Source: an optimization exercise on an open RTL-to-GDS flow (aim: small area). Production flows keep margins and buffers that such runs may drop.
At most, simulation tests tie the RTL to the original design; equivalence was not proved.
The series may have gaps, and a smaller design here may also do less where the tests do not look.
No functional check of the RTL was part of runs 4 and 9.
In run 12 the design's own scripts or RTL, not TritonCTS, make the clock network.
The clock port is modelled as an ideal driver, which makes a skipped or thinned clock tree look cheaper than it is; a real chip needs a root buffer or a tree.

Run 1, zoomed window:
Region (109, 109) to (159, 159) um. Cells in gray, sequential cells in the stronger gray; small squares are vias.
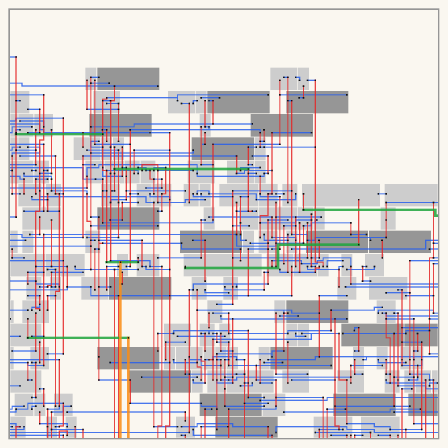
Run 1, signal wires on met4:
Drawn at 3 px/um.
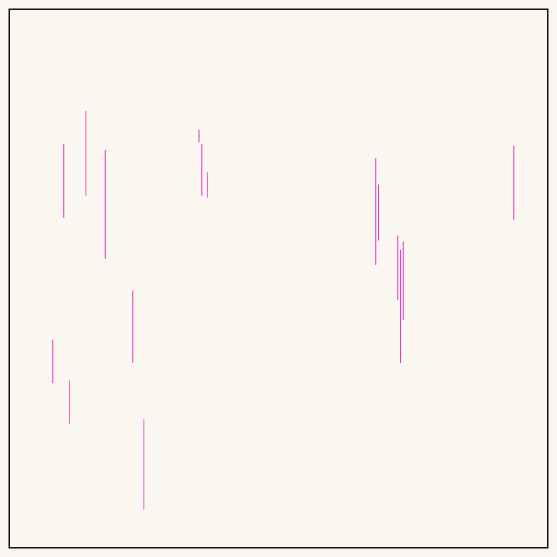
Run 1, ports around the boundary:
Drawn at 3 px/um. Pins as bars across the die edge, other pins in gray.
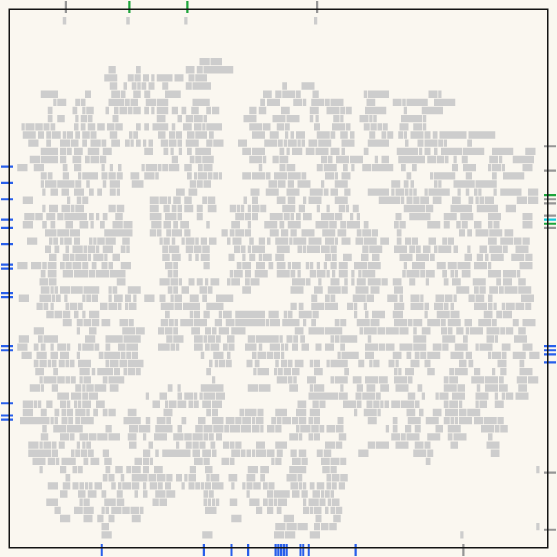
File: flow/constraint.sdc
create_clock -name core_clock -period 40.0 [get_ports {clk}]
set_input_delay 8.0000 -clock core_clock [delete_from_list [all_inputs] [get_ports {clk}]]
set_output_delay 8.0000 -clock core_clock [all_outputs]
set_load 0.01 [all_outputs]
File: flow/design.v
`timescale 1ns / 1ps
module display(
    input   wire        clk,         
    input   wire        rstn,        
    input   wire[31:0]  vga_pos,     
    output   wire       hsync,       
    output   wire       vsync,       
    output   wire[3:0]  red,         
    output   wire[3:0]  green,       
    output   wire[3:0]  blue         
    );
    reg reg_h;
    reg reg_v;
    reg[3:0] reg_red;
    reg[3:0] reg_green;
    reg[3:0] reg_blue;
    assign hsync = reg_h;
    assign vsync = reg_v;
    assign red = reg_red;
    assign green = reg_green;
    assign blue = reg_blue;
    reg[9:0] h_count;
    reg[9:0] v_count;
    always @(posedge clk) begin
        if (!rstn) begin
            h_count <= 10'b0;
            v_count <= 10'b0;
        end
        else begin
            if (h_count == 10'd800 - 1) begin
                h_count <= 10'b0;
                if (v_count == 10'd525 - 1) begin
                    v_count <= 10'b0;
                end
                else begin
                    v_count <= v_count + 1'b1;
                end
            end
            else begin
                h_count <= h_count + 1'b1;
            end
        end
    end
    always @(posedge clk) begin
        if (h_count < 10'd96) begin
            reg_h <= 1'b0;
        end
        else begin
            reg_h <= 1'b1;
        end
    end
    always @(posedge clk) begin
        if (v_count < 10'd2) begin
            reg_v <= 1'b0;
        end
        else begin
            reg_v <= 1'b1;
        end
    end
    wire[9:0] x, y;
    assign x = vga_pos % 10'd800;
    assign y = vga_pos / 10'd800;
    wire[9:0] top = y - 10'd15;
    wire[9:0] bottom = y + 10'd15;
    wire[9:0] left = x - 10'd15;
    wire[9:0] right = x + 10'd15;
    always @(posedge clk) begin
        if (h_count>left && h_count<right && v_count>top && v_count<bottom) begin
            if(v_count>top+10'd6 && v_count<top+10'd12) begin
                if((h_count>left+10'd3 && h_count<left+10'd12) || (h_count>right-10'd12 && h_count<right-10'd3)) begin   
                    reg_red   <= 4'b0;
                    reg_green <= 4'b0;
                    reg_blue  <= 4'b0;
                end
                else begin    
                    reg_red   <= 4'b0100;
                    reg_green <= 4'b0010;
                    reg_blue  <= 4'b0001;
                end
            end
            else if(h_count>left+10'd10 && h_count<right-10'd10 && v_count>bottom-10'd10 && v_count<bottom-10'd4) begin  
                reg_red     <= 4'b1000;
                reg_green   <= 4'b0001;
                reg_blue    <= 4'b0001;
            end
            else begin   
                reg_red   <= 4'b0100;
                reg_green <= 4'b0010;
                reg_blue  <= 4'b0001;
            end
        end
        else begin   
                reg_red   <= 4'b0;
                reg_green <= 4'b0;
                reg_blue  <= 4'b0;
        end
    end
endmodule
File: flow/run.sh
#!/bin/bash
# synth_recipe.tcl (not shown) runs the flow's synth.tcl, then flattens the netlist and writes it again
# the make line also repeats each setting of config.mk as NAME=value (left out here)
make -C /OpenROAD-flow-scripts/flow DESIGN_CONFIG=/design/flow/config.mk WORK_HOME=/design/flow/orfs CLKGATE_MAP_FILE= SYNTH_SCRIPT=/design/flow/synth_recipe.tcl finish
File: flow/config.mk
export PLATFORM = sky130hd
export DESIGN_NAME = display
export DESIGN_NICKNAME = display
export VERILOG_FILES = /design/flow/design.v
export SDC_FILE = /design/flow/constraint.sdc
export NUM_CORES = 4
export LEC_CHECK = 0
export CAP_MARGIN = 20
export CORE_MARGIN = 2
export CORE_UTILIZATION = 40
export SLEW_MARGIN = 20
==> flow_summary.json, run 1 <==
{
  "synthMostInstantiatedCell": "ha_1",
  "flops_and_latches": 25,
  "required_ns": 40.16,
  "synth_warnings": 1,
  "post-route-cell-area_mm2": 0.0129,
  "cp.arrival_ns": 28.12,
  "cts.clk_slew.worst_paths_ns": 0.06,
  "status": "timing/DRC/antenna clean",
  "io_pins": 48,
  "ys.flop_type": "dfxtp_1",
  "n_antenna_cell": 0,
  "yosysTopAreaCellShare": 0.153,
  "use_met1": 0.286,
  "ys_async_sr_fraction": 0,
  "hold_path_depth": 1,
  "cts.sinks": 25,
  "nMultiInputCombCells": 1478,
  "vias": 12600,
  "cp-start-kind": "input port",
  "fin_crit_ns": 27.96,
  "crit_path_end": "reg_red[3]$_SDFF_PP0_",
  "finalNetCount": 1814,
  "synth_top_family_by_area": "compound AO/OA/AOI/OAI gates",
  "fillCellCount": 3125,
  "ys_seq_area_frac": 0.0408,
  "initial_core_util": 0.404,
  "clkbuf_count": 3,
  "wl_met3_um": 1580,
  "dr_wl_met2_um": 16100,
  "skew_ns": 0.00382,
  "fmax_mhz": 35.8,
  "cp_slowest_cell": "clkdlybuf4s50_1",
  "grt_max_degree": 26,
  "synth_common_cells": "150 x ha_1, 130 x nor2_1, 96 x nand2_1, 95 x a21oi_1, 80 x xnor2_1",
  "r2r_end": "reg_green[1]$_SDFF_PN0_",
  "fin_util": 0.426,
  "hpwl_um": 27400,
  "post_cts_resized": 0,
  "hold_buffers": 0,
  "seq_area_um2": 500,
  "synth_mux_area_frac": 0.0325,
  "synth_cell_types": 129,
  "critPathMaxFanout": 25,
  "regToRegSetupSlack_ns": 37.01,
  "chipWidth_um": 179,
  "layout_common_cells": "150 x ha_1, 130 x nor2_1, 96 x nand2_1",
  "seq_area_frac": 0.0387,
  "hold_path_end": "h_count[0]$_SDFF_PP0_",
  "area_growth_pct": 5.60,
  "wl_per_cell_um": 16.9,
  "cts_root_buf": "clkbuf_16",
  "rr_worst_depth": 14
}
Notes on 'zoomed window' above:
red -> M2
green -> M3
blue -> M1
orange -> M4
sequential cells in the window = 20
cells with their middle in the window = 126
most frequent = nor2_1 (23), dfxtp_1 (20), ha_1 (12)
netlist names of flops here include = v_count (10), h_count (7)

Notes on 'signal wires on met4' above:
share of all routed wire = 1.1%
wire length on this layer = 362 um
main direction = vertical

Notes on 'ports around the boundary' above:
green -> green  # pins 4, direction output, edge 2 east, 2 north
blue -> vga_pos  # pins 32, direction input, edge 15 west, 13 south, 4 east
cyan -> clk  # pins 1, direction input, edge east
all pins by edge = 15 east, 15 west, 14 south, 4 north

Run 1, clock distribution:
Drawn at 3 px/um.
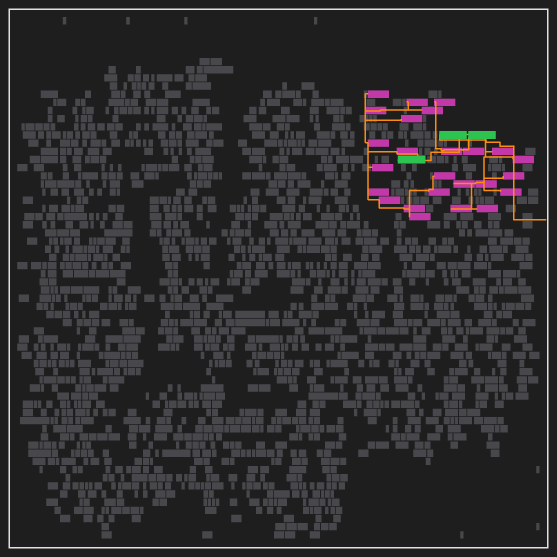

==> inputs of run 2 (changes only) <==
==> flow/design.v (replaced) <==
`timescale 1ns / 1ps
module display(
    input   wire        clk,         
    input   wire        rstn,        
    input   wire[31:0]  vga_pos,     
    output   wire       hsync,       
    output   wire       vsync,       
    output   wire[3:0]  red,         
    output   wire[3:0]  green,       
    output   wire[3:0]  blue         
    );
    function [9:0] add10(input [9:0] a, input [9:0] b, input cin);
        integer i;
        reg c;
        begin
            c = cin;
            for (i = 0; i < 10; i = i + 1) begin
                add10[i] = a[i] ^ b[i] ^ c;
                c = (a[i] & b[i]) | (a[i] & c) | (b[i] & c);
            end
        end
    endfunction
    function [9:0] inc10(input [9:0] a);
        integer i;
        reg c;
        begin
            c = 1'b1;
            for (i = 0; i < 10; i = i + 1) begin
                inc10[i] = a[i] ^ c;
                c = a[i] & c;
            end
        end
    endfunction
    reg [9:0] hx;
    reg [9:0] vy;
    wire h_wrap = (hx == 10'd800 + 10'd14);
    wire v_wrap = (vy == 10'd525 + 10'd14);
    always @(posedge clk) begin
        if (!rstn) begin
            hx <= 10'd14;
            vy <= 10'd15;
        end
        else begin
            if (h_wrap) begin
                hx <= 10'd15;
                if (v_wrap)
                    vy <= 10'd15;
                else
                    vy <= inc10(vy);
            end
            else begin
                hx <= inc10(hx);
            end
        end
    end
    assign hsync = hx >= 10'd96 + 10'd15;
    assign vsync = vy >= 10'd2 + 10'd15;
    wire [4:0] s = hx[4:0];
    wire [31:0] pbits = {vga_pos[5], vga_pos[5], vga_pos[5], vga_pos[5], vga_pos[5],
                         vga_pos[5], vga_pos[6], vga_pos[7], vga_pos[8], vga_pos[9],
                         vga_pos[10], vga_pos[11], vga_pos[12], vga_pos[13], vga_pos[14],
                         vga_pos[15], vga_pos[16], vga_pos[17], vga_pos[18], vga_pos[19],
                         vga_pos[20], vga_pos[21], vga_pos[22], vga_pos[23], vga_pos[24],
                         vga_pos[25], vga_pos[26], vga_pos[27], vga_pos[28], vga_pos[29],
                         vga_pos[30], vga_pos[31]};
    wire pbit = pbits[s];
    reg [4:0] r_w;       
    reg [4:0] r_q;       
    wire [4:0] r_in = (s == 5'd0) ? 5'd0 : r_w;
    wire [5:0] t = {r_in, pbit};
    wire t_ge = (t >= 6'd25);
    wire [5:0] t_sub = t - 6'd25;
    always @(posedge clk) begin
        r_w <= t_ge ? t_sub[4:0] : t[4:0];
        if (s == 5'd27)
            r_q <= r_w;
    end
    wire [9:0] x = {r_q, vga_pos[4:0]};
    wire [9:0] d = add10(vga_pos[14:5], {5'b11111, ~r_q}, 1'b1);    
    wire [9:0] y = add10(add10(d, {d[6:0], 3'b000}, 1'b0), {d[4:0], 5'b00000}, 1'b0);
    wire [9:0] dh = add10(hx, ~x, 1'b1);
    wire [9:0] dv = add10(vy, ~y, 1'b1);
    wire in_h = (dh[9:5] == 5'd0) && (dh[4:0] != 5'd0) && (dh[4:0] <= 5'd29) && (x >= 10'd15);
    wire in_v = (dv[9:5] == 5'd0) && (dv[4:0] != 5'd0) && (dv[4:0] <= 5'd29) &&
                (y >= 10'd15) && (y <= 10'd1008);
    wire [4:0] ch = dh[4:0];
    wire [4:0] cv = dv[4:0];
    wire eye_row = (cv >= 5'd7) && (cv <= 5'd11);
    wire eye_col = ((ch >= 5'd4) && (ch <= 5'd11)) || ((ch >= 5'd19) && (ch <= 5'd26));
    wire mouth_row = (cv >= 5'd21) && (cv <= 5'd25);
    wire mouth_col = (ch >= 5'd11) && (ch <= 5'd19);
    wire inbox = in_h && in_v;
    wire mouth = inbox && mouth_row && mouth_col;
    wire face = inbox && !(eye_row && eye_col) && !mouth;
    assign red = {mouth, face, 2'b00};
    assign green = {2'b00, face, mouth};
    assign blue = {3'b000, face | mouth};
endmodule
==> flow/flow/run.sh (new file) <==
#!/bin/bash
# Standard ORFS layout, with two changes that only pick smaller cells:
#  - port buffers are buf_1 instead of the resizer's default choice;
#  - the clock tree uses small clock buffers and no dummy loads.
set -euo pipefail
bash standard.sh synth > synth.log 2>&1
bash standard.sh \
  "BUFFER_PORTS_ARGS=-buffer_cell sky130_fd_sc_hd__buf_1" \
  "CTS_ARGS=-sink_clustering_enable -repair_clock_nets -dont_use_dummy_load -buf_list sky130_fd_sc_hd__clkbuf_4 -root_buf sky130_fd_sc_hd__clkbuf_4" \
  finish > layout.log 2>&1
==> flow/standard.sh (new file) <==
#!/bin/bash
# synth_recipe.tcl (not shown) runs the flow's synth.tcl, then flattens the netlist and writes it again
# the make line also repeats each setting of config.mk as NAME=value (left out here)
make -C /OpenROAD-flow-scripts/flow DESIGN_CONFIG=/design/flow/config.mk WORK_HOME=/design/flow/orfs CLKGATE_MAP_FILE= SYNTH_SCRIPT=/design/flow/synth_recipe.tcl "${@:-finish}"
removed: flow/run.sh
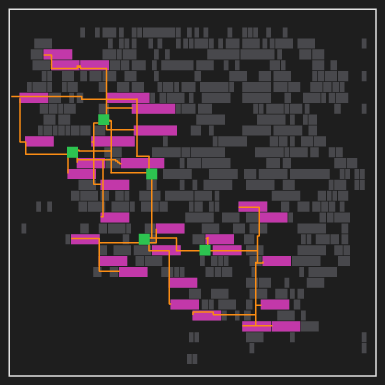
Run 2: clock distribution
Drawn at 4 px/um.
magenta -> flip-flops  # count 30
orange -> clock wires  # length 394 um
green -> clock-net drivers  # count 5
routed clock nets = 6

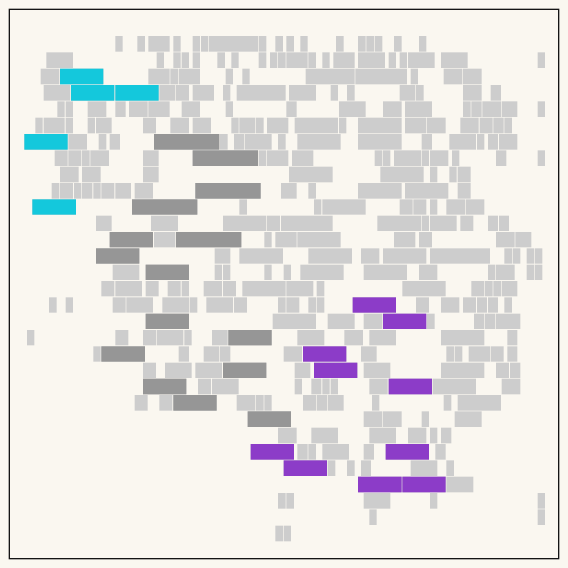
Run 2: register map, names as in the netlist
Drawn at 6 px/um. Other sequential cells in the stronger gray, the rest of the logic in the fainter gray.
cyan -> r_w  # placed flops 5, where north-west
purple -> vy  # placed flops 10

==> run 2 against run 1 <==
Register-to-register slack worse by 0.21 ns. Still clean. Sequential cell count is 5 higher. Largest cell class unchanged. Non-clock buffer count fell by 2. Global-route usage decreased by 4.8 points. Die area decreased by 74%.
==> flow_summary.json, run 2 <==
{
  "ys_seq_area_frac": 0.213,
  "status": "timing/DRC/antenna clean",
  "seq_area_frac": 0.199,
  "cp_slowest_cell": "fa_1",
  "hold_path_depth": 1,
  "cts.clk_slew.worst_paths_ns": 0.10,
  "vias": 2307,
  "chipWidth_um": 91.3,
  "ys_async_sr_fraction": 0,
  "synth_warnings": 1,
  "grt_max_degree": 16,
  "area_growth_pct": 7.01,
  "nMultiInputCombCells": 230,
  "fmax_mhz": 45.0,
  "wl_per_cell_um": 14.3,
  "flops_and_latches": 30,
  "wl_met3_um": 148,
  "synth_top_family_by_area": "adder cells",
  "dr_wl_met2_um": 3110,
  "post-route-cell-area_mm2": 0.00326,
  "initial_core_util": 0.416,
  "seq_area_um2": 651,
  "fin_crit_ns": 22.24,
  "cp-start-kind": "input port",
  "fin_util": 0.445,
  "skew_ns": 0.0200,
  "ys.flop_type": "dfxtp_1",
  "synthMostInstantiatedCell": "inv_1",
  "io_pins": 48,
  "fillCellCount": 724
}
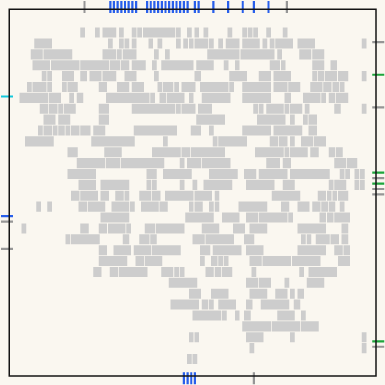
Run 2: ports around the boundary
Drawn at 4 px/um. Pins as bars across the die edge, other pins in gray.
blue -> vga_pos  # pins 32, direction input, edge 27 north, 4 south, 1 west
green -> green  # pins 4, direction output, edge east
cyan -> clk  # pins 1, direction input, edge west

Run 2, routing congestion map:
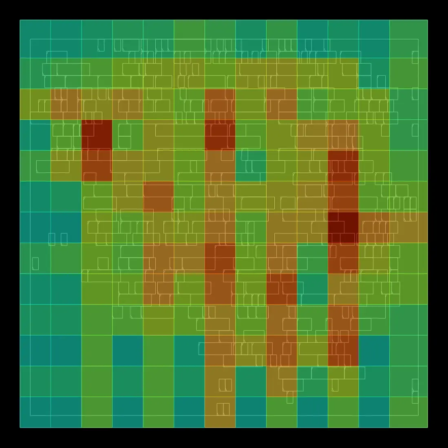

==> inputs of run 3 (changes only) <==
==> flow/run.sh (new file) <==
#!/bin/bash
# synth_recipe.tcl (not shown) runs the flow's synth.tcl, then flattens the netlist and writes it again
# the make line also repeats each setting of config.mk as NAME=value (left out here)
make -C /OpenROAD-flow-scripts/flow DESIGN_CONFIG=/design/flow/config.mk WORK_HOME=/design/flow/orfs CLKGATE_MAP_FILE= SYNTH_SCRIPT=/design/flow/synth_recipe.tcl finish
removed: flow/flow/run.sh
removed: flow/standard.sh
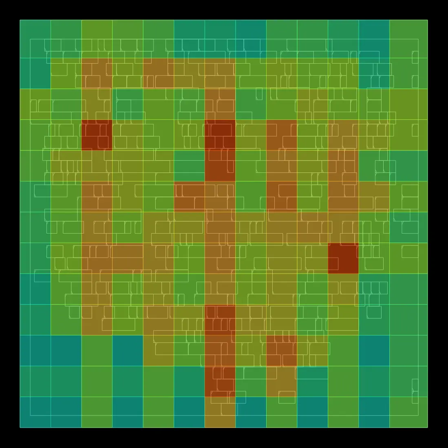
Run 3: routing congestion map
final core occ: 0.488
post-DR wirelength/cell: 14.8 um
GR peak layer: met2
global routing usage on met1: 0.244
All-Layer GR Usage: 0.170

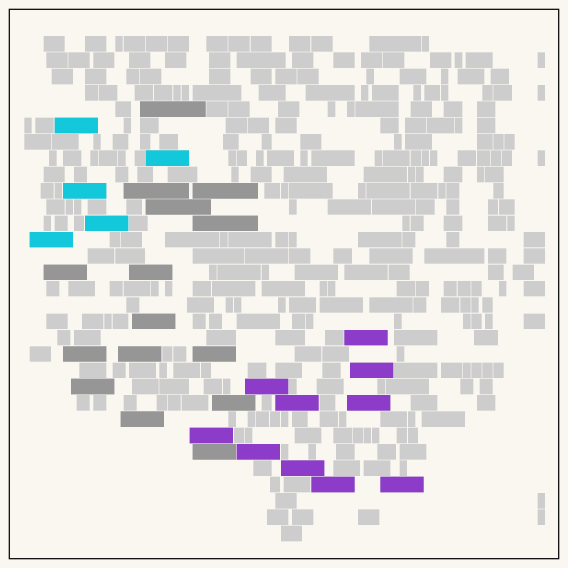
Run 3: register map, names as in the netlist
Drawn at 6 px/um. Other sequential cells in the stronger gray, the rest of the logic in the fainter gray.
cyan -> r_w  # placed flops 5
purple -> vy  # placed flops 10, where south
not colored = 15

==> run 3 against run 2 <==
Still clean. Core utilization rose by 4.3 points. Worst setup slack got worse by 0.85 ns. Cell count grew 0.67%. Fmax shrank 3.7%. Sequential cell count unchanged. Synthesized cell count unchanged. Non-clock buffer count did not move. Global-route usage is 0.80 points higher. First-iteration DRC count is 26% lower. Critical endpoint is now green[1]. Largest cell class unchanged.
==> flow_summary.json, run 3 <==
{
  "status": "timing/DRC/antenna clean",
  "r2r_end": "r_w[2]$_DFF_P_",
  "fin_crit_ns": 23.09,
  "clkbuf_count": 6,
  "wl_met3_um": 124,
  "n_antenna_cell": 0,
  "post_cts_resized": 0,
  "crit_path_end": "green[1]",
  "nMultiInputCombCells": 230,
  "hold_path_depth": 0,
  "grt_max_degree": 16,
  "ys.flop_type": "dfxtp_1",
  "finalNetCount": 442,
  "critPathMaxFanout": 4,
  "cts.clk_slew.worst_paths_ns": 0.06,
  "synthMostInstantiatedCell": "inv_1",
  "synth_warnings": 1,
  "cts.sinks": 30,
  "yosysTopAreaCellShare": 0.164,
  "synth_top_family_by_area": "adder cells",
  "cp_slowest_cell": "fa_1",
  "cp.arrival_ns": 15.09,
  "ys_seq_area_frac": 0.213,
  "synth_cell_types": 63,
  "drtIter0Drc": 51,
  "chipWidth_um": 91.3,
  "vias": 2311,
  "io_pins": 48,
  "flops_and_latches": 30,
  "skew_ns": 0.00802,
  "fmax_mhz": 43.3,
  "cts_root_buf": "clkbuf_8",
  "fillCellCount": 705,
  "hold_path_end": "r_q[0]$_DFFE_PN_",
  "layout_common_cells": "42 x inv_1, 40 x clkdlybuf4s50_1, 33 x ha_1",
  "initial_core_util": 0.416,
  "synth_common_cells": "42 x inv_1, 33 x ha_1, 25 x dfxtp_1, 24 x fa_1, 17 x nor2_1",
  "area_growth_pct": 17.4,
  "hold_buffers": 0,
  "required_ns": 32.00,
  "synth_mux_area_frac": 0.0484,
  "seq_area_frac": 0.182,
  "dr_wl_met2_um": 3160
}
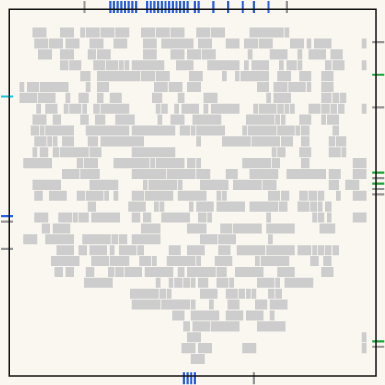
Run 3: ports around the boundary
Drawn at 4 px/um. Pins as bars across the die edge, other pins in gray.
blue -> vga_pos  # pins 32, direction input, edge 27 north, 4 south, 1 west
cyan -> clk  # pins 1, direction input, edge west
green -> green  # pins 4, direction output, edge east
all pins by edge = 29 north, 10 east, 5 south, 4 west

Run 3, clock distribution:
Drawn at 4 px/um.
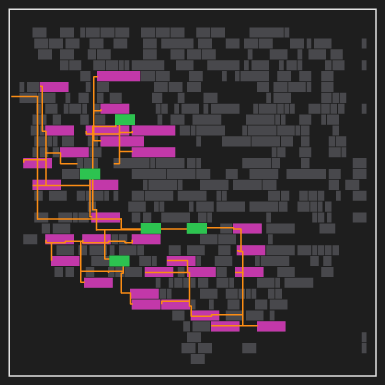

==> inputs of run 4 (changes only) <==
--- a/flow/design.v
+++ b/flow/design.v
@@ -21,9 +21,9 @@
         end
     endfunction
-    function [9:0] inc10(input [9:0] a);
+    function [9:0] inc10(input [9:0] a, input cin);
         integer i;
         reg c;
         begin
-            c = 1'b1;
+            c = cin;
             for (i = 0; i < 10; i = i + 1) begin
                 inc10[i] = a[i] ^ c;
@@ -42,14 +42,6 @@
         end
         else begin
-            if (h_wrap) begin
-                hx <= 10'd15;
-                if (v_wrap)
-                    vy <= 10'd15;
-                else
-                    vy <= inc10(vy);
-            end
-            else begin
-                hx <= inc10(hx);
-            end
+            hx <= h_wrap ? 10'd15 : inc10(hx, 1'b1);
+            vy <= (h_wrap && v_wrap) ? 10'd15 : inc10(vy, h_wrap);
         end
     end
@@ -66,19 +58,24 @@
     wire pbit = pbits[s];
     reg [4:0] r_w;       
-    reg [4:0] r_q;       
+    reg [4:0] r_qn;      
+    reg [9:0] y_n;       
     wire [4:0] r_in = (s == 5'd0) ? 5'd0 : r_w;
     wire [5:0] t = {r_in, pbit};
-    wire t_ge = (t >= 6'd25);
+    wire q = (t >= 6'd25);
     wire [5:0] t_sub = t - 6'd25;
+    integer k;
     always @(posedge clk) begin
-        r_w <= t_ge ? t_sub[4:0] : t[4:0];
+        r_w <= q ? t_sub[4:0] : t[4:0];
         if (s == 5'd27)
-            r_q <= r_w;
+            r_qn <= ~r_w;
+        for (k = 0; k < 10; k = k + 1)
+            if (s == 5'd26 - k)
+                y_n[k] <= ~q;
     end
-    wire [9:0] x = {r_q, vga_pos[4:0]};
-    wire [9:0] d = add10(vga_pos[14:5], {5'b11111, ~r_q}, 1'b1);    
-    wire [9:0] y = add10(add10(d, {d[6:0], 3'b000}, 1'b0), {d[4:0], 5'b00000}, 1'b0);
-    wire [9:0] dh = add10(hx, ~x, 1'b1);
-    wire [9:0] dv = add10(vy, ~y, 1'b1);
+    wire [9:0] x_n = {r_qn, ~vga_pos[4:0]};
+    wire [9:0] x = ~x_n;
+    wire [9:0] y = ~y_n;
+    wire [9:0] dh = add10(hx, x_n, 1'b1);
+    wire [9:0] dv = add10(vy, y_n, 1'b1);
     wire in_h = (dh[9:5] == 5'd0) && (dh[4:0] != 5'd0) && (dh[4:0] <= 5'd29) && (x >= 10'd15);
     wire in_v = (dv[9:5] == 5'd0) && (dv[4:0] != 5'd0) && (dv[4:0] <= 5'd29) &&
==> flow/flow/run.sh (new file) <==
#!/bin/bash
# The standard ORFS layout with changes that only pick smaller cells:
#  - synthesis: the same ORFS synthesis script, but the combinational logic is
#    mapped by ABC with an area-oriented script (flow/abc.script) and without
#    Yosys's separate full-adder extraction, so ABC sees all of the logic;
#    registers are mapped exactly as in the standard synthesis;
#  - port buffers are buf_1 instead of the resizer's default choice;
#  - the clock tree uses small clock buffers and no dummy loads.
set -euo pipefail
HERE=$(pwd)
rm -rf "$HERE/scripts_mod"
cp -r "$FLOW_HOME/scripts" "$HERE/scripts_mod"
cp "$HERE/flow/abc.script" "$HERE/scripts_mod/abc_speed.script"
bash standard.sh "SCRIPTS_DIR=$HERE/scripts_mod" "ADDER_MAP_FILE=" synth > synth.log 2>&1
bash standard.sh \
  "BUFFER_PORTS_ARGS=-buffer_cell sky130_fd_sc_hd__buf_1" \
  "CTS_ARGS=-sink_clustering_enable -repair_clock_nets -dont_use_dummy_load -buf_list {sky130_fd_sc_hd__clkbuf_4 sky130_fd_sc_hd__clkbuf_8} -root_buf sky130_fd_sc_hd__clkbuf_8" \
  finish > layout.log 2>&1
==> flow/flow/abc.script (new file) <==
strash
&get -n
&deepsyn -T 30
&dch -f
&nf -R 1000
&put
==> flow/standard.sh (new file) <==
#!/bin/bash
# synth_recipe.tcl (not shown) runs the flow's synth.tcl, then flattens the netlist and writes it again
# the make line also repeats each setting of config.mk as NAME=value (left out here)
make -C /OpenROAD-flow-scripts/flow DESIGN_CONFIG=/design/flow/config.mk WORK_HOME=/design/flow/orfs CLKGATE_MAP_FILE= SYNTH_SCRIPT=/design/flow/synth_recipe.tcl "${@:-finish}"
removed: flow/run.sh
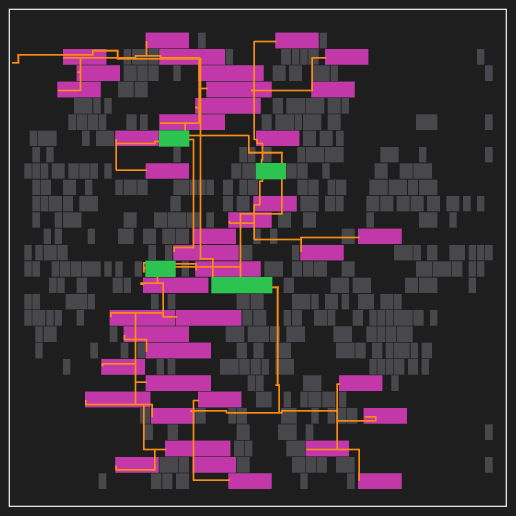
Run 4: clock distribution
Drawn at 6 px/um.
Skew-Pair Late Insertion Delay: 0.29 ns

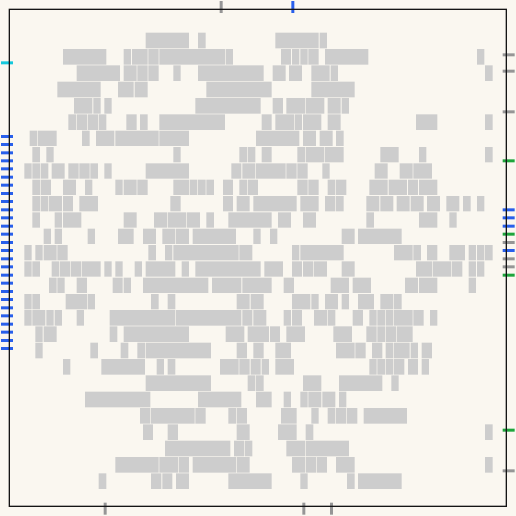
Run 4: ports around the boundary
Drawn at 6 px/um. Pins as bars across the die edge, other pins in gray.
blue -> vga_pos  # pins 32, direction input, edge 27 west, 4 east, 1 north
green -> green  # pins 4, direction output, edge east
cyan -> clk  # pins 1, direction input, edge west
all pins by edge = 28 west, 15 east, 3 south, 2 north

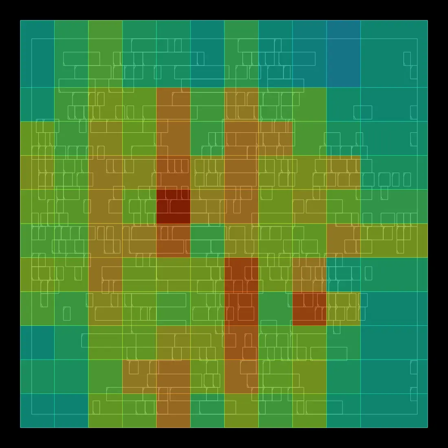
Run 4: routing congestion map
met2 usage: 0.288
All-Layer GR Usage: 0.182
global routing usage on met1: 0.259
global routing usage on met3: 0.0293

==> run 4 against run 3 <==
Die area shrank 18%. Worst setup slack gained 5.2 ns. Clock skew grew 0.0067 ns. Highest routed layer unchanged. Sequential share of layout area grew 17 points. Worst hold slack lost 0.063 ns. Wire length shrank 14%. Cell count shrank 6.2%.
==> flow_summary.json, run 4 <==
{
  "post_cts_resized": 0,
  "regToRegSetupSlack_ns": 36.98,
  "hold_buffers": 0,
  "chipWidth_um": 82.6,
  "yosysTopAreaCellShare": 0.203,
  "cp.arrival_ns": 9.92,
  "crit_path_end": "green[1]",
  "area_growth_pct": 10.2,
  "hold_path_end": "r_w[4]$_DFF_P_",
  "r2r_end": "y_n[2]$_DFFE_PN_",
  "wl_met3_um": 291,
  "synth_cell_types": 45,
  "fin_crit_ns": 17.92,
  "synth_common_cells": "45 x nor2_1, 26 x nand2_1, 25 x dfxtp_1, 21 x o21ai_0, 20 x xnor2_1",
  "critPathMaxFanout": 4,
  "fin_util": 0.457,
  "initial_core_util": 0.415,
  "drtIter0Drc": 140,
  "layout_common_cells": "45 x nor2_1, 40 x buf_1, 26 x nand2_1",
  "cts.clk_slew.worst_paths_ns": 0.08,
  "status": "timing/DRC/antenna clean"
}
Run 4, register map, names as in the netlist:
Drawn at 6 px/um. Other sequential cells in the stronger gray, the rest of the logic in the fainter gray.
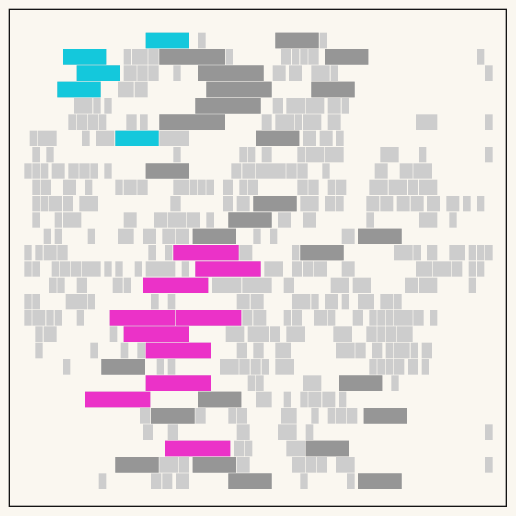

==> inputs of run 5 (changes only) <==
--- a/flow/design.v
+++ b/flow/design.v
@@ -34,6 +34,6 @@
     reg [9:0] hx;
     reg [9:0] vy;
-    wire h_wrap = (hx == 10'd800 + 10'd14);
-    wire v_wrap = (vy == 10'd525 + 10'd14);
+    wire h_wrap = hx[9] & hx[8] & hx[5] & ~hx[4] & hx[3] & hx[2] & hx[1] & ~hx[0];   
+    wire v_wrap = vy[9] & vy[4] & vy[3] & vy[1] & vy[0];                            
     always @(posedge clk) begin
         if (!rstn) begin
--- a/flow/flow/run.sh
+++ b/flow/flow/run.sh
@@ -6,5 +6,5 @@
 #    registers are mapped exactly as in the standard synthesis;
 #  - port buffers are buf_1 instead of the resizer's default choice;
-#  - the clock tree uses small clock buffers and no dummy loads.
+#  - the clock tree uses clkbuf_8 buffers only and no dummy loads.
 set -euo pipefail
 HERE=$(pwd)
@@ -14,5 +14,5 @@
 bash standard.sh "SCRIPTS_DIR=$HERE/scripts_mod" "ADDER_MAP_FILE=" synth > synth.log 2>&1
 bash standard.sh \
-  "BUFFER_PORTS_ARGS=-buffer_cell sky130_fd_sc_hd__buf_1" \
-  "CTS_ARGS=-sink_clustering_enable -repair_clock_nets -dont_use_dummy_load -buf_list {sky130_fd_sc_hd__clkbuf_4 sky130_fd_sc_hd__clkbuf_8} -root_buf sky130_fd_sc_hd__clkbuf_8" \
+  "SKIP_REPAIR_TIE_FANOUT=1" "BUFFER_PORTS_ARGS=-buffer_cell sky130_fd_sc_hd__buf_1" \
+  "CTS_ARGS=-sink_clustering_enable -repair_clock_nets -dont_use_dummy_load -sink_clustering_size 50 -sink_clustering_max_diameter 300 -buf_list sky130_fd_sc_hd__clkbuf_16 -root_buf sky130_fd_sc_hd__clkbuf_16" \
   finish > layout.log 2>&1
==> flow/flow/abc.script (replaced) <==
strash
&get -n
&deepsyn -J 100 -T 100 -S 3
&dch -f
&nf -R 1000
&put
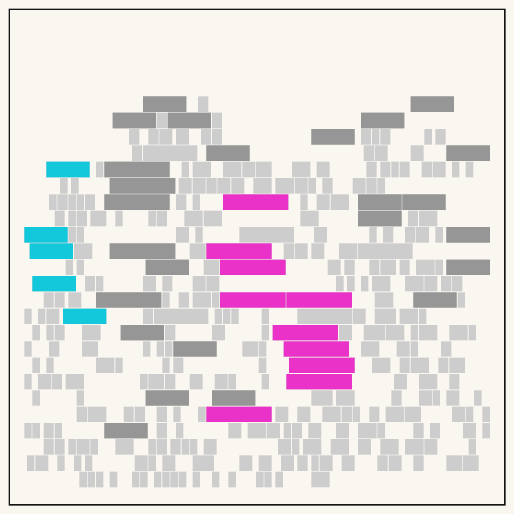
Run 5: register map, names as in the netlist
Drawn at 6 px/um. Other sequential cells in the stronger gray, the rest of the logic in the fainter gray.
cyan -> r_w  # placed flops 5, where west
magenta -> y_n  # placed flops 10
not colored = 25

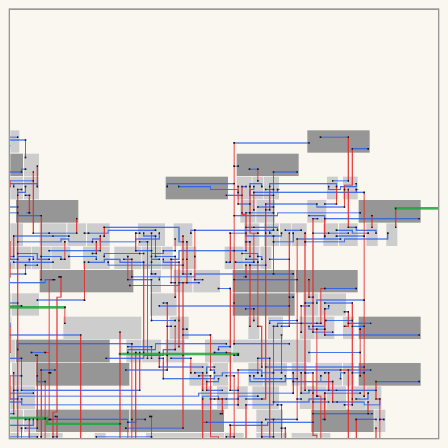
Run 5: zoomed window
Region (32, 32) to (82, 82) um. Cells in gray, sequential cells in the stronger gray; small squares are vias.
red -> M2
blue -> M1
green -> M3
sequential cells in the window = 16
most frequent = nor2_1 (12), dfxtp_1 (11)
netlist names of flops here include = vy (10), y_n (5)
cells with their middle in the window = 91

==> run 5 against run 4 <==
Still clean on timing, DRC and antenna. Design area up 1.2%. Non-clock buffer count up 2. Core utilization up 0.82 points. Critical path type unchanged.
==> flow_summary.json, run 5 <==
{
  "status": "timing/DRC/antenna clean",
  "worstMarginPinSlew_ns": 0.559,
  "required_ns": 32.00,
  "use_met2": 0.308,
  "synth_top_family_by_area": "simple AND/OR/NAND/NOR gates",
  "critPathMaxFanout": 5,
  "cts_root_buf": "clkbuf_16",
  "clk_latency_ns": 0.28,
  "nMultiInputCombCells": 239,
  "ys.flop_type": "dfxtp_1",
  "wl_met3_um": 150,
  "ys_async_sr_fraction": 0,
  "cts.sinks": 40,
  "r2r_end": "r_w[2]$_DFF_P_",
  "hold_buffers": 0,
  "chipWidth_um": 82.3,
  "vias": 2168,
  "fillCellCount": 611,
  "synth_cell_types": 41,
  "post_cts_resized": 0,
  "flops_and_latches": 40,
  "multi_input_area_share": 0.505,
  "dr_wl_met2_um": 2550,
  "fmax_mhz": 54.3,
  "holdWs_ns": 0.460,
  "area_growth_pct": 12.3,
  "synth_warnings": 1,
  "rr_worst_depth": 15,
  "finalNetCount": 370,
  "skew_ns": 0.0144,
  "synthMostInstantiatedCell": "nor2_1",
  "crit_path_end": "green[1]",
  "grt_use_total": 0.179,
  "grt_max_degree": 17,
  "seq_area_frac": 0.345,
  "drtIter0Drc": 80,
  "cts.clk_slew.worst_paths_ns": 0.06,
  "cp.arrival_ns": 10.42,
  "seq_area_um2": 951,
  "io_pins": 48,
  "busiest_layer": "met2",
  "hpwl_um": 4130,
  "fin_util": 0.466,
  "wl_per_cell_um": 13.0,
  "yosysTopAreaCellShare": 0.204,
  "layout_common_cells": "41 x nor2_1, 40 x buf_1, 27 x o21ai_0",
  "clkbuf_count": 5,
  "post-route-cell-area_mm2": 0.00276,
  "synth_mux_area_frac": 0.00408
}
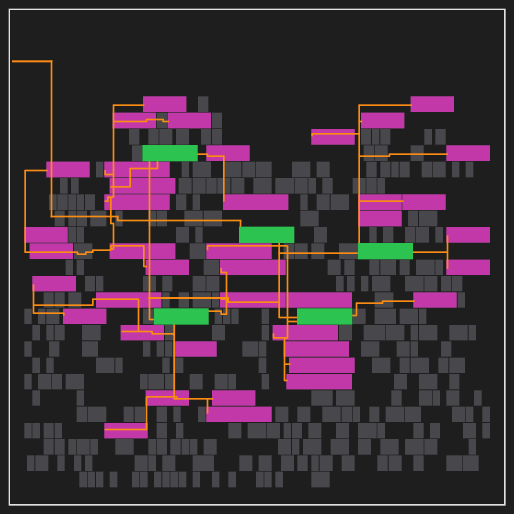
Run 5: clock distribution
Drawn at 6 px/um.
green -> clock-net drivers  # count 5
magenta -> flip-flops  # count 40
orange -> clock wires  # length 509 um
routed clock nets = 6

Run 5, routing congestion map:
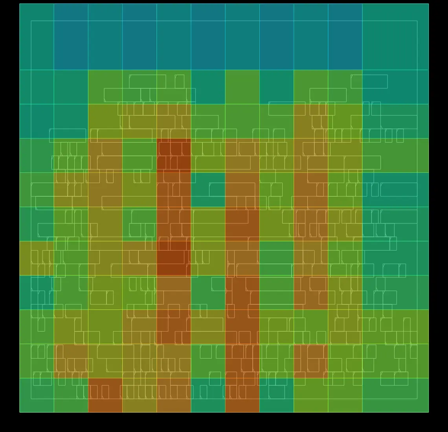

==> inputs of run 6 (changes only) <==
--- a/flow/flow/run.sh
+++ b/flow/flow/run.sh
@@ -15,4 +15,4 @@
 bash standard.sh \
   "SKIP_REPAIR_TIE_FANOUT=1" "BUFFER_PORTS_ARGS=-buffer_cell sky130_fd_sc_hd__buf_1" \
-  "CTS_ARGS=-sink_clustering_enable -repair_clock_nets -dont_use_dummy_load -sink_clustering_size 50 -sink_clustering_max_diameter 300 -buf_list sky130_fd_sc_hd__clkbuf_16 -root_buf sky130_fd_sc_hd__clkbuf_16" \
+  "CTS_ARGS=-sink_clustering_enable -repair_clock_nets -dont_use_dummy_load -buf_list sky130_fd_sc_hd__clkbuf_4 -root_buf sky130_fd_sc_hd__clkbuf_4" \
   finish > layout.log 2>&1
--- a/flow/config.mk
+++ b/flow/config.mk
@@ -6,6 +6,6 @@
 export NUM_CORES = 4
 export LEC_CHECK = 0
-export CAP_MARGIN = 20
+export CAP_MARGIN = 0
 export CORE_MARGIN = 2
-export CORE_UTILIZATION = 40
-export SLEW_MARGIN = 20
+export CORE_UTILIZATION = 70
+export SLEW_MARGIN = 0
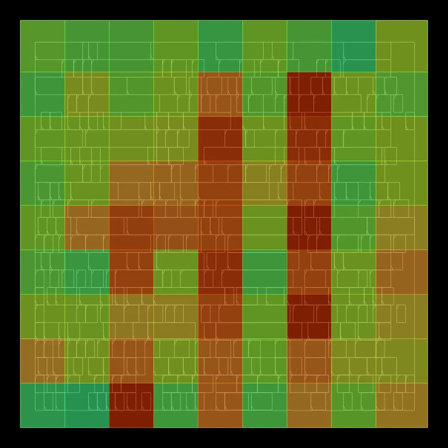
Run 6: routing congestion map
post-DR wirelength/cell: 13.0 um
All-Layer GR Usage: 0.277
global routing usage on met3: 0.0607

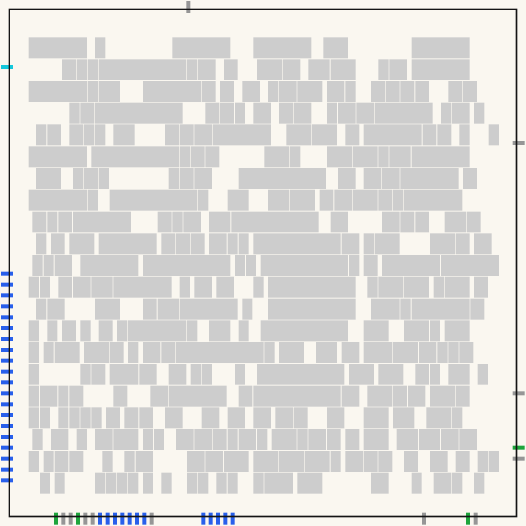
Run 6: ports around the boundary
Drawn at 8 px/um. Pins as bars across the die edge, other pins in gray.
cyan -> clk  # pins 1, direction input, edge west
blue -> vga_pos  # pins 32, direction input, edge 20 west, 12 south
green -> green  # pins 4, direction output, edge 3 south, 1 east
all pins by edge = 22 south, 21 west, 4 east, 1 north

==> run 6 against run 5 <==
Worst setup slack got worse by 0.024 ns. Global-route usage increased by 9.9 points. Clock-buffer cell count did not move. Sequential share of layout area rose by 1.7 points. Synthesized cell count stayed put. Critical path depth did not move. Wire length down 7.6%. Sequential cell count unchanged. Register-to-register slack worse by 0.07 ns.
==> flow_summary.json, run 6 <==
{
  "synth_common_cells": "41 x nor2_1, 27 x o21ai_0, 25 x dfxtp_1, 20 x a21oi_1, 18 x xnor2_1",
  "layout_common_cells": "41 x nor2_1, 40 x buf_1, 27 x o21ai_0",
  "grt_max_degree": 17,
  "synth_warnings": 1,
  "post-route-cell-area_mm2": 0.00263,
  "synthMostInstantiatedCell": "nor2_1",
  "hold_path_depth": 1,
  "required_ns": 32.00,
  "cp.arrival_ns": 10.44,
  "post_cts_resized": 0,
  "ys.flop_type": "dfxtp_1",
  "cts.clk_slew.worst_paths_ns": 0.12,
  "critPathMaxFanout": 5,
  "fin_crit_ns": 18.45,
  "finalNetCount": 369,
  "synth_mux_area_frac": 0.00408,
  "status": "timing/DRC/antenna clean",
  "worstMarginPinSlew_ns": 0.720,
  "wl_met3_um": 270,
  "regToRegSetupSlack_ns": 37.09,
  "fillCellCount": 263,
  "ys_async_sr_fraction": 0,
  "drtIter0Drc": 135,
  "io_pins": 48,
  "cp-start-kind": "input port",
  "area_growth_pct": 6.93,
  "vias": 2247,
  "chipWidth_um": 63.2,
  "holdWs_ns": 0.475,
  "flops_and_latches": 40,
  "n_antenna_cell": 0,
  "dr_wl_met2_um": 2440,
  "rr_worst_depth": 9,
  "crit_path_end": "green[1]",
  "use_met2": 0.493,
  "yosysTopAreaCellShare": 0.204,
  "use_met1": 0.331,
  "busiest_layer": "met2",
  "clk_latency_ns": 0.35,
  "multi_input_area_share": 0.530,
  "synth_top_family_by_area": "simple AND/OR/NAND/NOR gates",
  "cts_root_buf": "clkbuf_4",
  "synth_cell_types": 41,
  "ys_seq_area_frac": 0.387,
  "initial_core_util": 0.730,
  "hpwl_um": 3750
}
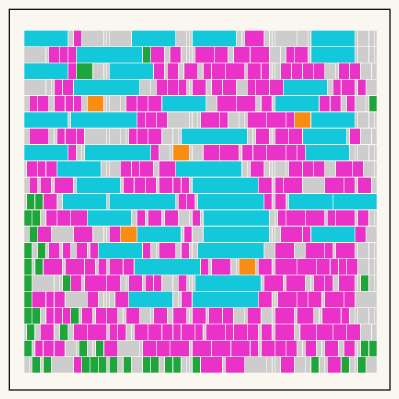
Run 6: placement by cell class
Drawn at 6 px/um. Fill, decap, tap and diode cells in gray.
cyan -> sequential cells  # cells 40
magenta -> remaining logic cells  # cells 247
green -> remaining buffers and delay cells  # cells 41
orange -> clock-net drivers  # cells 5

==> inputs of run 7 (changes only) <==
--- a/flow/config.mk
+++ b/flow/config.mk
@@ -8,4 +8,4 @@
 export CAP_MARGIN = 0
 export CORE_MARGIN = 2
-export CORE_UTILIZATION = 70
+export CORE_UTILIZATION = 85
 export SLEW_MARGIN = 0
==> run 7 against run 6 <==
The flow now stops in global placement without I/O (3_1_place_gp_skip_io). Synthesized cell count is the same. Area after synthesis is the same.
==> flow_summary.json, run 7 <==
{
  "netlist_area_mm2": 0.00245,
  "ys.flop_type": "dfxtp_1",
  "postSynthCellCount": 298,
  "ys_seq_area_frac": 0.387,
  "synth_area_per_cell_um2": 8.24,
  "ys_async_sr_fraction": 0,
  "synth_area_leaders": "dfxtp_1 20%, edfxtp_1 18%, xnor2_1 6.4%",
  "synthMostInstantiatedCell": "nor2_1",
  "status": "aborted with a tool error",
  "dieHeight_um": 57.7,
  "synth_warnings": 1,
  "synth_common_cells": "41 x nor2_1, 27 x o21ai_0, 25 x dfxtp_1, 20 x a21oi_1, 18 x xnor2_1",
  "chipWidth_um": 57.7,
  "synth_mux_area_frac": 0.00408,
  "yosys_register_bits": 40,
  "yosysTopAreaCellShare": 0.204,
  "flow.stopped_at": "global placement without I/O (3_1_place_gp_skip_io)",
  "synth-compound-area-share": 0.179,
  "synth_cell_types": 41,
  "error": "[ERROR GPL-0301] Utilization 100.971 % exceeds 100%.",
  "synth_top_family_by_area": "simple AND/OR/NAND/NOR gates",
  "synthAdderAreaFrac": 0.0122,
  "synth_edf_count": 15,
  "initial_core_util": 0.890,
  "synth_top_area_cell": "dfxtp_1",
  "synth_xor_area_frac": 0.111,
  "row_count": 19,
  "synth-simple-area-share": 0.259
}
==> inputs of run 8 (changes only) <==
--- a/flow/flow/run.sh
+++ b/flow/flow/run.sh
@@ -14,5 +14,5 @@
 bash standard.sh "SCRIPTS_DIR=$HERE/scripts_mod" "ADDER_MAP_FILE=" synth > synth.log 2>&1
 bash standard.sh \
-  "SKIP_REPAIR_TIE_FANOUT=1" "BUFFER_PORTS_ARGS=-buffer_cell sky130_fd_sc_hd__buf_1" \
-  "CTS_ARGS=-sink_clustering_enable -repair_clock_nets -dont_use_dummy_load -buf_list sky130_fd_sc_hd__clkbuf_4 -root_buf sky130_fd_sc_hd__clkbuf_4" \
+  "BUFFER_PORTS_ARGS=-buffer_cell sky130_fd_sc_hd__buf_1" \
+  "CTS_ARGS=-sink_clustering_enable -repair_clock_nets -dont_use_dummy_load -buf_list sky130_fd_sc_hd__clkbuf_8 -root_buf sky130_fd_sc_hd__clkbuf_8" \
   finish > layout.log 2>&1
--- a/flow/config.mk
+++ b/flow/config.mk
@@ -6,6 +6,6 @@
 export NUM_CORES = 4
 export LEC_CHECK = 0
-export CAP_MARGIN = 0
+export CAP_MARGIN = 20
 export CORE_MARGIN = 2
-export CORE_UTILIZATION = 85
-export SLEW_MARGIN = 0
+export CORE_UTILIZATION = 40
+export SLEW_MARGIN = 20
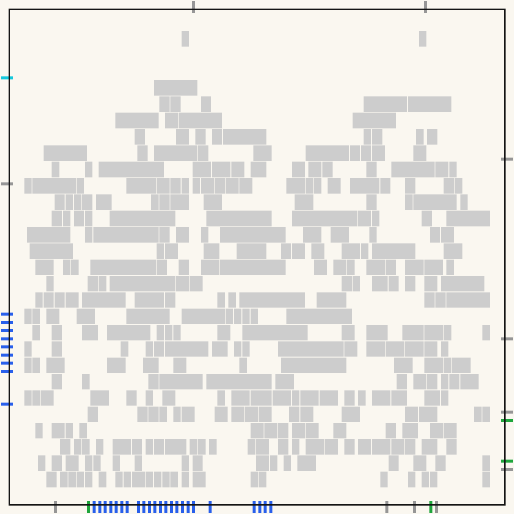
Run 8: ports around the boundary
Drawn at 6 px/um. Pins as bars across the die edge, other pins in gray.
Die Wd: 82.3 um
Port Buffer Count: 40

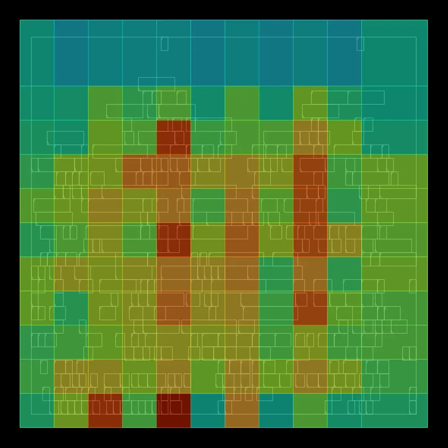
Run 8: routing congestion map
global routing usage on met1: 0.215
global routing usage on met3: 0.0500
post-DR wirelength/cell: 13.1 um
met2 usage: 0.305

==> run 8 against run 7 <==
The run now finishes clean. Synthesized cell count is the same. Area after synthesis is the same.
==> flow_summary.json, run 8 <==
{
  "status": "timing/DRC/antenna clean",
  "crit_path_end": "green[1]",
  "holdWs_ns": 0.460,
  "grt_use_total": 0.176,
  "multi_input_area_share": 0.521,
  "regToRegSetupSlack_ns": 37.11,
  "seq_area_frac": 0.350,
  "seq_area_um2": 951,
  "hold_path_depth": 1,
  "cts.sinks": 40,
  "ys_async_sr_fraction": 0,
  "netlist_area_mm2": 0.00245,
  "post_cts_resized": 0,
  "fmax_mhz": 54.2,
  "n_antenna_cell": 0,
  "postSynthCellCount": 298,
  "critPathMaxFanout": 5,
  "hold_path_end": "r_qn[1]$_DFFE_PN_",
  "fin_util": 0.459,
  "synth_top_family_by_area": "simple AND/OR/NAND/NOR gates",
  "cp-start-kind": "input port",
  "synth_warnings": 1,
  "row_count": 28,
  "ys.flop_type": "dfxtp_1",
  "cts_root_buf": "clkbuf_8",
  "synthMostInstantiatedCell": "nor2_1"
}
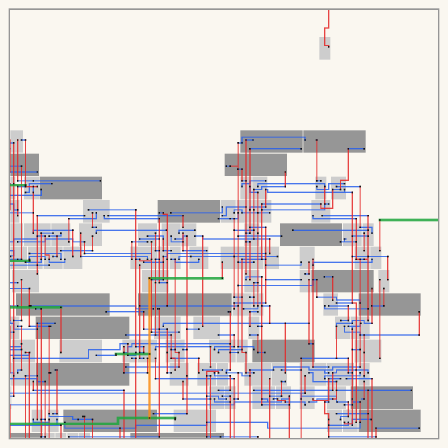
Run 8: zoomed window
Region (32, 32) to (82, 82) um. Cells in gray, sequential cells in the stronger gray; small squares are vias.

Run 8, register map, names as in the netlist:
Drawn at 6 px/um. Other sequential cells in the stronger gray, the rest of the logic in the fainter gray.
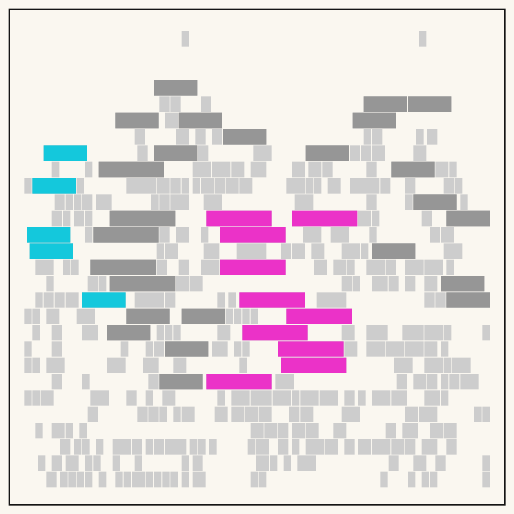

==> inputs of run 9 (changes only) <==
--- a/flow/design.v
+++ b/flow/design.v
@@ -76,6 +76,15 @@
     wire [9:0] x = ~x_n;
     wire [9:0] y = ~y_n;
-    wire [9:0] dh = add10(hx, x_n, 1'b1);
-    wire [9:0] dv = add10(vy, y_n, 1'b1);
+    wire [9:0] dh, dv;
+    wire [10:0] ch_c, cv_c;
+    assign ch_c[0] = 1'b1;
+    assign cv_c[0] = 1'b1;
+    genvar g;
+    generate
+        for (g = 0; g < 10; g = g + 1) begin : adders
+            display_fa fa_h (.a(hx[g]), .b(x_n[g]), .ci(ch_c[g]), .s(dh[g]), .co(ch_c[g + 1]));
+            display_fa fa_v (.a(vy[g]), .b(y_n[g]), .ci(cv_c[g]), .s(dv[g]), .co(cv_c[g + 1]));
+        end
+    endgenerate
     wire in_h = (dh[9:5] == 5'd0) && (dh[4:0] != 5'd0) && (dh[4:0] <= 5'd29) && (x >= 10'd15);
     wire in_v = (dv[9:5] == 5'd0) && (dv[4:0] != 5'd0) && (dv[4:0] <= 5'd29) &&
@@ -94,2 +103,12 @@
     assign blue = {3'b000, face | mouth};
 endmodule
+module display_fa(
+    input   wire    a,
+    input   wire    b,
+    input   wire    ci,
+    output  wire    s,
+    output  wire    co
+    );
+    assign s = a ^ b ^ ci;
+    assign co = (a & b) | (a & ci) | (b & ci);
+endmodule
==> flow/flow/run.sh (replaced) <==
#!/bin/bash
# The standard ORFS layout with changes that only pick smaller cells:
#  - synthesis: the standard flow's synthesis script (ORFS's synth.tcl, then flatten and
#    rename), with three changes: ABC maps the combinational logic with an
#    area-oriented script (flow/abc.script) instead of the speed script;
#    Yosys's separate full-adder extraction is off, so ABC sees all of that
#    logic; and the design's one-bit full-adder module display_fa is kept
#    whole through synthesis and then laid out as the library's fa_1 cell
#    (flow/fa_cell.v) before the design is flattened.  Registers are mapped
#    exactly as in the standard synthesis.
#  - port buffers are buf_1 instead of the resizer's default choice;
#  - the clock tree uses clkbuf_4 buffers and no dummy loads;
#  - one tie cell drives all constant outputs.
set -euo pipefail
HERE=$(pwd)
rm -rf "$HERE/scripts_mod"
cp -r "$FLOW_HOME/scripts" "$HERE/scripts_mod"
cp "$HERE/flow/abc.script" "$HERE/scripts_mod/abc_speed.script"
# synth_recipe.tcl with the full-adder cell swapped in before flattening
awk -v fa="$HERE/flow/fa_cell.v" '{print} /^source .*synth\.tcl/ {print "read_verilog -overwrite " fa}' \
  "$HERE/synth_recipe.tcl" > "$HERE/synth_fa.tcl"
grep -q "read_verilog -overwrite" "$HERE/synth_fa.tcl"
bash standard.sh "SCRIPTS_DIR=$HERE/scripts_mod" "ADDER_MAP_FILE=" \
  "SYNTH_KEEP_MODULES=display_fa" "SYNTH_SCRIPT=$HERE/synth_fa.tcl" synth > synth.log 2>&1
bash standard.sh \
  "SKIP_REPAIR_TIE_FANOUT=1" "BUFFER_PORTS_ARGS=-buffer_cell sky130_fd_sc_hd__buf_1" \
  "CTS_ARGS=-sink_clustering_enable -repair_clock_nets -dont_use_dummy_load -buf_list sky130_fd_sc_hd__clkbuf_4 -root_buf sky130_fd_sc_hd__clkbuf_4" \
  finish > layout.log 2>&1
==> flow/flow/fa_cell.v (new file) <==
// The full-adder bit of the design, as the library's full-adder cell.
module display_fa(input a, input b, input ci, output s, output co);
    sky130_fd_sc_hd__fa_1 u (.A(a), .B(b), .CIN(ci), .SUM(s), .COUT(co));
endmodule
--- a/flow/config.mk
+++ b/flow/config.mk
@@ -6,6 +6,6 @@
 export NUM_CORES = 4
 export LEC_CHECK = 0
-export CAP_MARGIN = 20
+export CAP_MARGIN = 0
 export CORE_MARGIN = 2
-export CORE_UTILIZATION = 40
-export SLEW_MARGIN = 20
+export CORE_UTILIZATION = 70
+export SLEW_MARGIN = 0
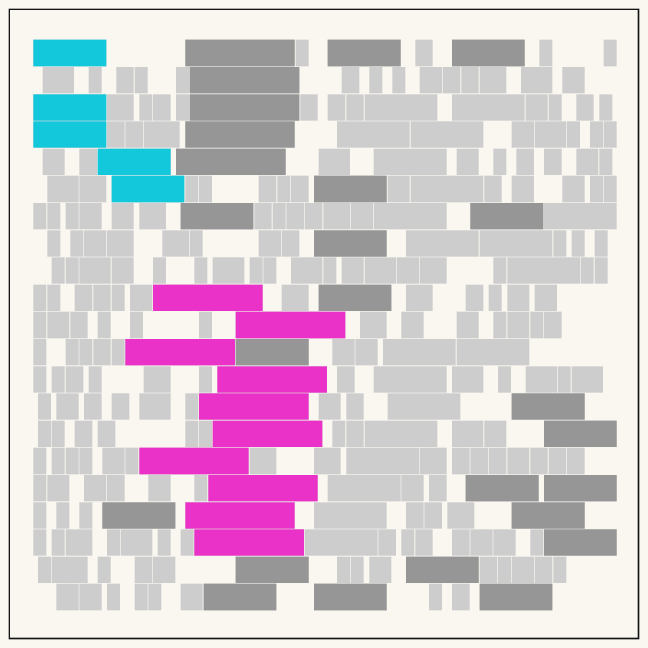
Run 9: register map, names as in the netlist
Drawn at 10 px/um. Other sequential cells in the stronger gray, the rest of the logic in the fainter gray.
sequential cell area share: 0.367
Seq. cell area: 951 um^2
final core occ: 0.776

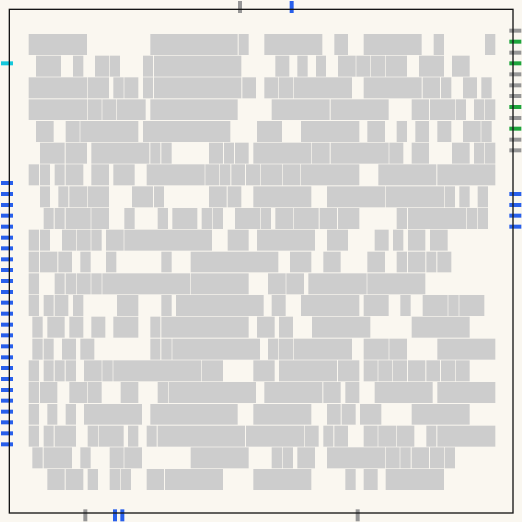
Run 9: ports around the boundary
Drawn at 8 px/um. Pins as bars across the die edge, other pins in gray.
blue -> vga_pos  # pins 32, direction input, edge 25 west, 4 east, 2 south, 1 north
cyan -> clk  # pins 1, direction input, edge west
green -> green  # pins 4, direction output, edge east

==> run 9 against run 8 <==
Highest routed layer unchanged. Still clean on timing, DRC and antenna. Clock skew shrank 0.0030 ns. Global-route usage is 9.0 points higher.
==> flow_summary.json, run 9 <==
{
  "status": "timing/DRC/antenna clean",
  "hold_path_end": "r_w[4]$_DFF_P_",
  "fillCellCount": 262,
  "dr_wl_met2_um": 2240,
  "wl_met3_um": 250,
  "cts.sinks": 40,
  "multi_input_area_share": 0.518,
  "n_antenna_cell": 0,
  "finalNetCount": 343,
  "dieHeight_um": 62.8,
  "port_buffers": 40,
  "layout_common_cells": "40 x buf_1, 26 x nor2_1, 25 x dfxtp_1",
  "use_met2": 0.437,
  "fmax_mhz": 47.4,
  "postSynthCellCount": 252,
  "vias": 1940,
  "worstMarginPinSlew_ns": 0.516,
  "area_growth_pct": 7.04,
  "met3_usage": 0.0523,
  "cts.clk_slew.worst_paths_ns": 0.11,
  "io_pins": 48,
  "clkbuf_count": 5,
  "required_ns": 32.00,
  "hold_path_depth": 2,
  "critPathMaxFanout": 2,
  "hold_buffers": 0,
  "post_cts_resized": 0,
  "cp_slowest_cell": "or4_1",
  "clk_latency_ns": 0.33,
  "cp.arrival_ns": 13.12,
  "flops_and_latches": 40,
  "rr_worst_depth": 12,
  "grt_max_degree": 14,
  "synth_area_per_cell_um2": 9.60,
  "use_met1": 0.365,
  "nMultiInputCombCells": 189,
  "netlist_area_mm2": 0.00242,
  "crit_path_end": "green[1]",
  "wl_per_cell_um": 13.9,
  "hpwl_um": 3730,
  "skew_ns": 0.0206,
  "cts_root_buf": "clkbuf_4"
}
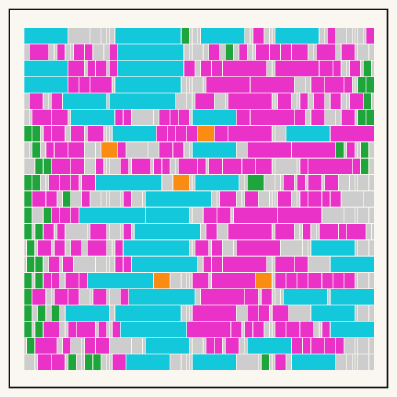
Run 9: placement by cell class
Drawn at 6 px/um. Fill, decap, tap and diode cells in gray.
num rows: 21
final instance area: 0.00259 mm^2
Core Region: 0.00334 mm^2

Run 9, routing congestion map:
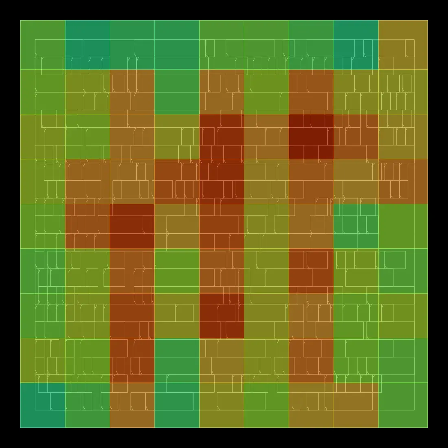

==> inputs of run 10 (changes only) <==
==> flow/design.v (replaced) <==
`timescale 1ns / 1ps
module display(
    input   wire        clk,         
    input   wire        rstn,        
    input   wire[31:0]  vga_pos,     
    output   wire       hsync,       
    output   wire       vsync,       
    output   wire[3:0]  red,         
    output   wire[3:0]  green,       
    output   wire[3:0]  blue         
    );
    function [9:0] inc10(input [9:0] a, input cin);
        integer i;
        reg c;
        begin
            c = cin;
            for (i = 0; i < 10; i = i + 1) begin
                inc10[i] = a[i] ^ c;
                c = a[i] & c;
            end
        end
    endfunction
    reg [9:0] hx_n;
    reg [9:0] vy_n;
    wire [9:0] hx = ~hx_n;
    wire [9:0] vy = ~vy_n;
    wire h_wrap = hx[9] & hx[8] & hx[5] & ~hx[4] & hx[3] & hx[2] & hx[1] & ~hx[0];   
    wire v_wrap = vy[9] & vy[4] & vy[3] & vy[1] & vy[0];                            
    always @(posedge clk) begin
        if (!rstn) begin
            hx_n <= ~10'd14;
            vy_n <= ~10'd15;
        end
        else begin
            hx_n <= ~(h_wrap ? 10'd15 : inc10(hx, 1'b1));
            vy_n <= ~((h_wrap && v_wrap) ? 10'd15 : inc10(vy, h_wrap));
        end
    end
    assign hsync = hx >= 10'd96 + 10'd15;
    assign vsync = vy >= 10'd2 + 10'd15;
    wire [4:0] s = hx[4:0];
    wire [31:0] pbits = {vga_pos[5], vga_pos[5], vga_pos[5], vga_pos[5], vga_pos[5],
                         vga_pos[5], vga_pos[6], vga_pos[7], vga_pos[8], vga_pos[9],
                         vga_pos[10], vga_pos[11], vga_pos[12], vga_pos[13], vga_pos[14],
                         vga_pos[15], vga_pos[16], vga_pos[17], vga_pos[18], vga_pos[19],
                         vga_pos[20], vga_pos[21], vga_pos[22], vga_pos[23], vga_pos[24],
                         vga_pos[25], vga_pos[26], vga_pos[27], vga_pos[28], vga_pos[29],
                         vga_pos[30], vga_pos[31]};
    wire pbit = pbits[s];
    reg [4:0] r_w;       
    reg [4:0] r_q;       
    reg [9:0] y;         
    wire [4:0] r_in = (s == 5'd0) ? 5'd0 : r_w;
    wire [5:0] t = {r_in, pbit};
    wire q = (t >= 6'd25);
    wire [5:0] t_sub = t - 6'd25;
    integer k;
    always @(posedge clk) begin
        r_w <= q ? t_sub[4:0] : t[4:0];
        if (s == 5'd27)
            r_q <= r_w;
        for (k = 0; k < 10; k = k + 1)
            if (s == 5'd26 - k)
                y[k] <= q;
    end
    wire [9:0] x = {r_q, vga_pos[4:0]};
    wire [9:0] sh, sv;
    wire [10:0] ch, cv;
    assign ch[0] = 1'b0;
    assign cv[0] = 1'b0;
    genvar g;
    generate
        for (g = 0; g < 10; g = g + 1) begin : adders
            display_fa fa_h (.a(hx_n[g]), .b(x[g]), .ci(ch[g]), .s(sh[g]), .co(ch[g + 1]));
            display_fa fa_v (.a(vy_n[g]), .b(y[g]), .ci(cv[g]), .s(sv[g]), .co(cv[g + 1]));
        end
    endgenerate
    wire [9:0] dh = ~sh;
    wire [9:0] dv = ~sv;
    wire [4:0] col = dh[4:0];
    wire [4:0] row = dv[4:0];
    wire in_h = (dh[9:5] == 5'd0) && (col != 5'd0) && (col <= 5'd29) && (x >= 10'd15);
    wire in_v = (dv[9:5] == 5'd0) && (row != 5'd0) && (row <= 5'd29) &&
                (y >= 10'd15) && (y <= 10'd1008);
    wire eye_row = (row >= 5'd7) && (row <= 5'd11);
    wire eye_col = ((col >= 5'd4) && (col <= 5'd11)) || ((col >= 5'd19) && (col <= 5'd26));
    wire mouth_row = (row >= 5'd21) && (row <= 5'd25);
    wire mouth_col = (col >= 5'd11) && (col <= 5'd19);
    wire inbox = in_h && in_v;
    wire mouth = inbox && mouth_row && mouth_col;
    wire face = inbox && !(eye_row && eye_col) && !mouth;
    assign red = {mouth, face, 2'b00};
    assign green = {2'b00, face, mouth};
    assign blue = {3'b000, face | mouth};
endmodule
module display_fa(
    input   wire    a,
    input   wire    b,
    input   wire    ci,
    output  wire    s,
    output  wire    co
    );
    assign s = a ^ b ^ ci;
    assign co = (a & b) | (a & ci) | (b & ci);
endmodule
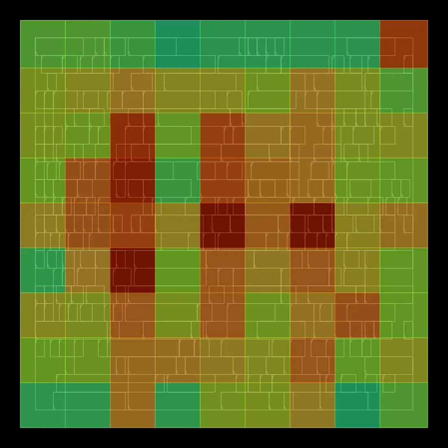
Run 10: routing congestion map
final core occ: 0.776
post-DR wirelength/cell: 14.7 um
All-Layer GR Usage: 0.276
global routing usage on met1: 0.375
met2 usage: 0.464

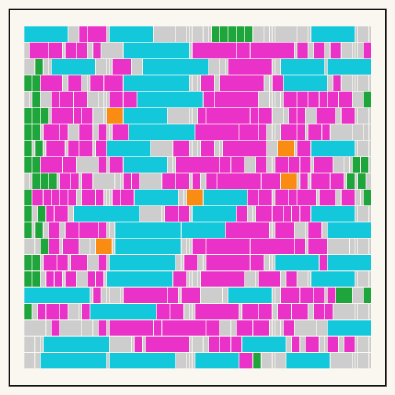
Run 10: placement by cell class
Drawn at 6 px/um. Fill, decap, tap and diode cells in gray.
magenta -> remaining logic cells  # cells 191
orange -> clock-net drivers  # cells 5
cyan -> sequential cells  # cells 40
green -> remaining buffers and delay cells  # cells 41

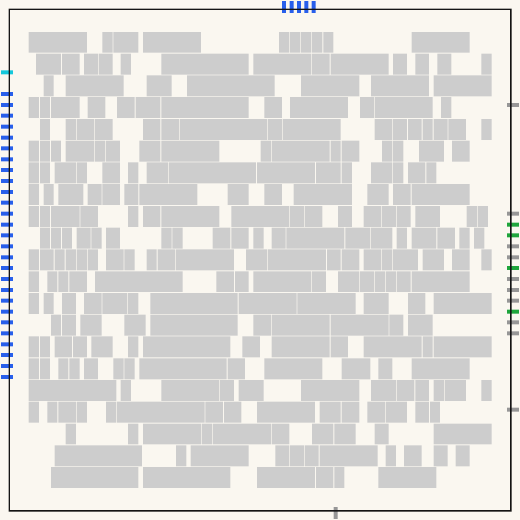
Run 10: ports around the boundary
Drawn at 8 px/um. Pins as bars across the die edge, other pins in gray.
Die H: 62.5 um
Die Wd: 62.5 um

==> run 10 against run 9 <==
Register-to-register slack worse by 0.21 ns. Highest routed layer unchanged. Fmax decreased by 0.81%. Largest cell class unchanged. Still clean on timing, DRC and antenna. Cell count shrank 3.0%. Design area shrank 0.82%. Critical endpoint unchanged. Critical path type unchanged. Clock-buffer cell count did not move. Wire length grew 2.6%. Clock skew barely moved. Worst hold slack worse by 0.033 ns.
==> flow_summary.json, run 10 <==
{
  "vias": 1973,
  "fmax_mhz": 47.0,
  "seq_area_frac": 0.370,
  "cts_root_buf": "clkbuf_4",
  "hold_buffers": 0,
  "synth_warnings": 1,
  "wl_met3_um": 311,
  "critPathMaxFanout": 2,
  "finalNetCount": 333,
  "netlist_area_mm2": 0.00240,
  "dr_wl_met2_um": 2300,
  "initial_core_util": 0.724,
  "io_pins": 48,
  "post_cts_resized": 0,
  "synth_area_per_cell_um2": 9.91,
  "cts.sinks": 40,
  "multi_input_area_share": 0.530,
  "crit_path_end": "green[1]",
  "n_antenna_cell": 0,
  "regToRegSetupSlack_ns": 36.85,
  "row_count": 21,
  "hold_path_end": "r_q[4]$_DFFE_PN_",
  "r2r_end": "vy_n[9]$_SDFF_PN1_",
  "status": "timing/DRC/antenna clean",
  "clkbuf_count": 5,
  "rr_worst_depth": 7,
  "cp.arrival_ns": 13.29,
  "fin_crit_ns": 21.29,
  "cp-start-kind": "input port",
  "post-route-cell-area_mm2": 0.00257,
  "flops_and_latches": 40,
  "area_growth_pct": 7.10,
  "holdWs_ns": 0.443,
  "worstMarginPinSlew_ns": 0.665,
  "hold_path_depth": 0,
  "clk_latency_ns": 0.34,
  "nMultiInputCombCells": 190,
  "drtIter0Drc": 191,
  "met3_usage": 0.0468,
  "hpwl_um": 3690
}
Run 10, clock distribution:
Drawn at 8 px/um.
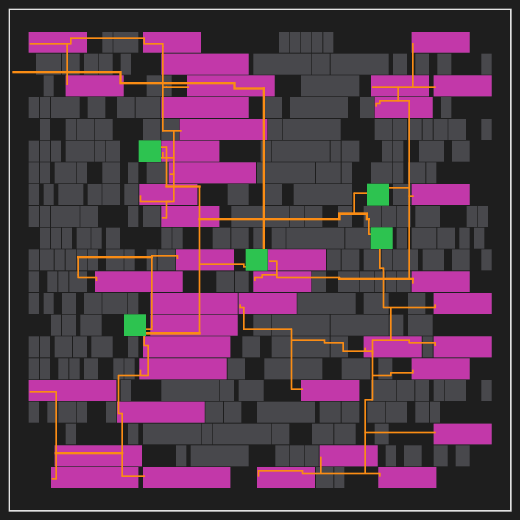

==> inputs of run 11 (changes only) <==
==> flow/flow/run.sh (replaced) <==
#!/bin/bash
# The standard ORFS layout with changes that only pick smaller cells:
#  - synthesis: the standard flow's synthesis script (ORFS's synth.tcl, then flatten and
#    rename), with three changes: ABC maps the combinational logic with an
#    area-oriented script (flow/abc.script.in) instead of the speed script;
#    Yosys's separate full-adder extraction is off, so ABC sees all of that
#    logic; and the design's one-bit full-adder module display_fa is kept
#    whole through synthesis and then laid out as the library's fa_1 cell
#    (flow/fa_cell.v) before the design is flattened.  Registers are mapped
#    exactly as in the standard synthesis.  The ABC script's random seed is
#    chosen by synthesizing with seeds 1..8 first and keeping the smallest.
#  - port buffers are buf_1 instead of the resizer's default choice;
#  - the clock tree uses clkbuf_4 buffers and no dummy loads;
#  - one tie cell drives all constant outputs.
# Each tool's output goes to a log file here: trial_<seed>.log, synth.log,
# layout.log (ORFS's own per-step logs are under orfs/logs/).
set -euo pipefail
HERE=$(pwd)

# synth_recipe.tcl with the full-adder cell swapped in before flattening
awk -v fa="$HERE/flow/fa_cell.v" '{print} /^source .*synth\.tcl/ {print "read_verilog -overwrite " fa}' \
  "$HERE/synth_recipe.tcl" > "$HERE/synth_fa.tcl"
grep -q "read_verilog -overwrite" "$HERE/synth_fa.tcl"

scripts_for() {  # scripts_for SEED: an ORFS scripts folder whose ABC script uses SEED
  local d="$HERE/scripts_$1"
  rm -rf "$d"
  cp -r "$FLOW_HOME/scripts" "$d"
  sed "s/@SEED@/$1/" "$HERE/flow/abc.script.in" > "$d/abc_speed.script"
}

SYNTH_VARS=("ADDER_MAP_FILE=" "SYNTH_KEEP_MODULES=display_fa" "SYNTH_SCRIPT=$HERE/synth_fa.tcl")

# trial syntheses, four at a time
trial() {
  local seed=$1
  scripts_for "$seed"
  make -C "$FLOW_HOME" DESIGN_CONFIG="$HERE/config.mk" WORK_HOME="$HERE/trial_$seed" \
    CLKGATE_MAP_FILE= "SCRIPTS_DIR=$HERE/scripts_$seed" "${SYNTH_VARS[@]}" synth \
    > "$HERE/trial_$seed.log" 2>&1 || true
}
for seed in 1 2 3 4; do trial $seed & done; wait
for seed in 5 6 7 8; do trial $seed & done; wait
best=3
best_area=1e30
for seed in 1 2 3 4 5 6 7 8; do
  f=$(ls "$HERE"/trial_$seed/reports/*/*/*/synth_stat.txt 2>/dev/null | head -1 || true)
  [[ -n "$f" ]] || continue
  a=$(sed -n "s/.*Chip area for module '\\\\display': \([0-9.]*\).*/\1/p" "$f" | head -1)
  [[ -n "$a" ]] || continue
  echo "seed $seed area $a" >> "$HERE/trials.txt"
  if awk -v a="$a" -v b="$best_area" 'BEGIN{exit !(a < b)}'; then best=$seed; best_area=$a; fi
done
echo "chosen seed $best" >> "$HERE/trials.txt"
for seed in 1 2 3 4 5 6 7 8; do [[ $seed == "$best" ]] || rm -rf "$HERE/trial_$seed" "$HERE/scripts_$seed"; done

bash standard.sh "SCRIPTS_DIR=$HERE/scripts_$best" "${SYNTH_VARS[@]}" synth > synth.log 2>&1
bash standard.sh \
  "SKIP_REPAIR_TIE_FANOUT=1" "BUFFER_PORTS_ARGS=-buffer_cell sky130_fd_sc_hd__buf_1" \
  "CTS_ARGS=-sink_clustering_enable -repair_clock_nets -dont_use_dummy_load -buf_list sky130_fd_sc_hd__clkbuf_4 -root_buf sky130_fd_sc_hd__clkbuf_4" \
  finish > layout.log 2>&1
==> flow/flow/abc.script.in (new file) <==
strash
&get -n
&deepsyn -J 100 -T 100 -S @SEED@
&dch -f
&nf -R 1000
&put
removed: flow/flow/abc.script
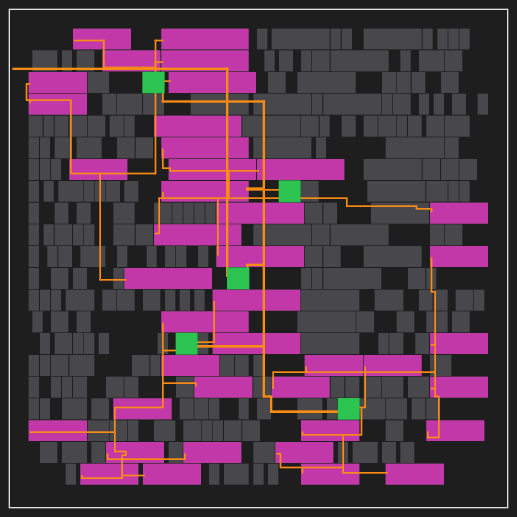
Run 11: clock distribution
Drawn at 8 px/um.
magenta -> flip-flops  # count 40
orange -> clock wires  # length 449 um
green -> clock-net drivers  # count 5
flops lie = all over the die
routed clock nets = 6

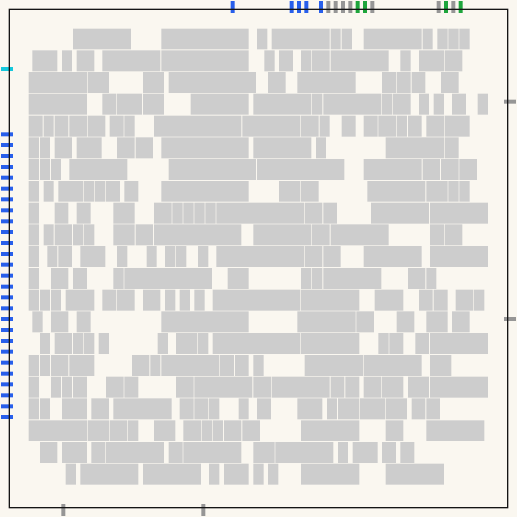
Run 11: ports around the boundary
Drawn at 8 px/um. Pins as bars across the die edge, other pins in gray.
blue -> vga_pos  # pins 32, direction input, edge 27 west, 5 north
cyan -> clk  # pins 1, direction input, edge west
green -> green  # pins 4, direction output, edge north

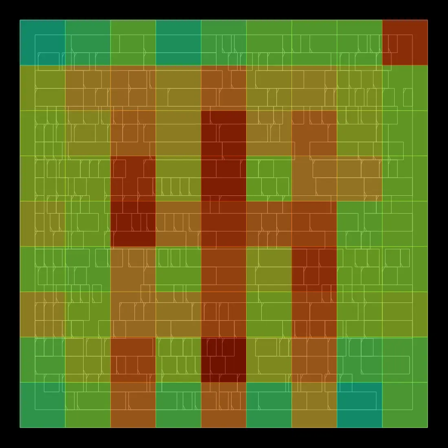
Run 11: routing congestion map
met2 usage: 0.458
global routing usage on met3: 0.0507
All-Layer GR Usage: 0.267

==> run 11 against run 10 <==
Still clean. Critical path depth shrank 1. Sequential cell count is the same. Wire length fell by 5.0%. Fmax grew 0.46%. Via count fell by 5.3%. Global-route usage fell by 0.89 points. Register-to-register slack better by 0.04 ns. Worst hold slack better by 0.0075 ns. Critical endpoint is now red[2].
==> flow_summary.json, run 11 <==
{
  "status": "timing/DRC/antenna clean",
  "hold_path_end": "r_q[4]$_DFFE_PN_",
  "fillCellCount": 242,
  "required_ns": 32.00,
  "fin_util": 0.771,
  "critPathMaxFanout": 2,
  "cp.arrival_ns": 13.19,
  "busiest_layer": "met2",
  "rr_worst_depth": 12,
  "hpwl_um": 3600,
  "chipWidth_um": 62.1,
  "skew_ns": 0.0166,
  "row_count": 21,
  "synth_warnings": 1,
  "wl_met3_um": 224,
  "clk_latency_ns": 0.35,
  "post_cts_resized": 0,
  "finalNetCount": 329,
  "synth_area_per_cell_um2": 9.93,
  "cp_slowest_cell": "fa_1",
  "cts.clk_slew.worst_paths_ns": 0.10,
  "postSynthCellCount": 238,
  "dr_wl_met2_um": 2250,
  "n_antenna_cell": 0,
  "layout_common_cells": "40 x buf_1, 26 x nor2_1, 25 x dfxtp_1",
  "cts_root_buf": "clkbuf_4",
  "core_area_mm2": 0.00328,
  "initial_core_util": 0.720,
  "use_met1": 0.348,
  "clkbuf_count": 5,
  "grt_max_degree": 16,
  "seq_area_um2": 951,
  "regToRegSetupSlack_ns": 36.89
}
Run 11, register map, names as in the netlist:
Drawn at 10 px/um. Other sequential cells in the stronger gray, the rest of the logic in the fainter gray.
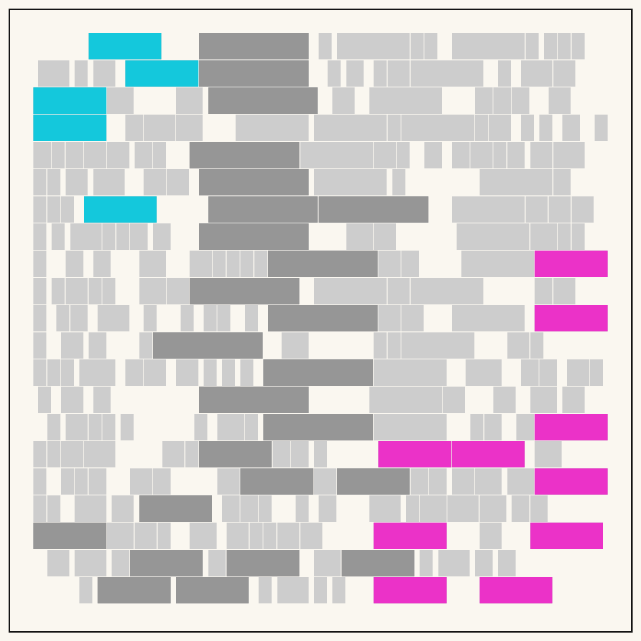

==> inputs of run 12 (changes only) <==
--- a/flow/flow/run.sh
+++ b/flow/flow/run.sh
@@ -11,5 +11,7 @@
 #    chosen by synthesizing with seeds 1..8 first and keeping the smallest.
 #  - port buffers are buf_1 instead of the resizer's default choice;
-#  - the clock tree uses clkbuf_4 buffers and no dummy loads;
+#  - the clock tree is two clkbuf_8 buffers fed by the clock port, each driving
+#    the registers of one half of the layout (flow/split_clock.tcl), in place
+#    of ORFS's clock tree synthesis;
 #  - one tie cell drives all constant outputs.
 # Each tool's output goes to a log file here: trial_<seed>.log, synth.log,
@@ -56,6 +58,16 @@
 
 bash standard.sh "SCRIPTS_DIR=$HERE/scripts_$best" "${SYNTH_VARS[@]}" synth > synth.log 2>&1
-bash standard.sh \
+# the clock tree step with the two-buffer clock tree
+cts="$HERE/scripts_$best/cts.tcl"
+python3 - "$cts" "$HERE/flow/split_clock.tcl" <<'PY'
+import sys
+path, split = sys.argv[1], sys.argv[2]
+s = open(path).read()
+old = "log_cmd clock_tree_synthesis {*}$cts_args"
+assert s.count(old) == 1
+s = s.replace(old, "source %s\nsplit_clock sky130_fd_sc_hd__clkbuf_8 2\nset_propagated_clock [all_clocks]" % split)
+open(path, "w").write(s)
+PY
+bash standard.sh "SCRIPTS_DIR=$HERE/scripts_$best" \
   "SKIP_REPAIR_TIE_FANOUT=1" "BUFFER_PORTS_ARGS=-buffer_cell sky130_fd_sc_hd__buf_1" \
-  "CTS_ARGS=-sink_clustering_enable -repair_clock_nets -dont_use_dummy_load -buf_list sky130_fd_sc_hd__clkbuf_4 -root_buf sky130_fd_sc_hd__clkbuf_4" \
   finish > layout.log 2>&1
==> flow/flow/split_clock.tcl (new file) <==
# Drive the clock's sinks through NG buffers of type CELL placed next to them:
# the sinks are sorted by x and split into NG groups of equal size, and each
# group gets one buffer at the centre of its sinks, fed by the clock port.
proc split_clock { cell ng } {
  set block [ord::get_db_block]
  set net [$block findNet clk]
  set sinks {}
  foreach it [$net getITerms] {
    set inst [$it getInst]
    set box [$inst getBBox]
    set x [expr ([$box xMin] + [$box xMax]) / 2]
    set y [expr ([$box yMin] + [$box yMax]) / 2]
    lappend sinks [list $x $y "[$inst getName]/[[$it getMTerm] getName]"]
  }
  set sinks [lsort -integer -index 0 $sinks]
  set n [llength $sinks]
  set dbu [$block getDbUnitsPerMicron]
  for {set g 0} {$g < $ng} {incr g} {
    set lo [expr $g * $n / $ng]
    set hi [expr ($g + 1) * $n / $ng - 1]
    set grp [lrange $sinks $lo $hi]
    set sx 0; set sy 0; set pins {}
    foreach s $grp {
      set sx [expr $sx + [lindex $s 0]]; set sy [expr $sy + [lindex $s 1]]
      lappend pins [get_pins [lindex $s 2]]
    }
    set cx [expr double($sx) / [llength $grp] / $dbu]
    set cy [expr double($sy) / [llength $grp] / $dbu]
    insert_buffer -buffer_cell $cell -net clk -load_pins $pins -location [list $cx $cy] \
      -buffer_name clkbuf_$g -net_name clknet_$g
  }
}
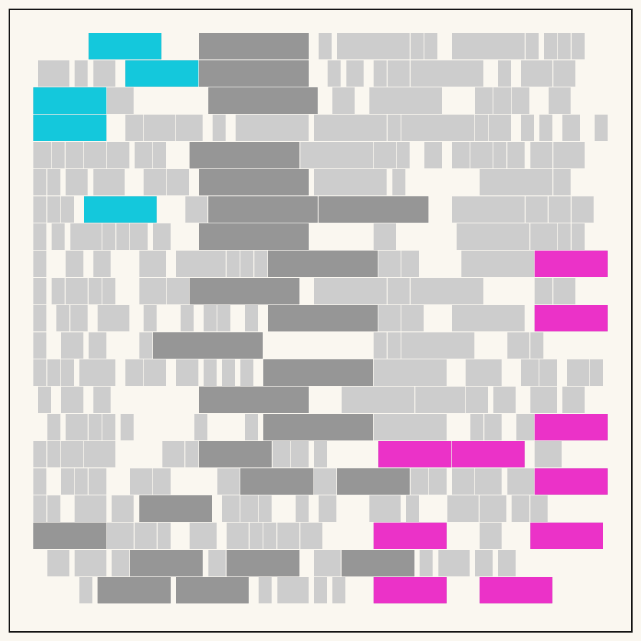
Run 12: register map, names as in the netlist
Drawn at 10 px/um. Other sequential cells in the stronger gray, the rest of the logic in the fainter gray.
final core occ: 0.768
sequential cell area share: 0.377

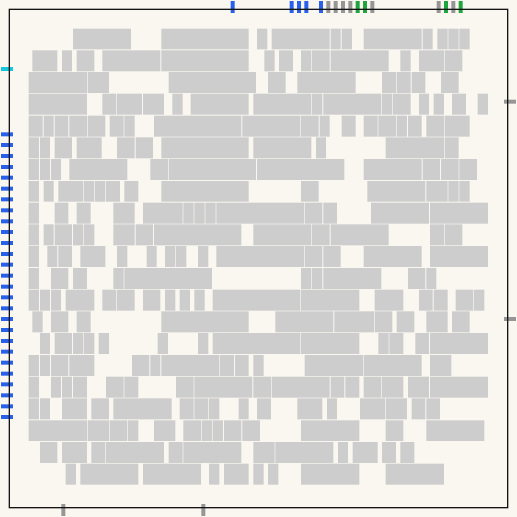
Run 12: ports around the boundary
Drawn at 8 px/um. Pins as bars across the die edge, other pins in gray.
green -> green  # pins 4, direction output, edge north
blue -> vga_pos  # pins 32, direction input, edge 27 west, 5 north
cyan -> clk  # pins 1, direction input, edge west
all pins by edge = 28 west, 16 north, 2 east, 2 south

==> run 12 against run 11 <==
Still clean. Critical path depth is the same. Register-to-register slack is essentially flat. Worst setup slack lost 0.018 ns. Fmax is essentially flat. Design area shrank 0.40%. Clock skew shrank 0.012 ns. Synthesized cell count is the same.
==> flow_summary.json, run 12 <==
{
  "grt_max_degree": 21,
  "nMultiInputCombCells": 183,
  "dieHeight_um": 62.1,
  "clk_latency_ns": 0.17,
  "rr_worst_depth": 8,
  "row_count": 21,
  "met3_usage": 0.0109,
  "r2r_end": "vy_n[9]$_SDFF_PN1_",
  "use_met2": 0.477,
  "regToRegSetupSlack_ns": 36.89,
  "critPathMaxFanout": 2,
  "flops_and_latches": 40,
  "netlist_area_mm2": 0.00236,
  "skew_ns": 0.00504,
  "finalNetCount": 326,
  "core_area_mm2": 0.00328,
  "initial_core_util": 0.720,
  "layout_common_cells": "40 x buf_1, 26 x nor2_1, 25 x dfxtp_1",
  "vias": 1848,
  "hold_path_depth": 0,
  "post_cts_resized": 0,
  "drtIter0Drc": 116,
  "cp.arrival_ns": 13.21,
  "io_pins": 48,
  "cp_slowest_cell": "fa_1",
  "dr_wl_met2_um": 2330,
  "status": "timing/DRC/antenna clean",
  "post-route-cell-area_mm2": 0.00252,
  "area_growth_pct": 6.78,
  "seq_area_um2": 951,
  "cp-start-kind": "input port",
  "port_buffers": 40,
  "crit_path_end": "red[2]",
  "fillCellCount": 241,
  "synth_warnings": 1,
  "hold_buffers": 0,
  "n_antenna_cell": 0
}
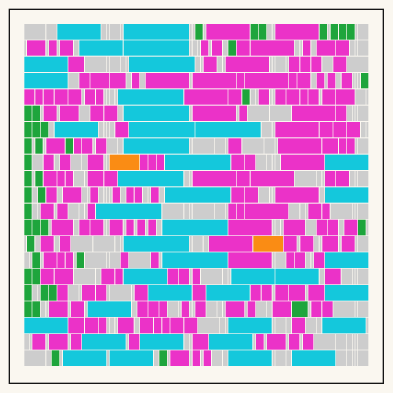
Run 12: placement by cell class
Drawn at 6 px/um. Fill, decap, tap and diode cells in gray.
magenta -> remaining logic cells  # cells 187
green -> remaining buffers and delay cells  # cells 41
orange -> clock-net drivers  # cells 2
cyan -> sequential cells  # cells 40

[separate check: timing with driven ports]
The results above use ideal ports. As a check the final layouts listed here were re-extracted and re-timed, cells and wires unchanged. Step 1, drivers: a clkbuf_16 drives clk and a buf_2 each remaining input, both assumed. Step 2 times the ports against the registers' clock, not the clock port: input delays grow and output delays shrink by t, the midpoint of the rising clock arrivals with the driver on. Slacks: ideal / step 1 / step 2; pairs: ideal / step 1.
run	shift t [ns]	setup slack, ns	worst setup path after step 2	worst data-port slew with drivers (ns)
run 1	0.287	12.037 / 12.041 / 11.754	input to register	0.06
run 2	0.338	17.765 / 17.736 / 17.736	input to output	0.04
run 3	0.305	16.912 / 16.883 / 16.883	input to output	0.05
run 4	0.311	22.080 / 22.053 / 22.053	input to output	0.03
run 5	0.303	21.579 / 21.557 / 21.557	input to output	0.04
run 6	0.359	21.555 / 21.535 / 21.535	input to output	0.03
run 8	0.310	21.553 / 21.528 / 21.528	input to output	0.04
run 9	0.344	18.882 / 18.858 / 18.858	input to output	0.03
run 10	0.356	18.710 / 18.690 / 18.690	input to output	0.03
run 11	0.361	18.808 / 18.786 / 18.786	input to output	0.03
run 12	0.205	18.790 / 18.767 / 18.767	input to output	0.03
After both steps setup and hold are still met in every run listed. The setup slack of run 1, which loses most, moves by +0.004 ns with the drivers and by -0.283 ns with both steps.
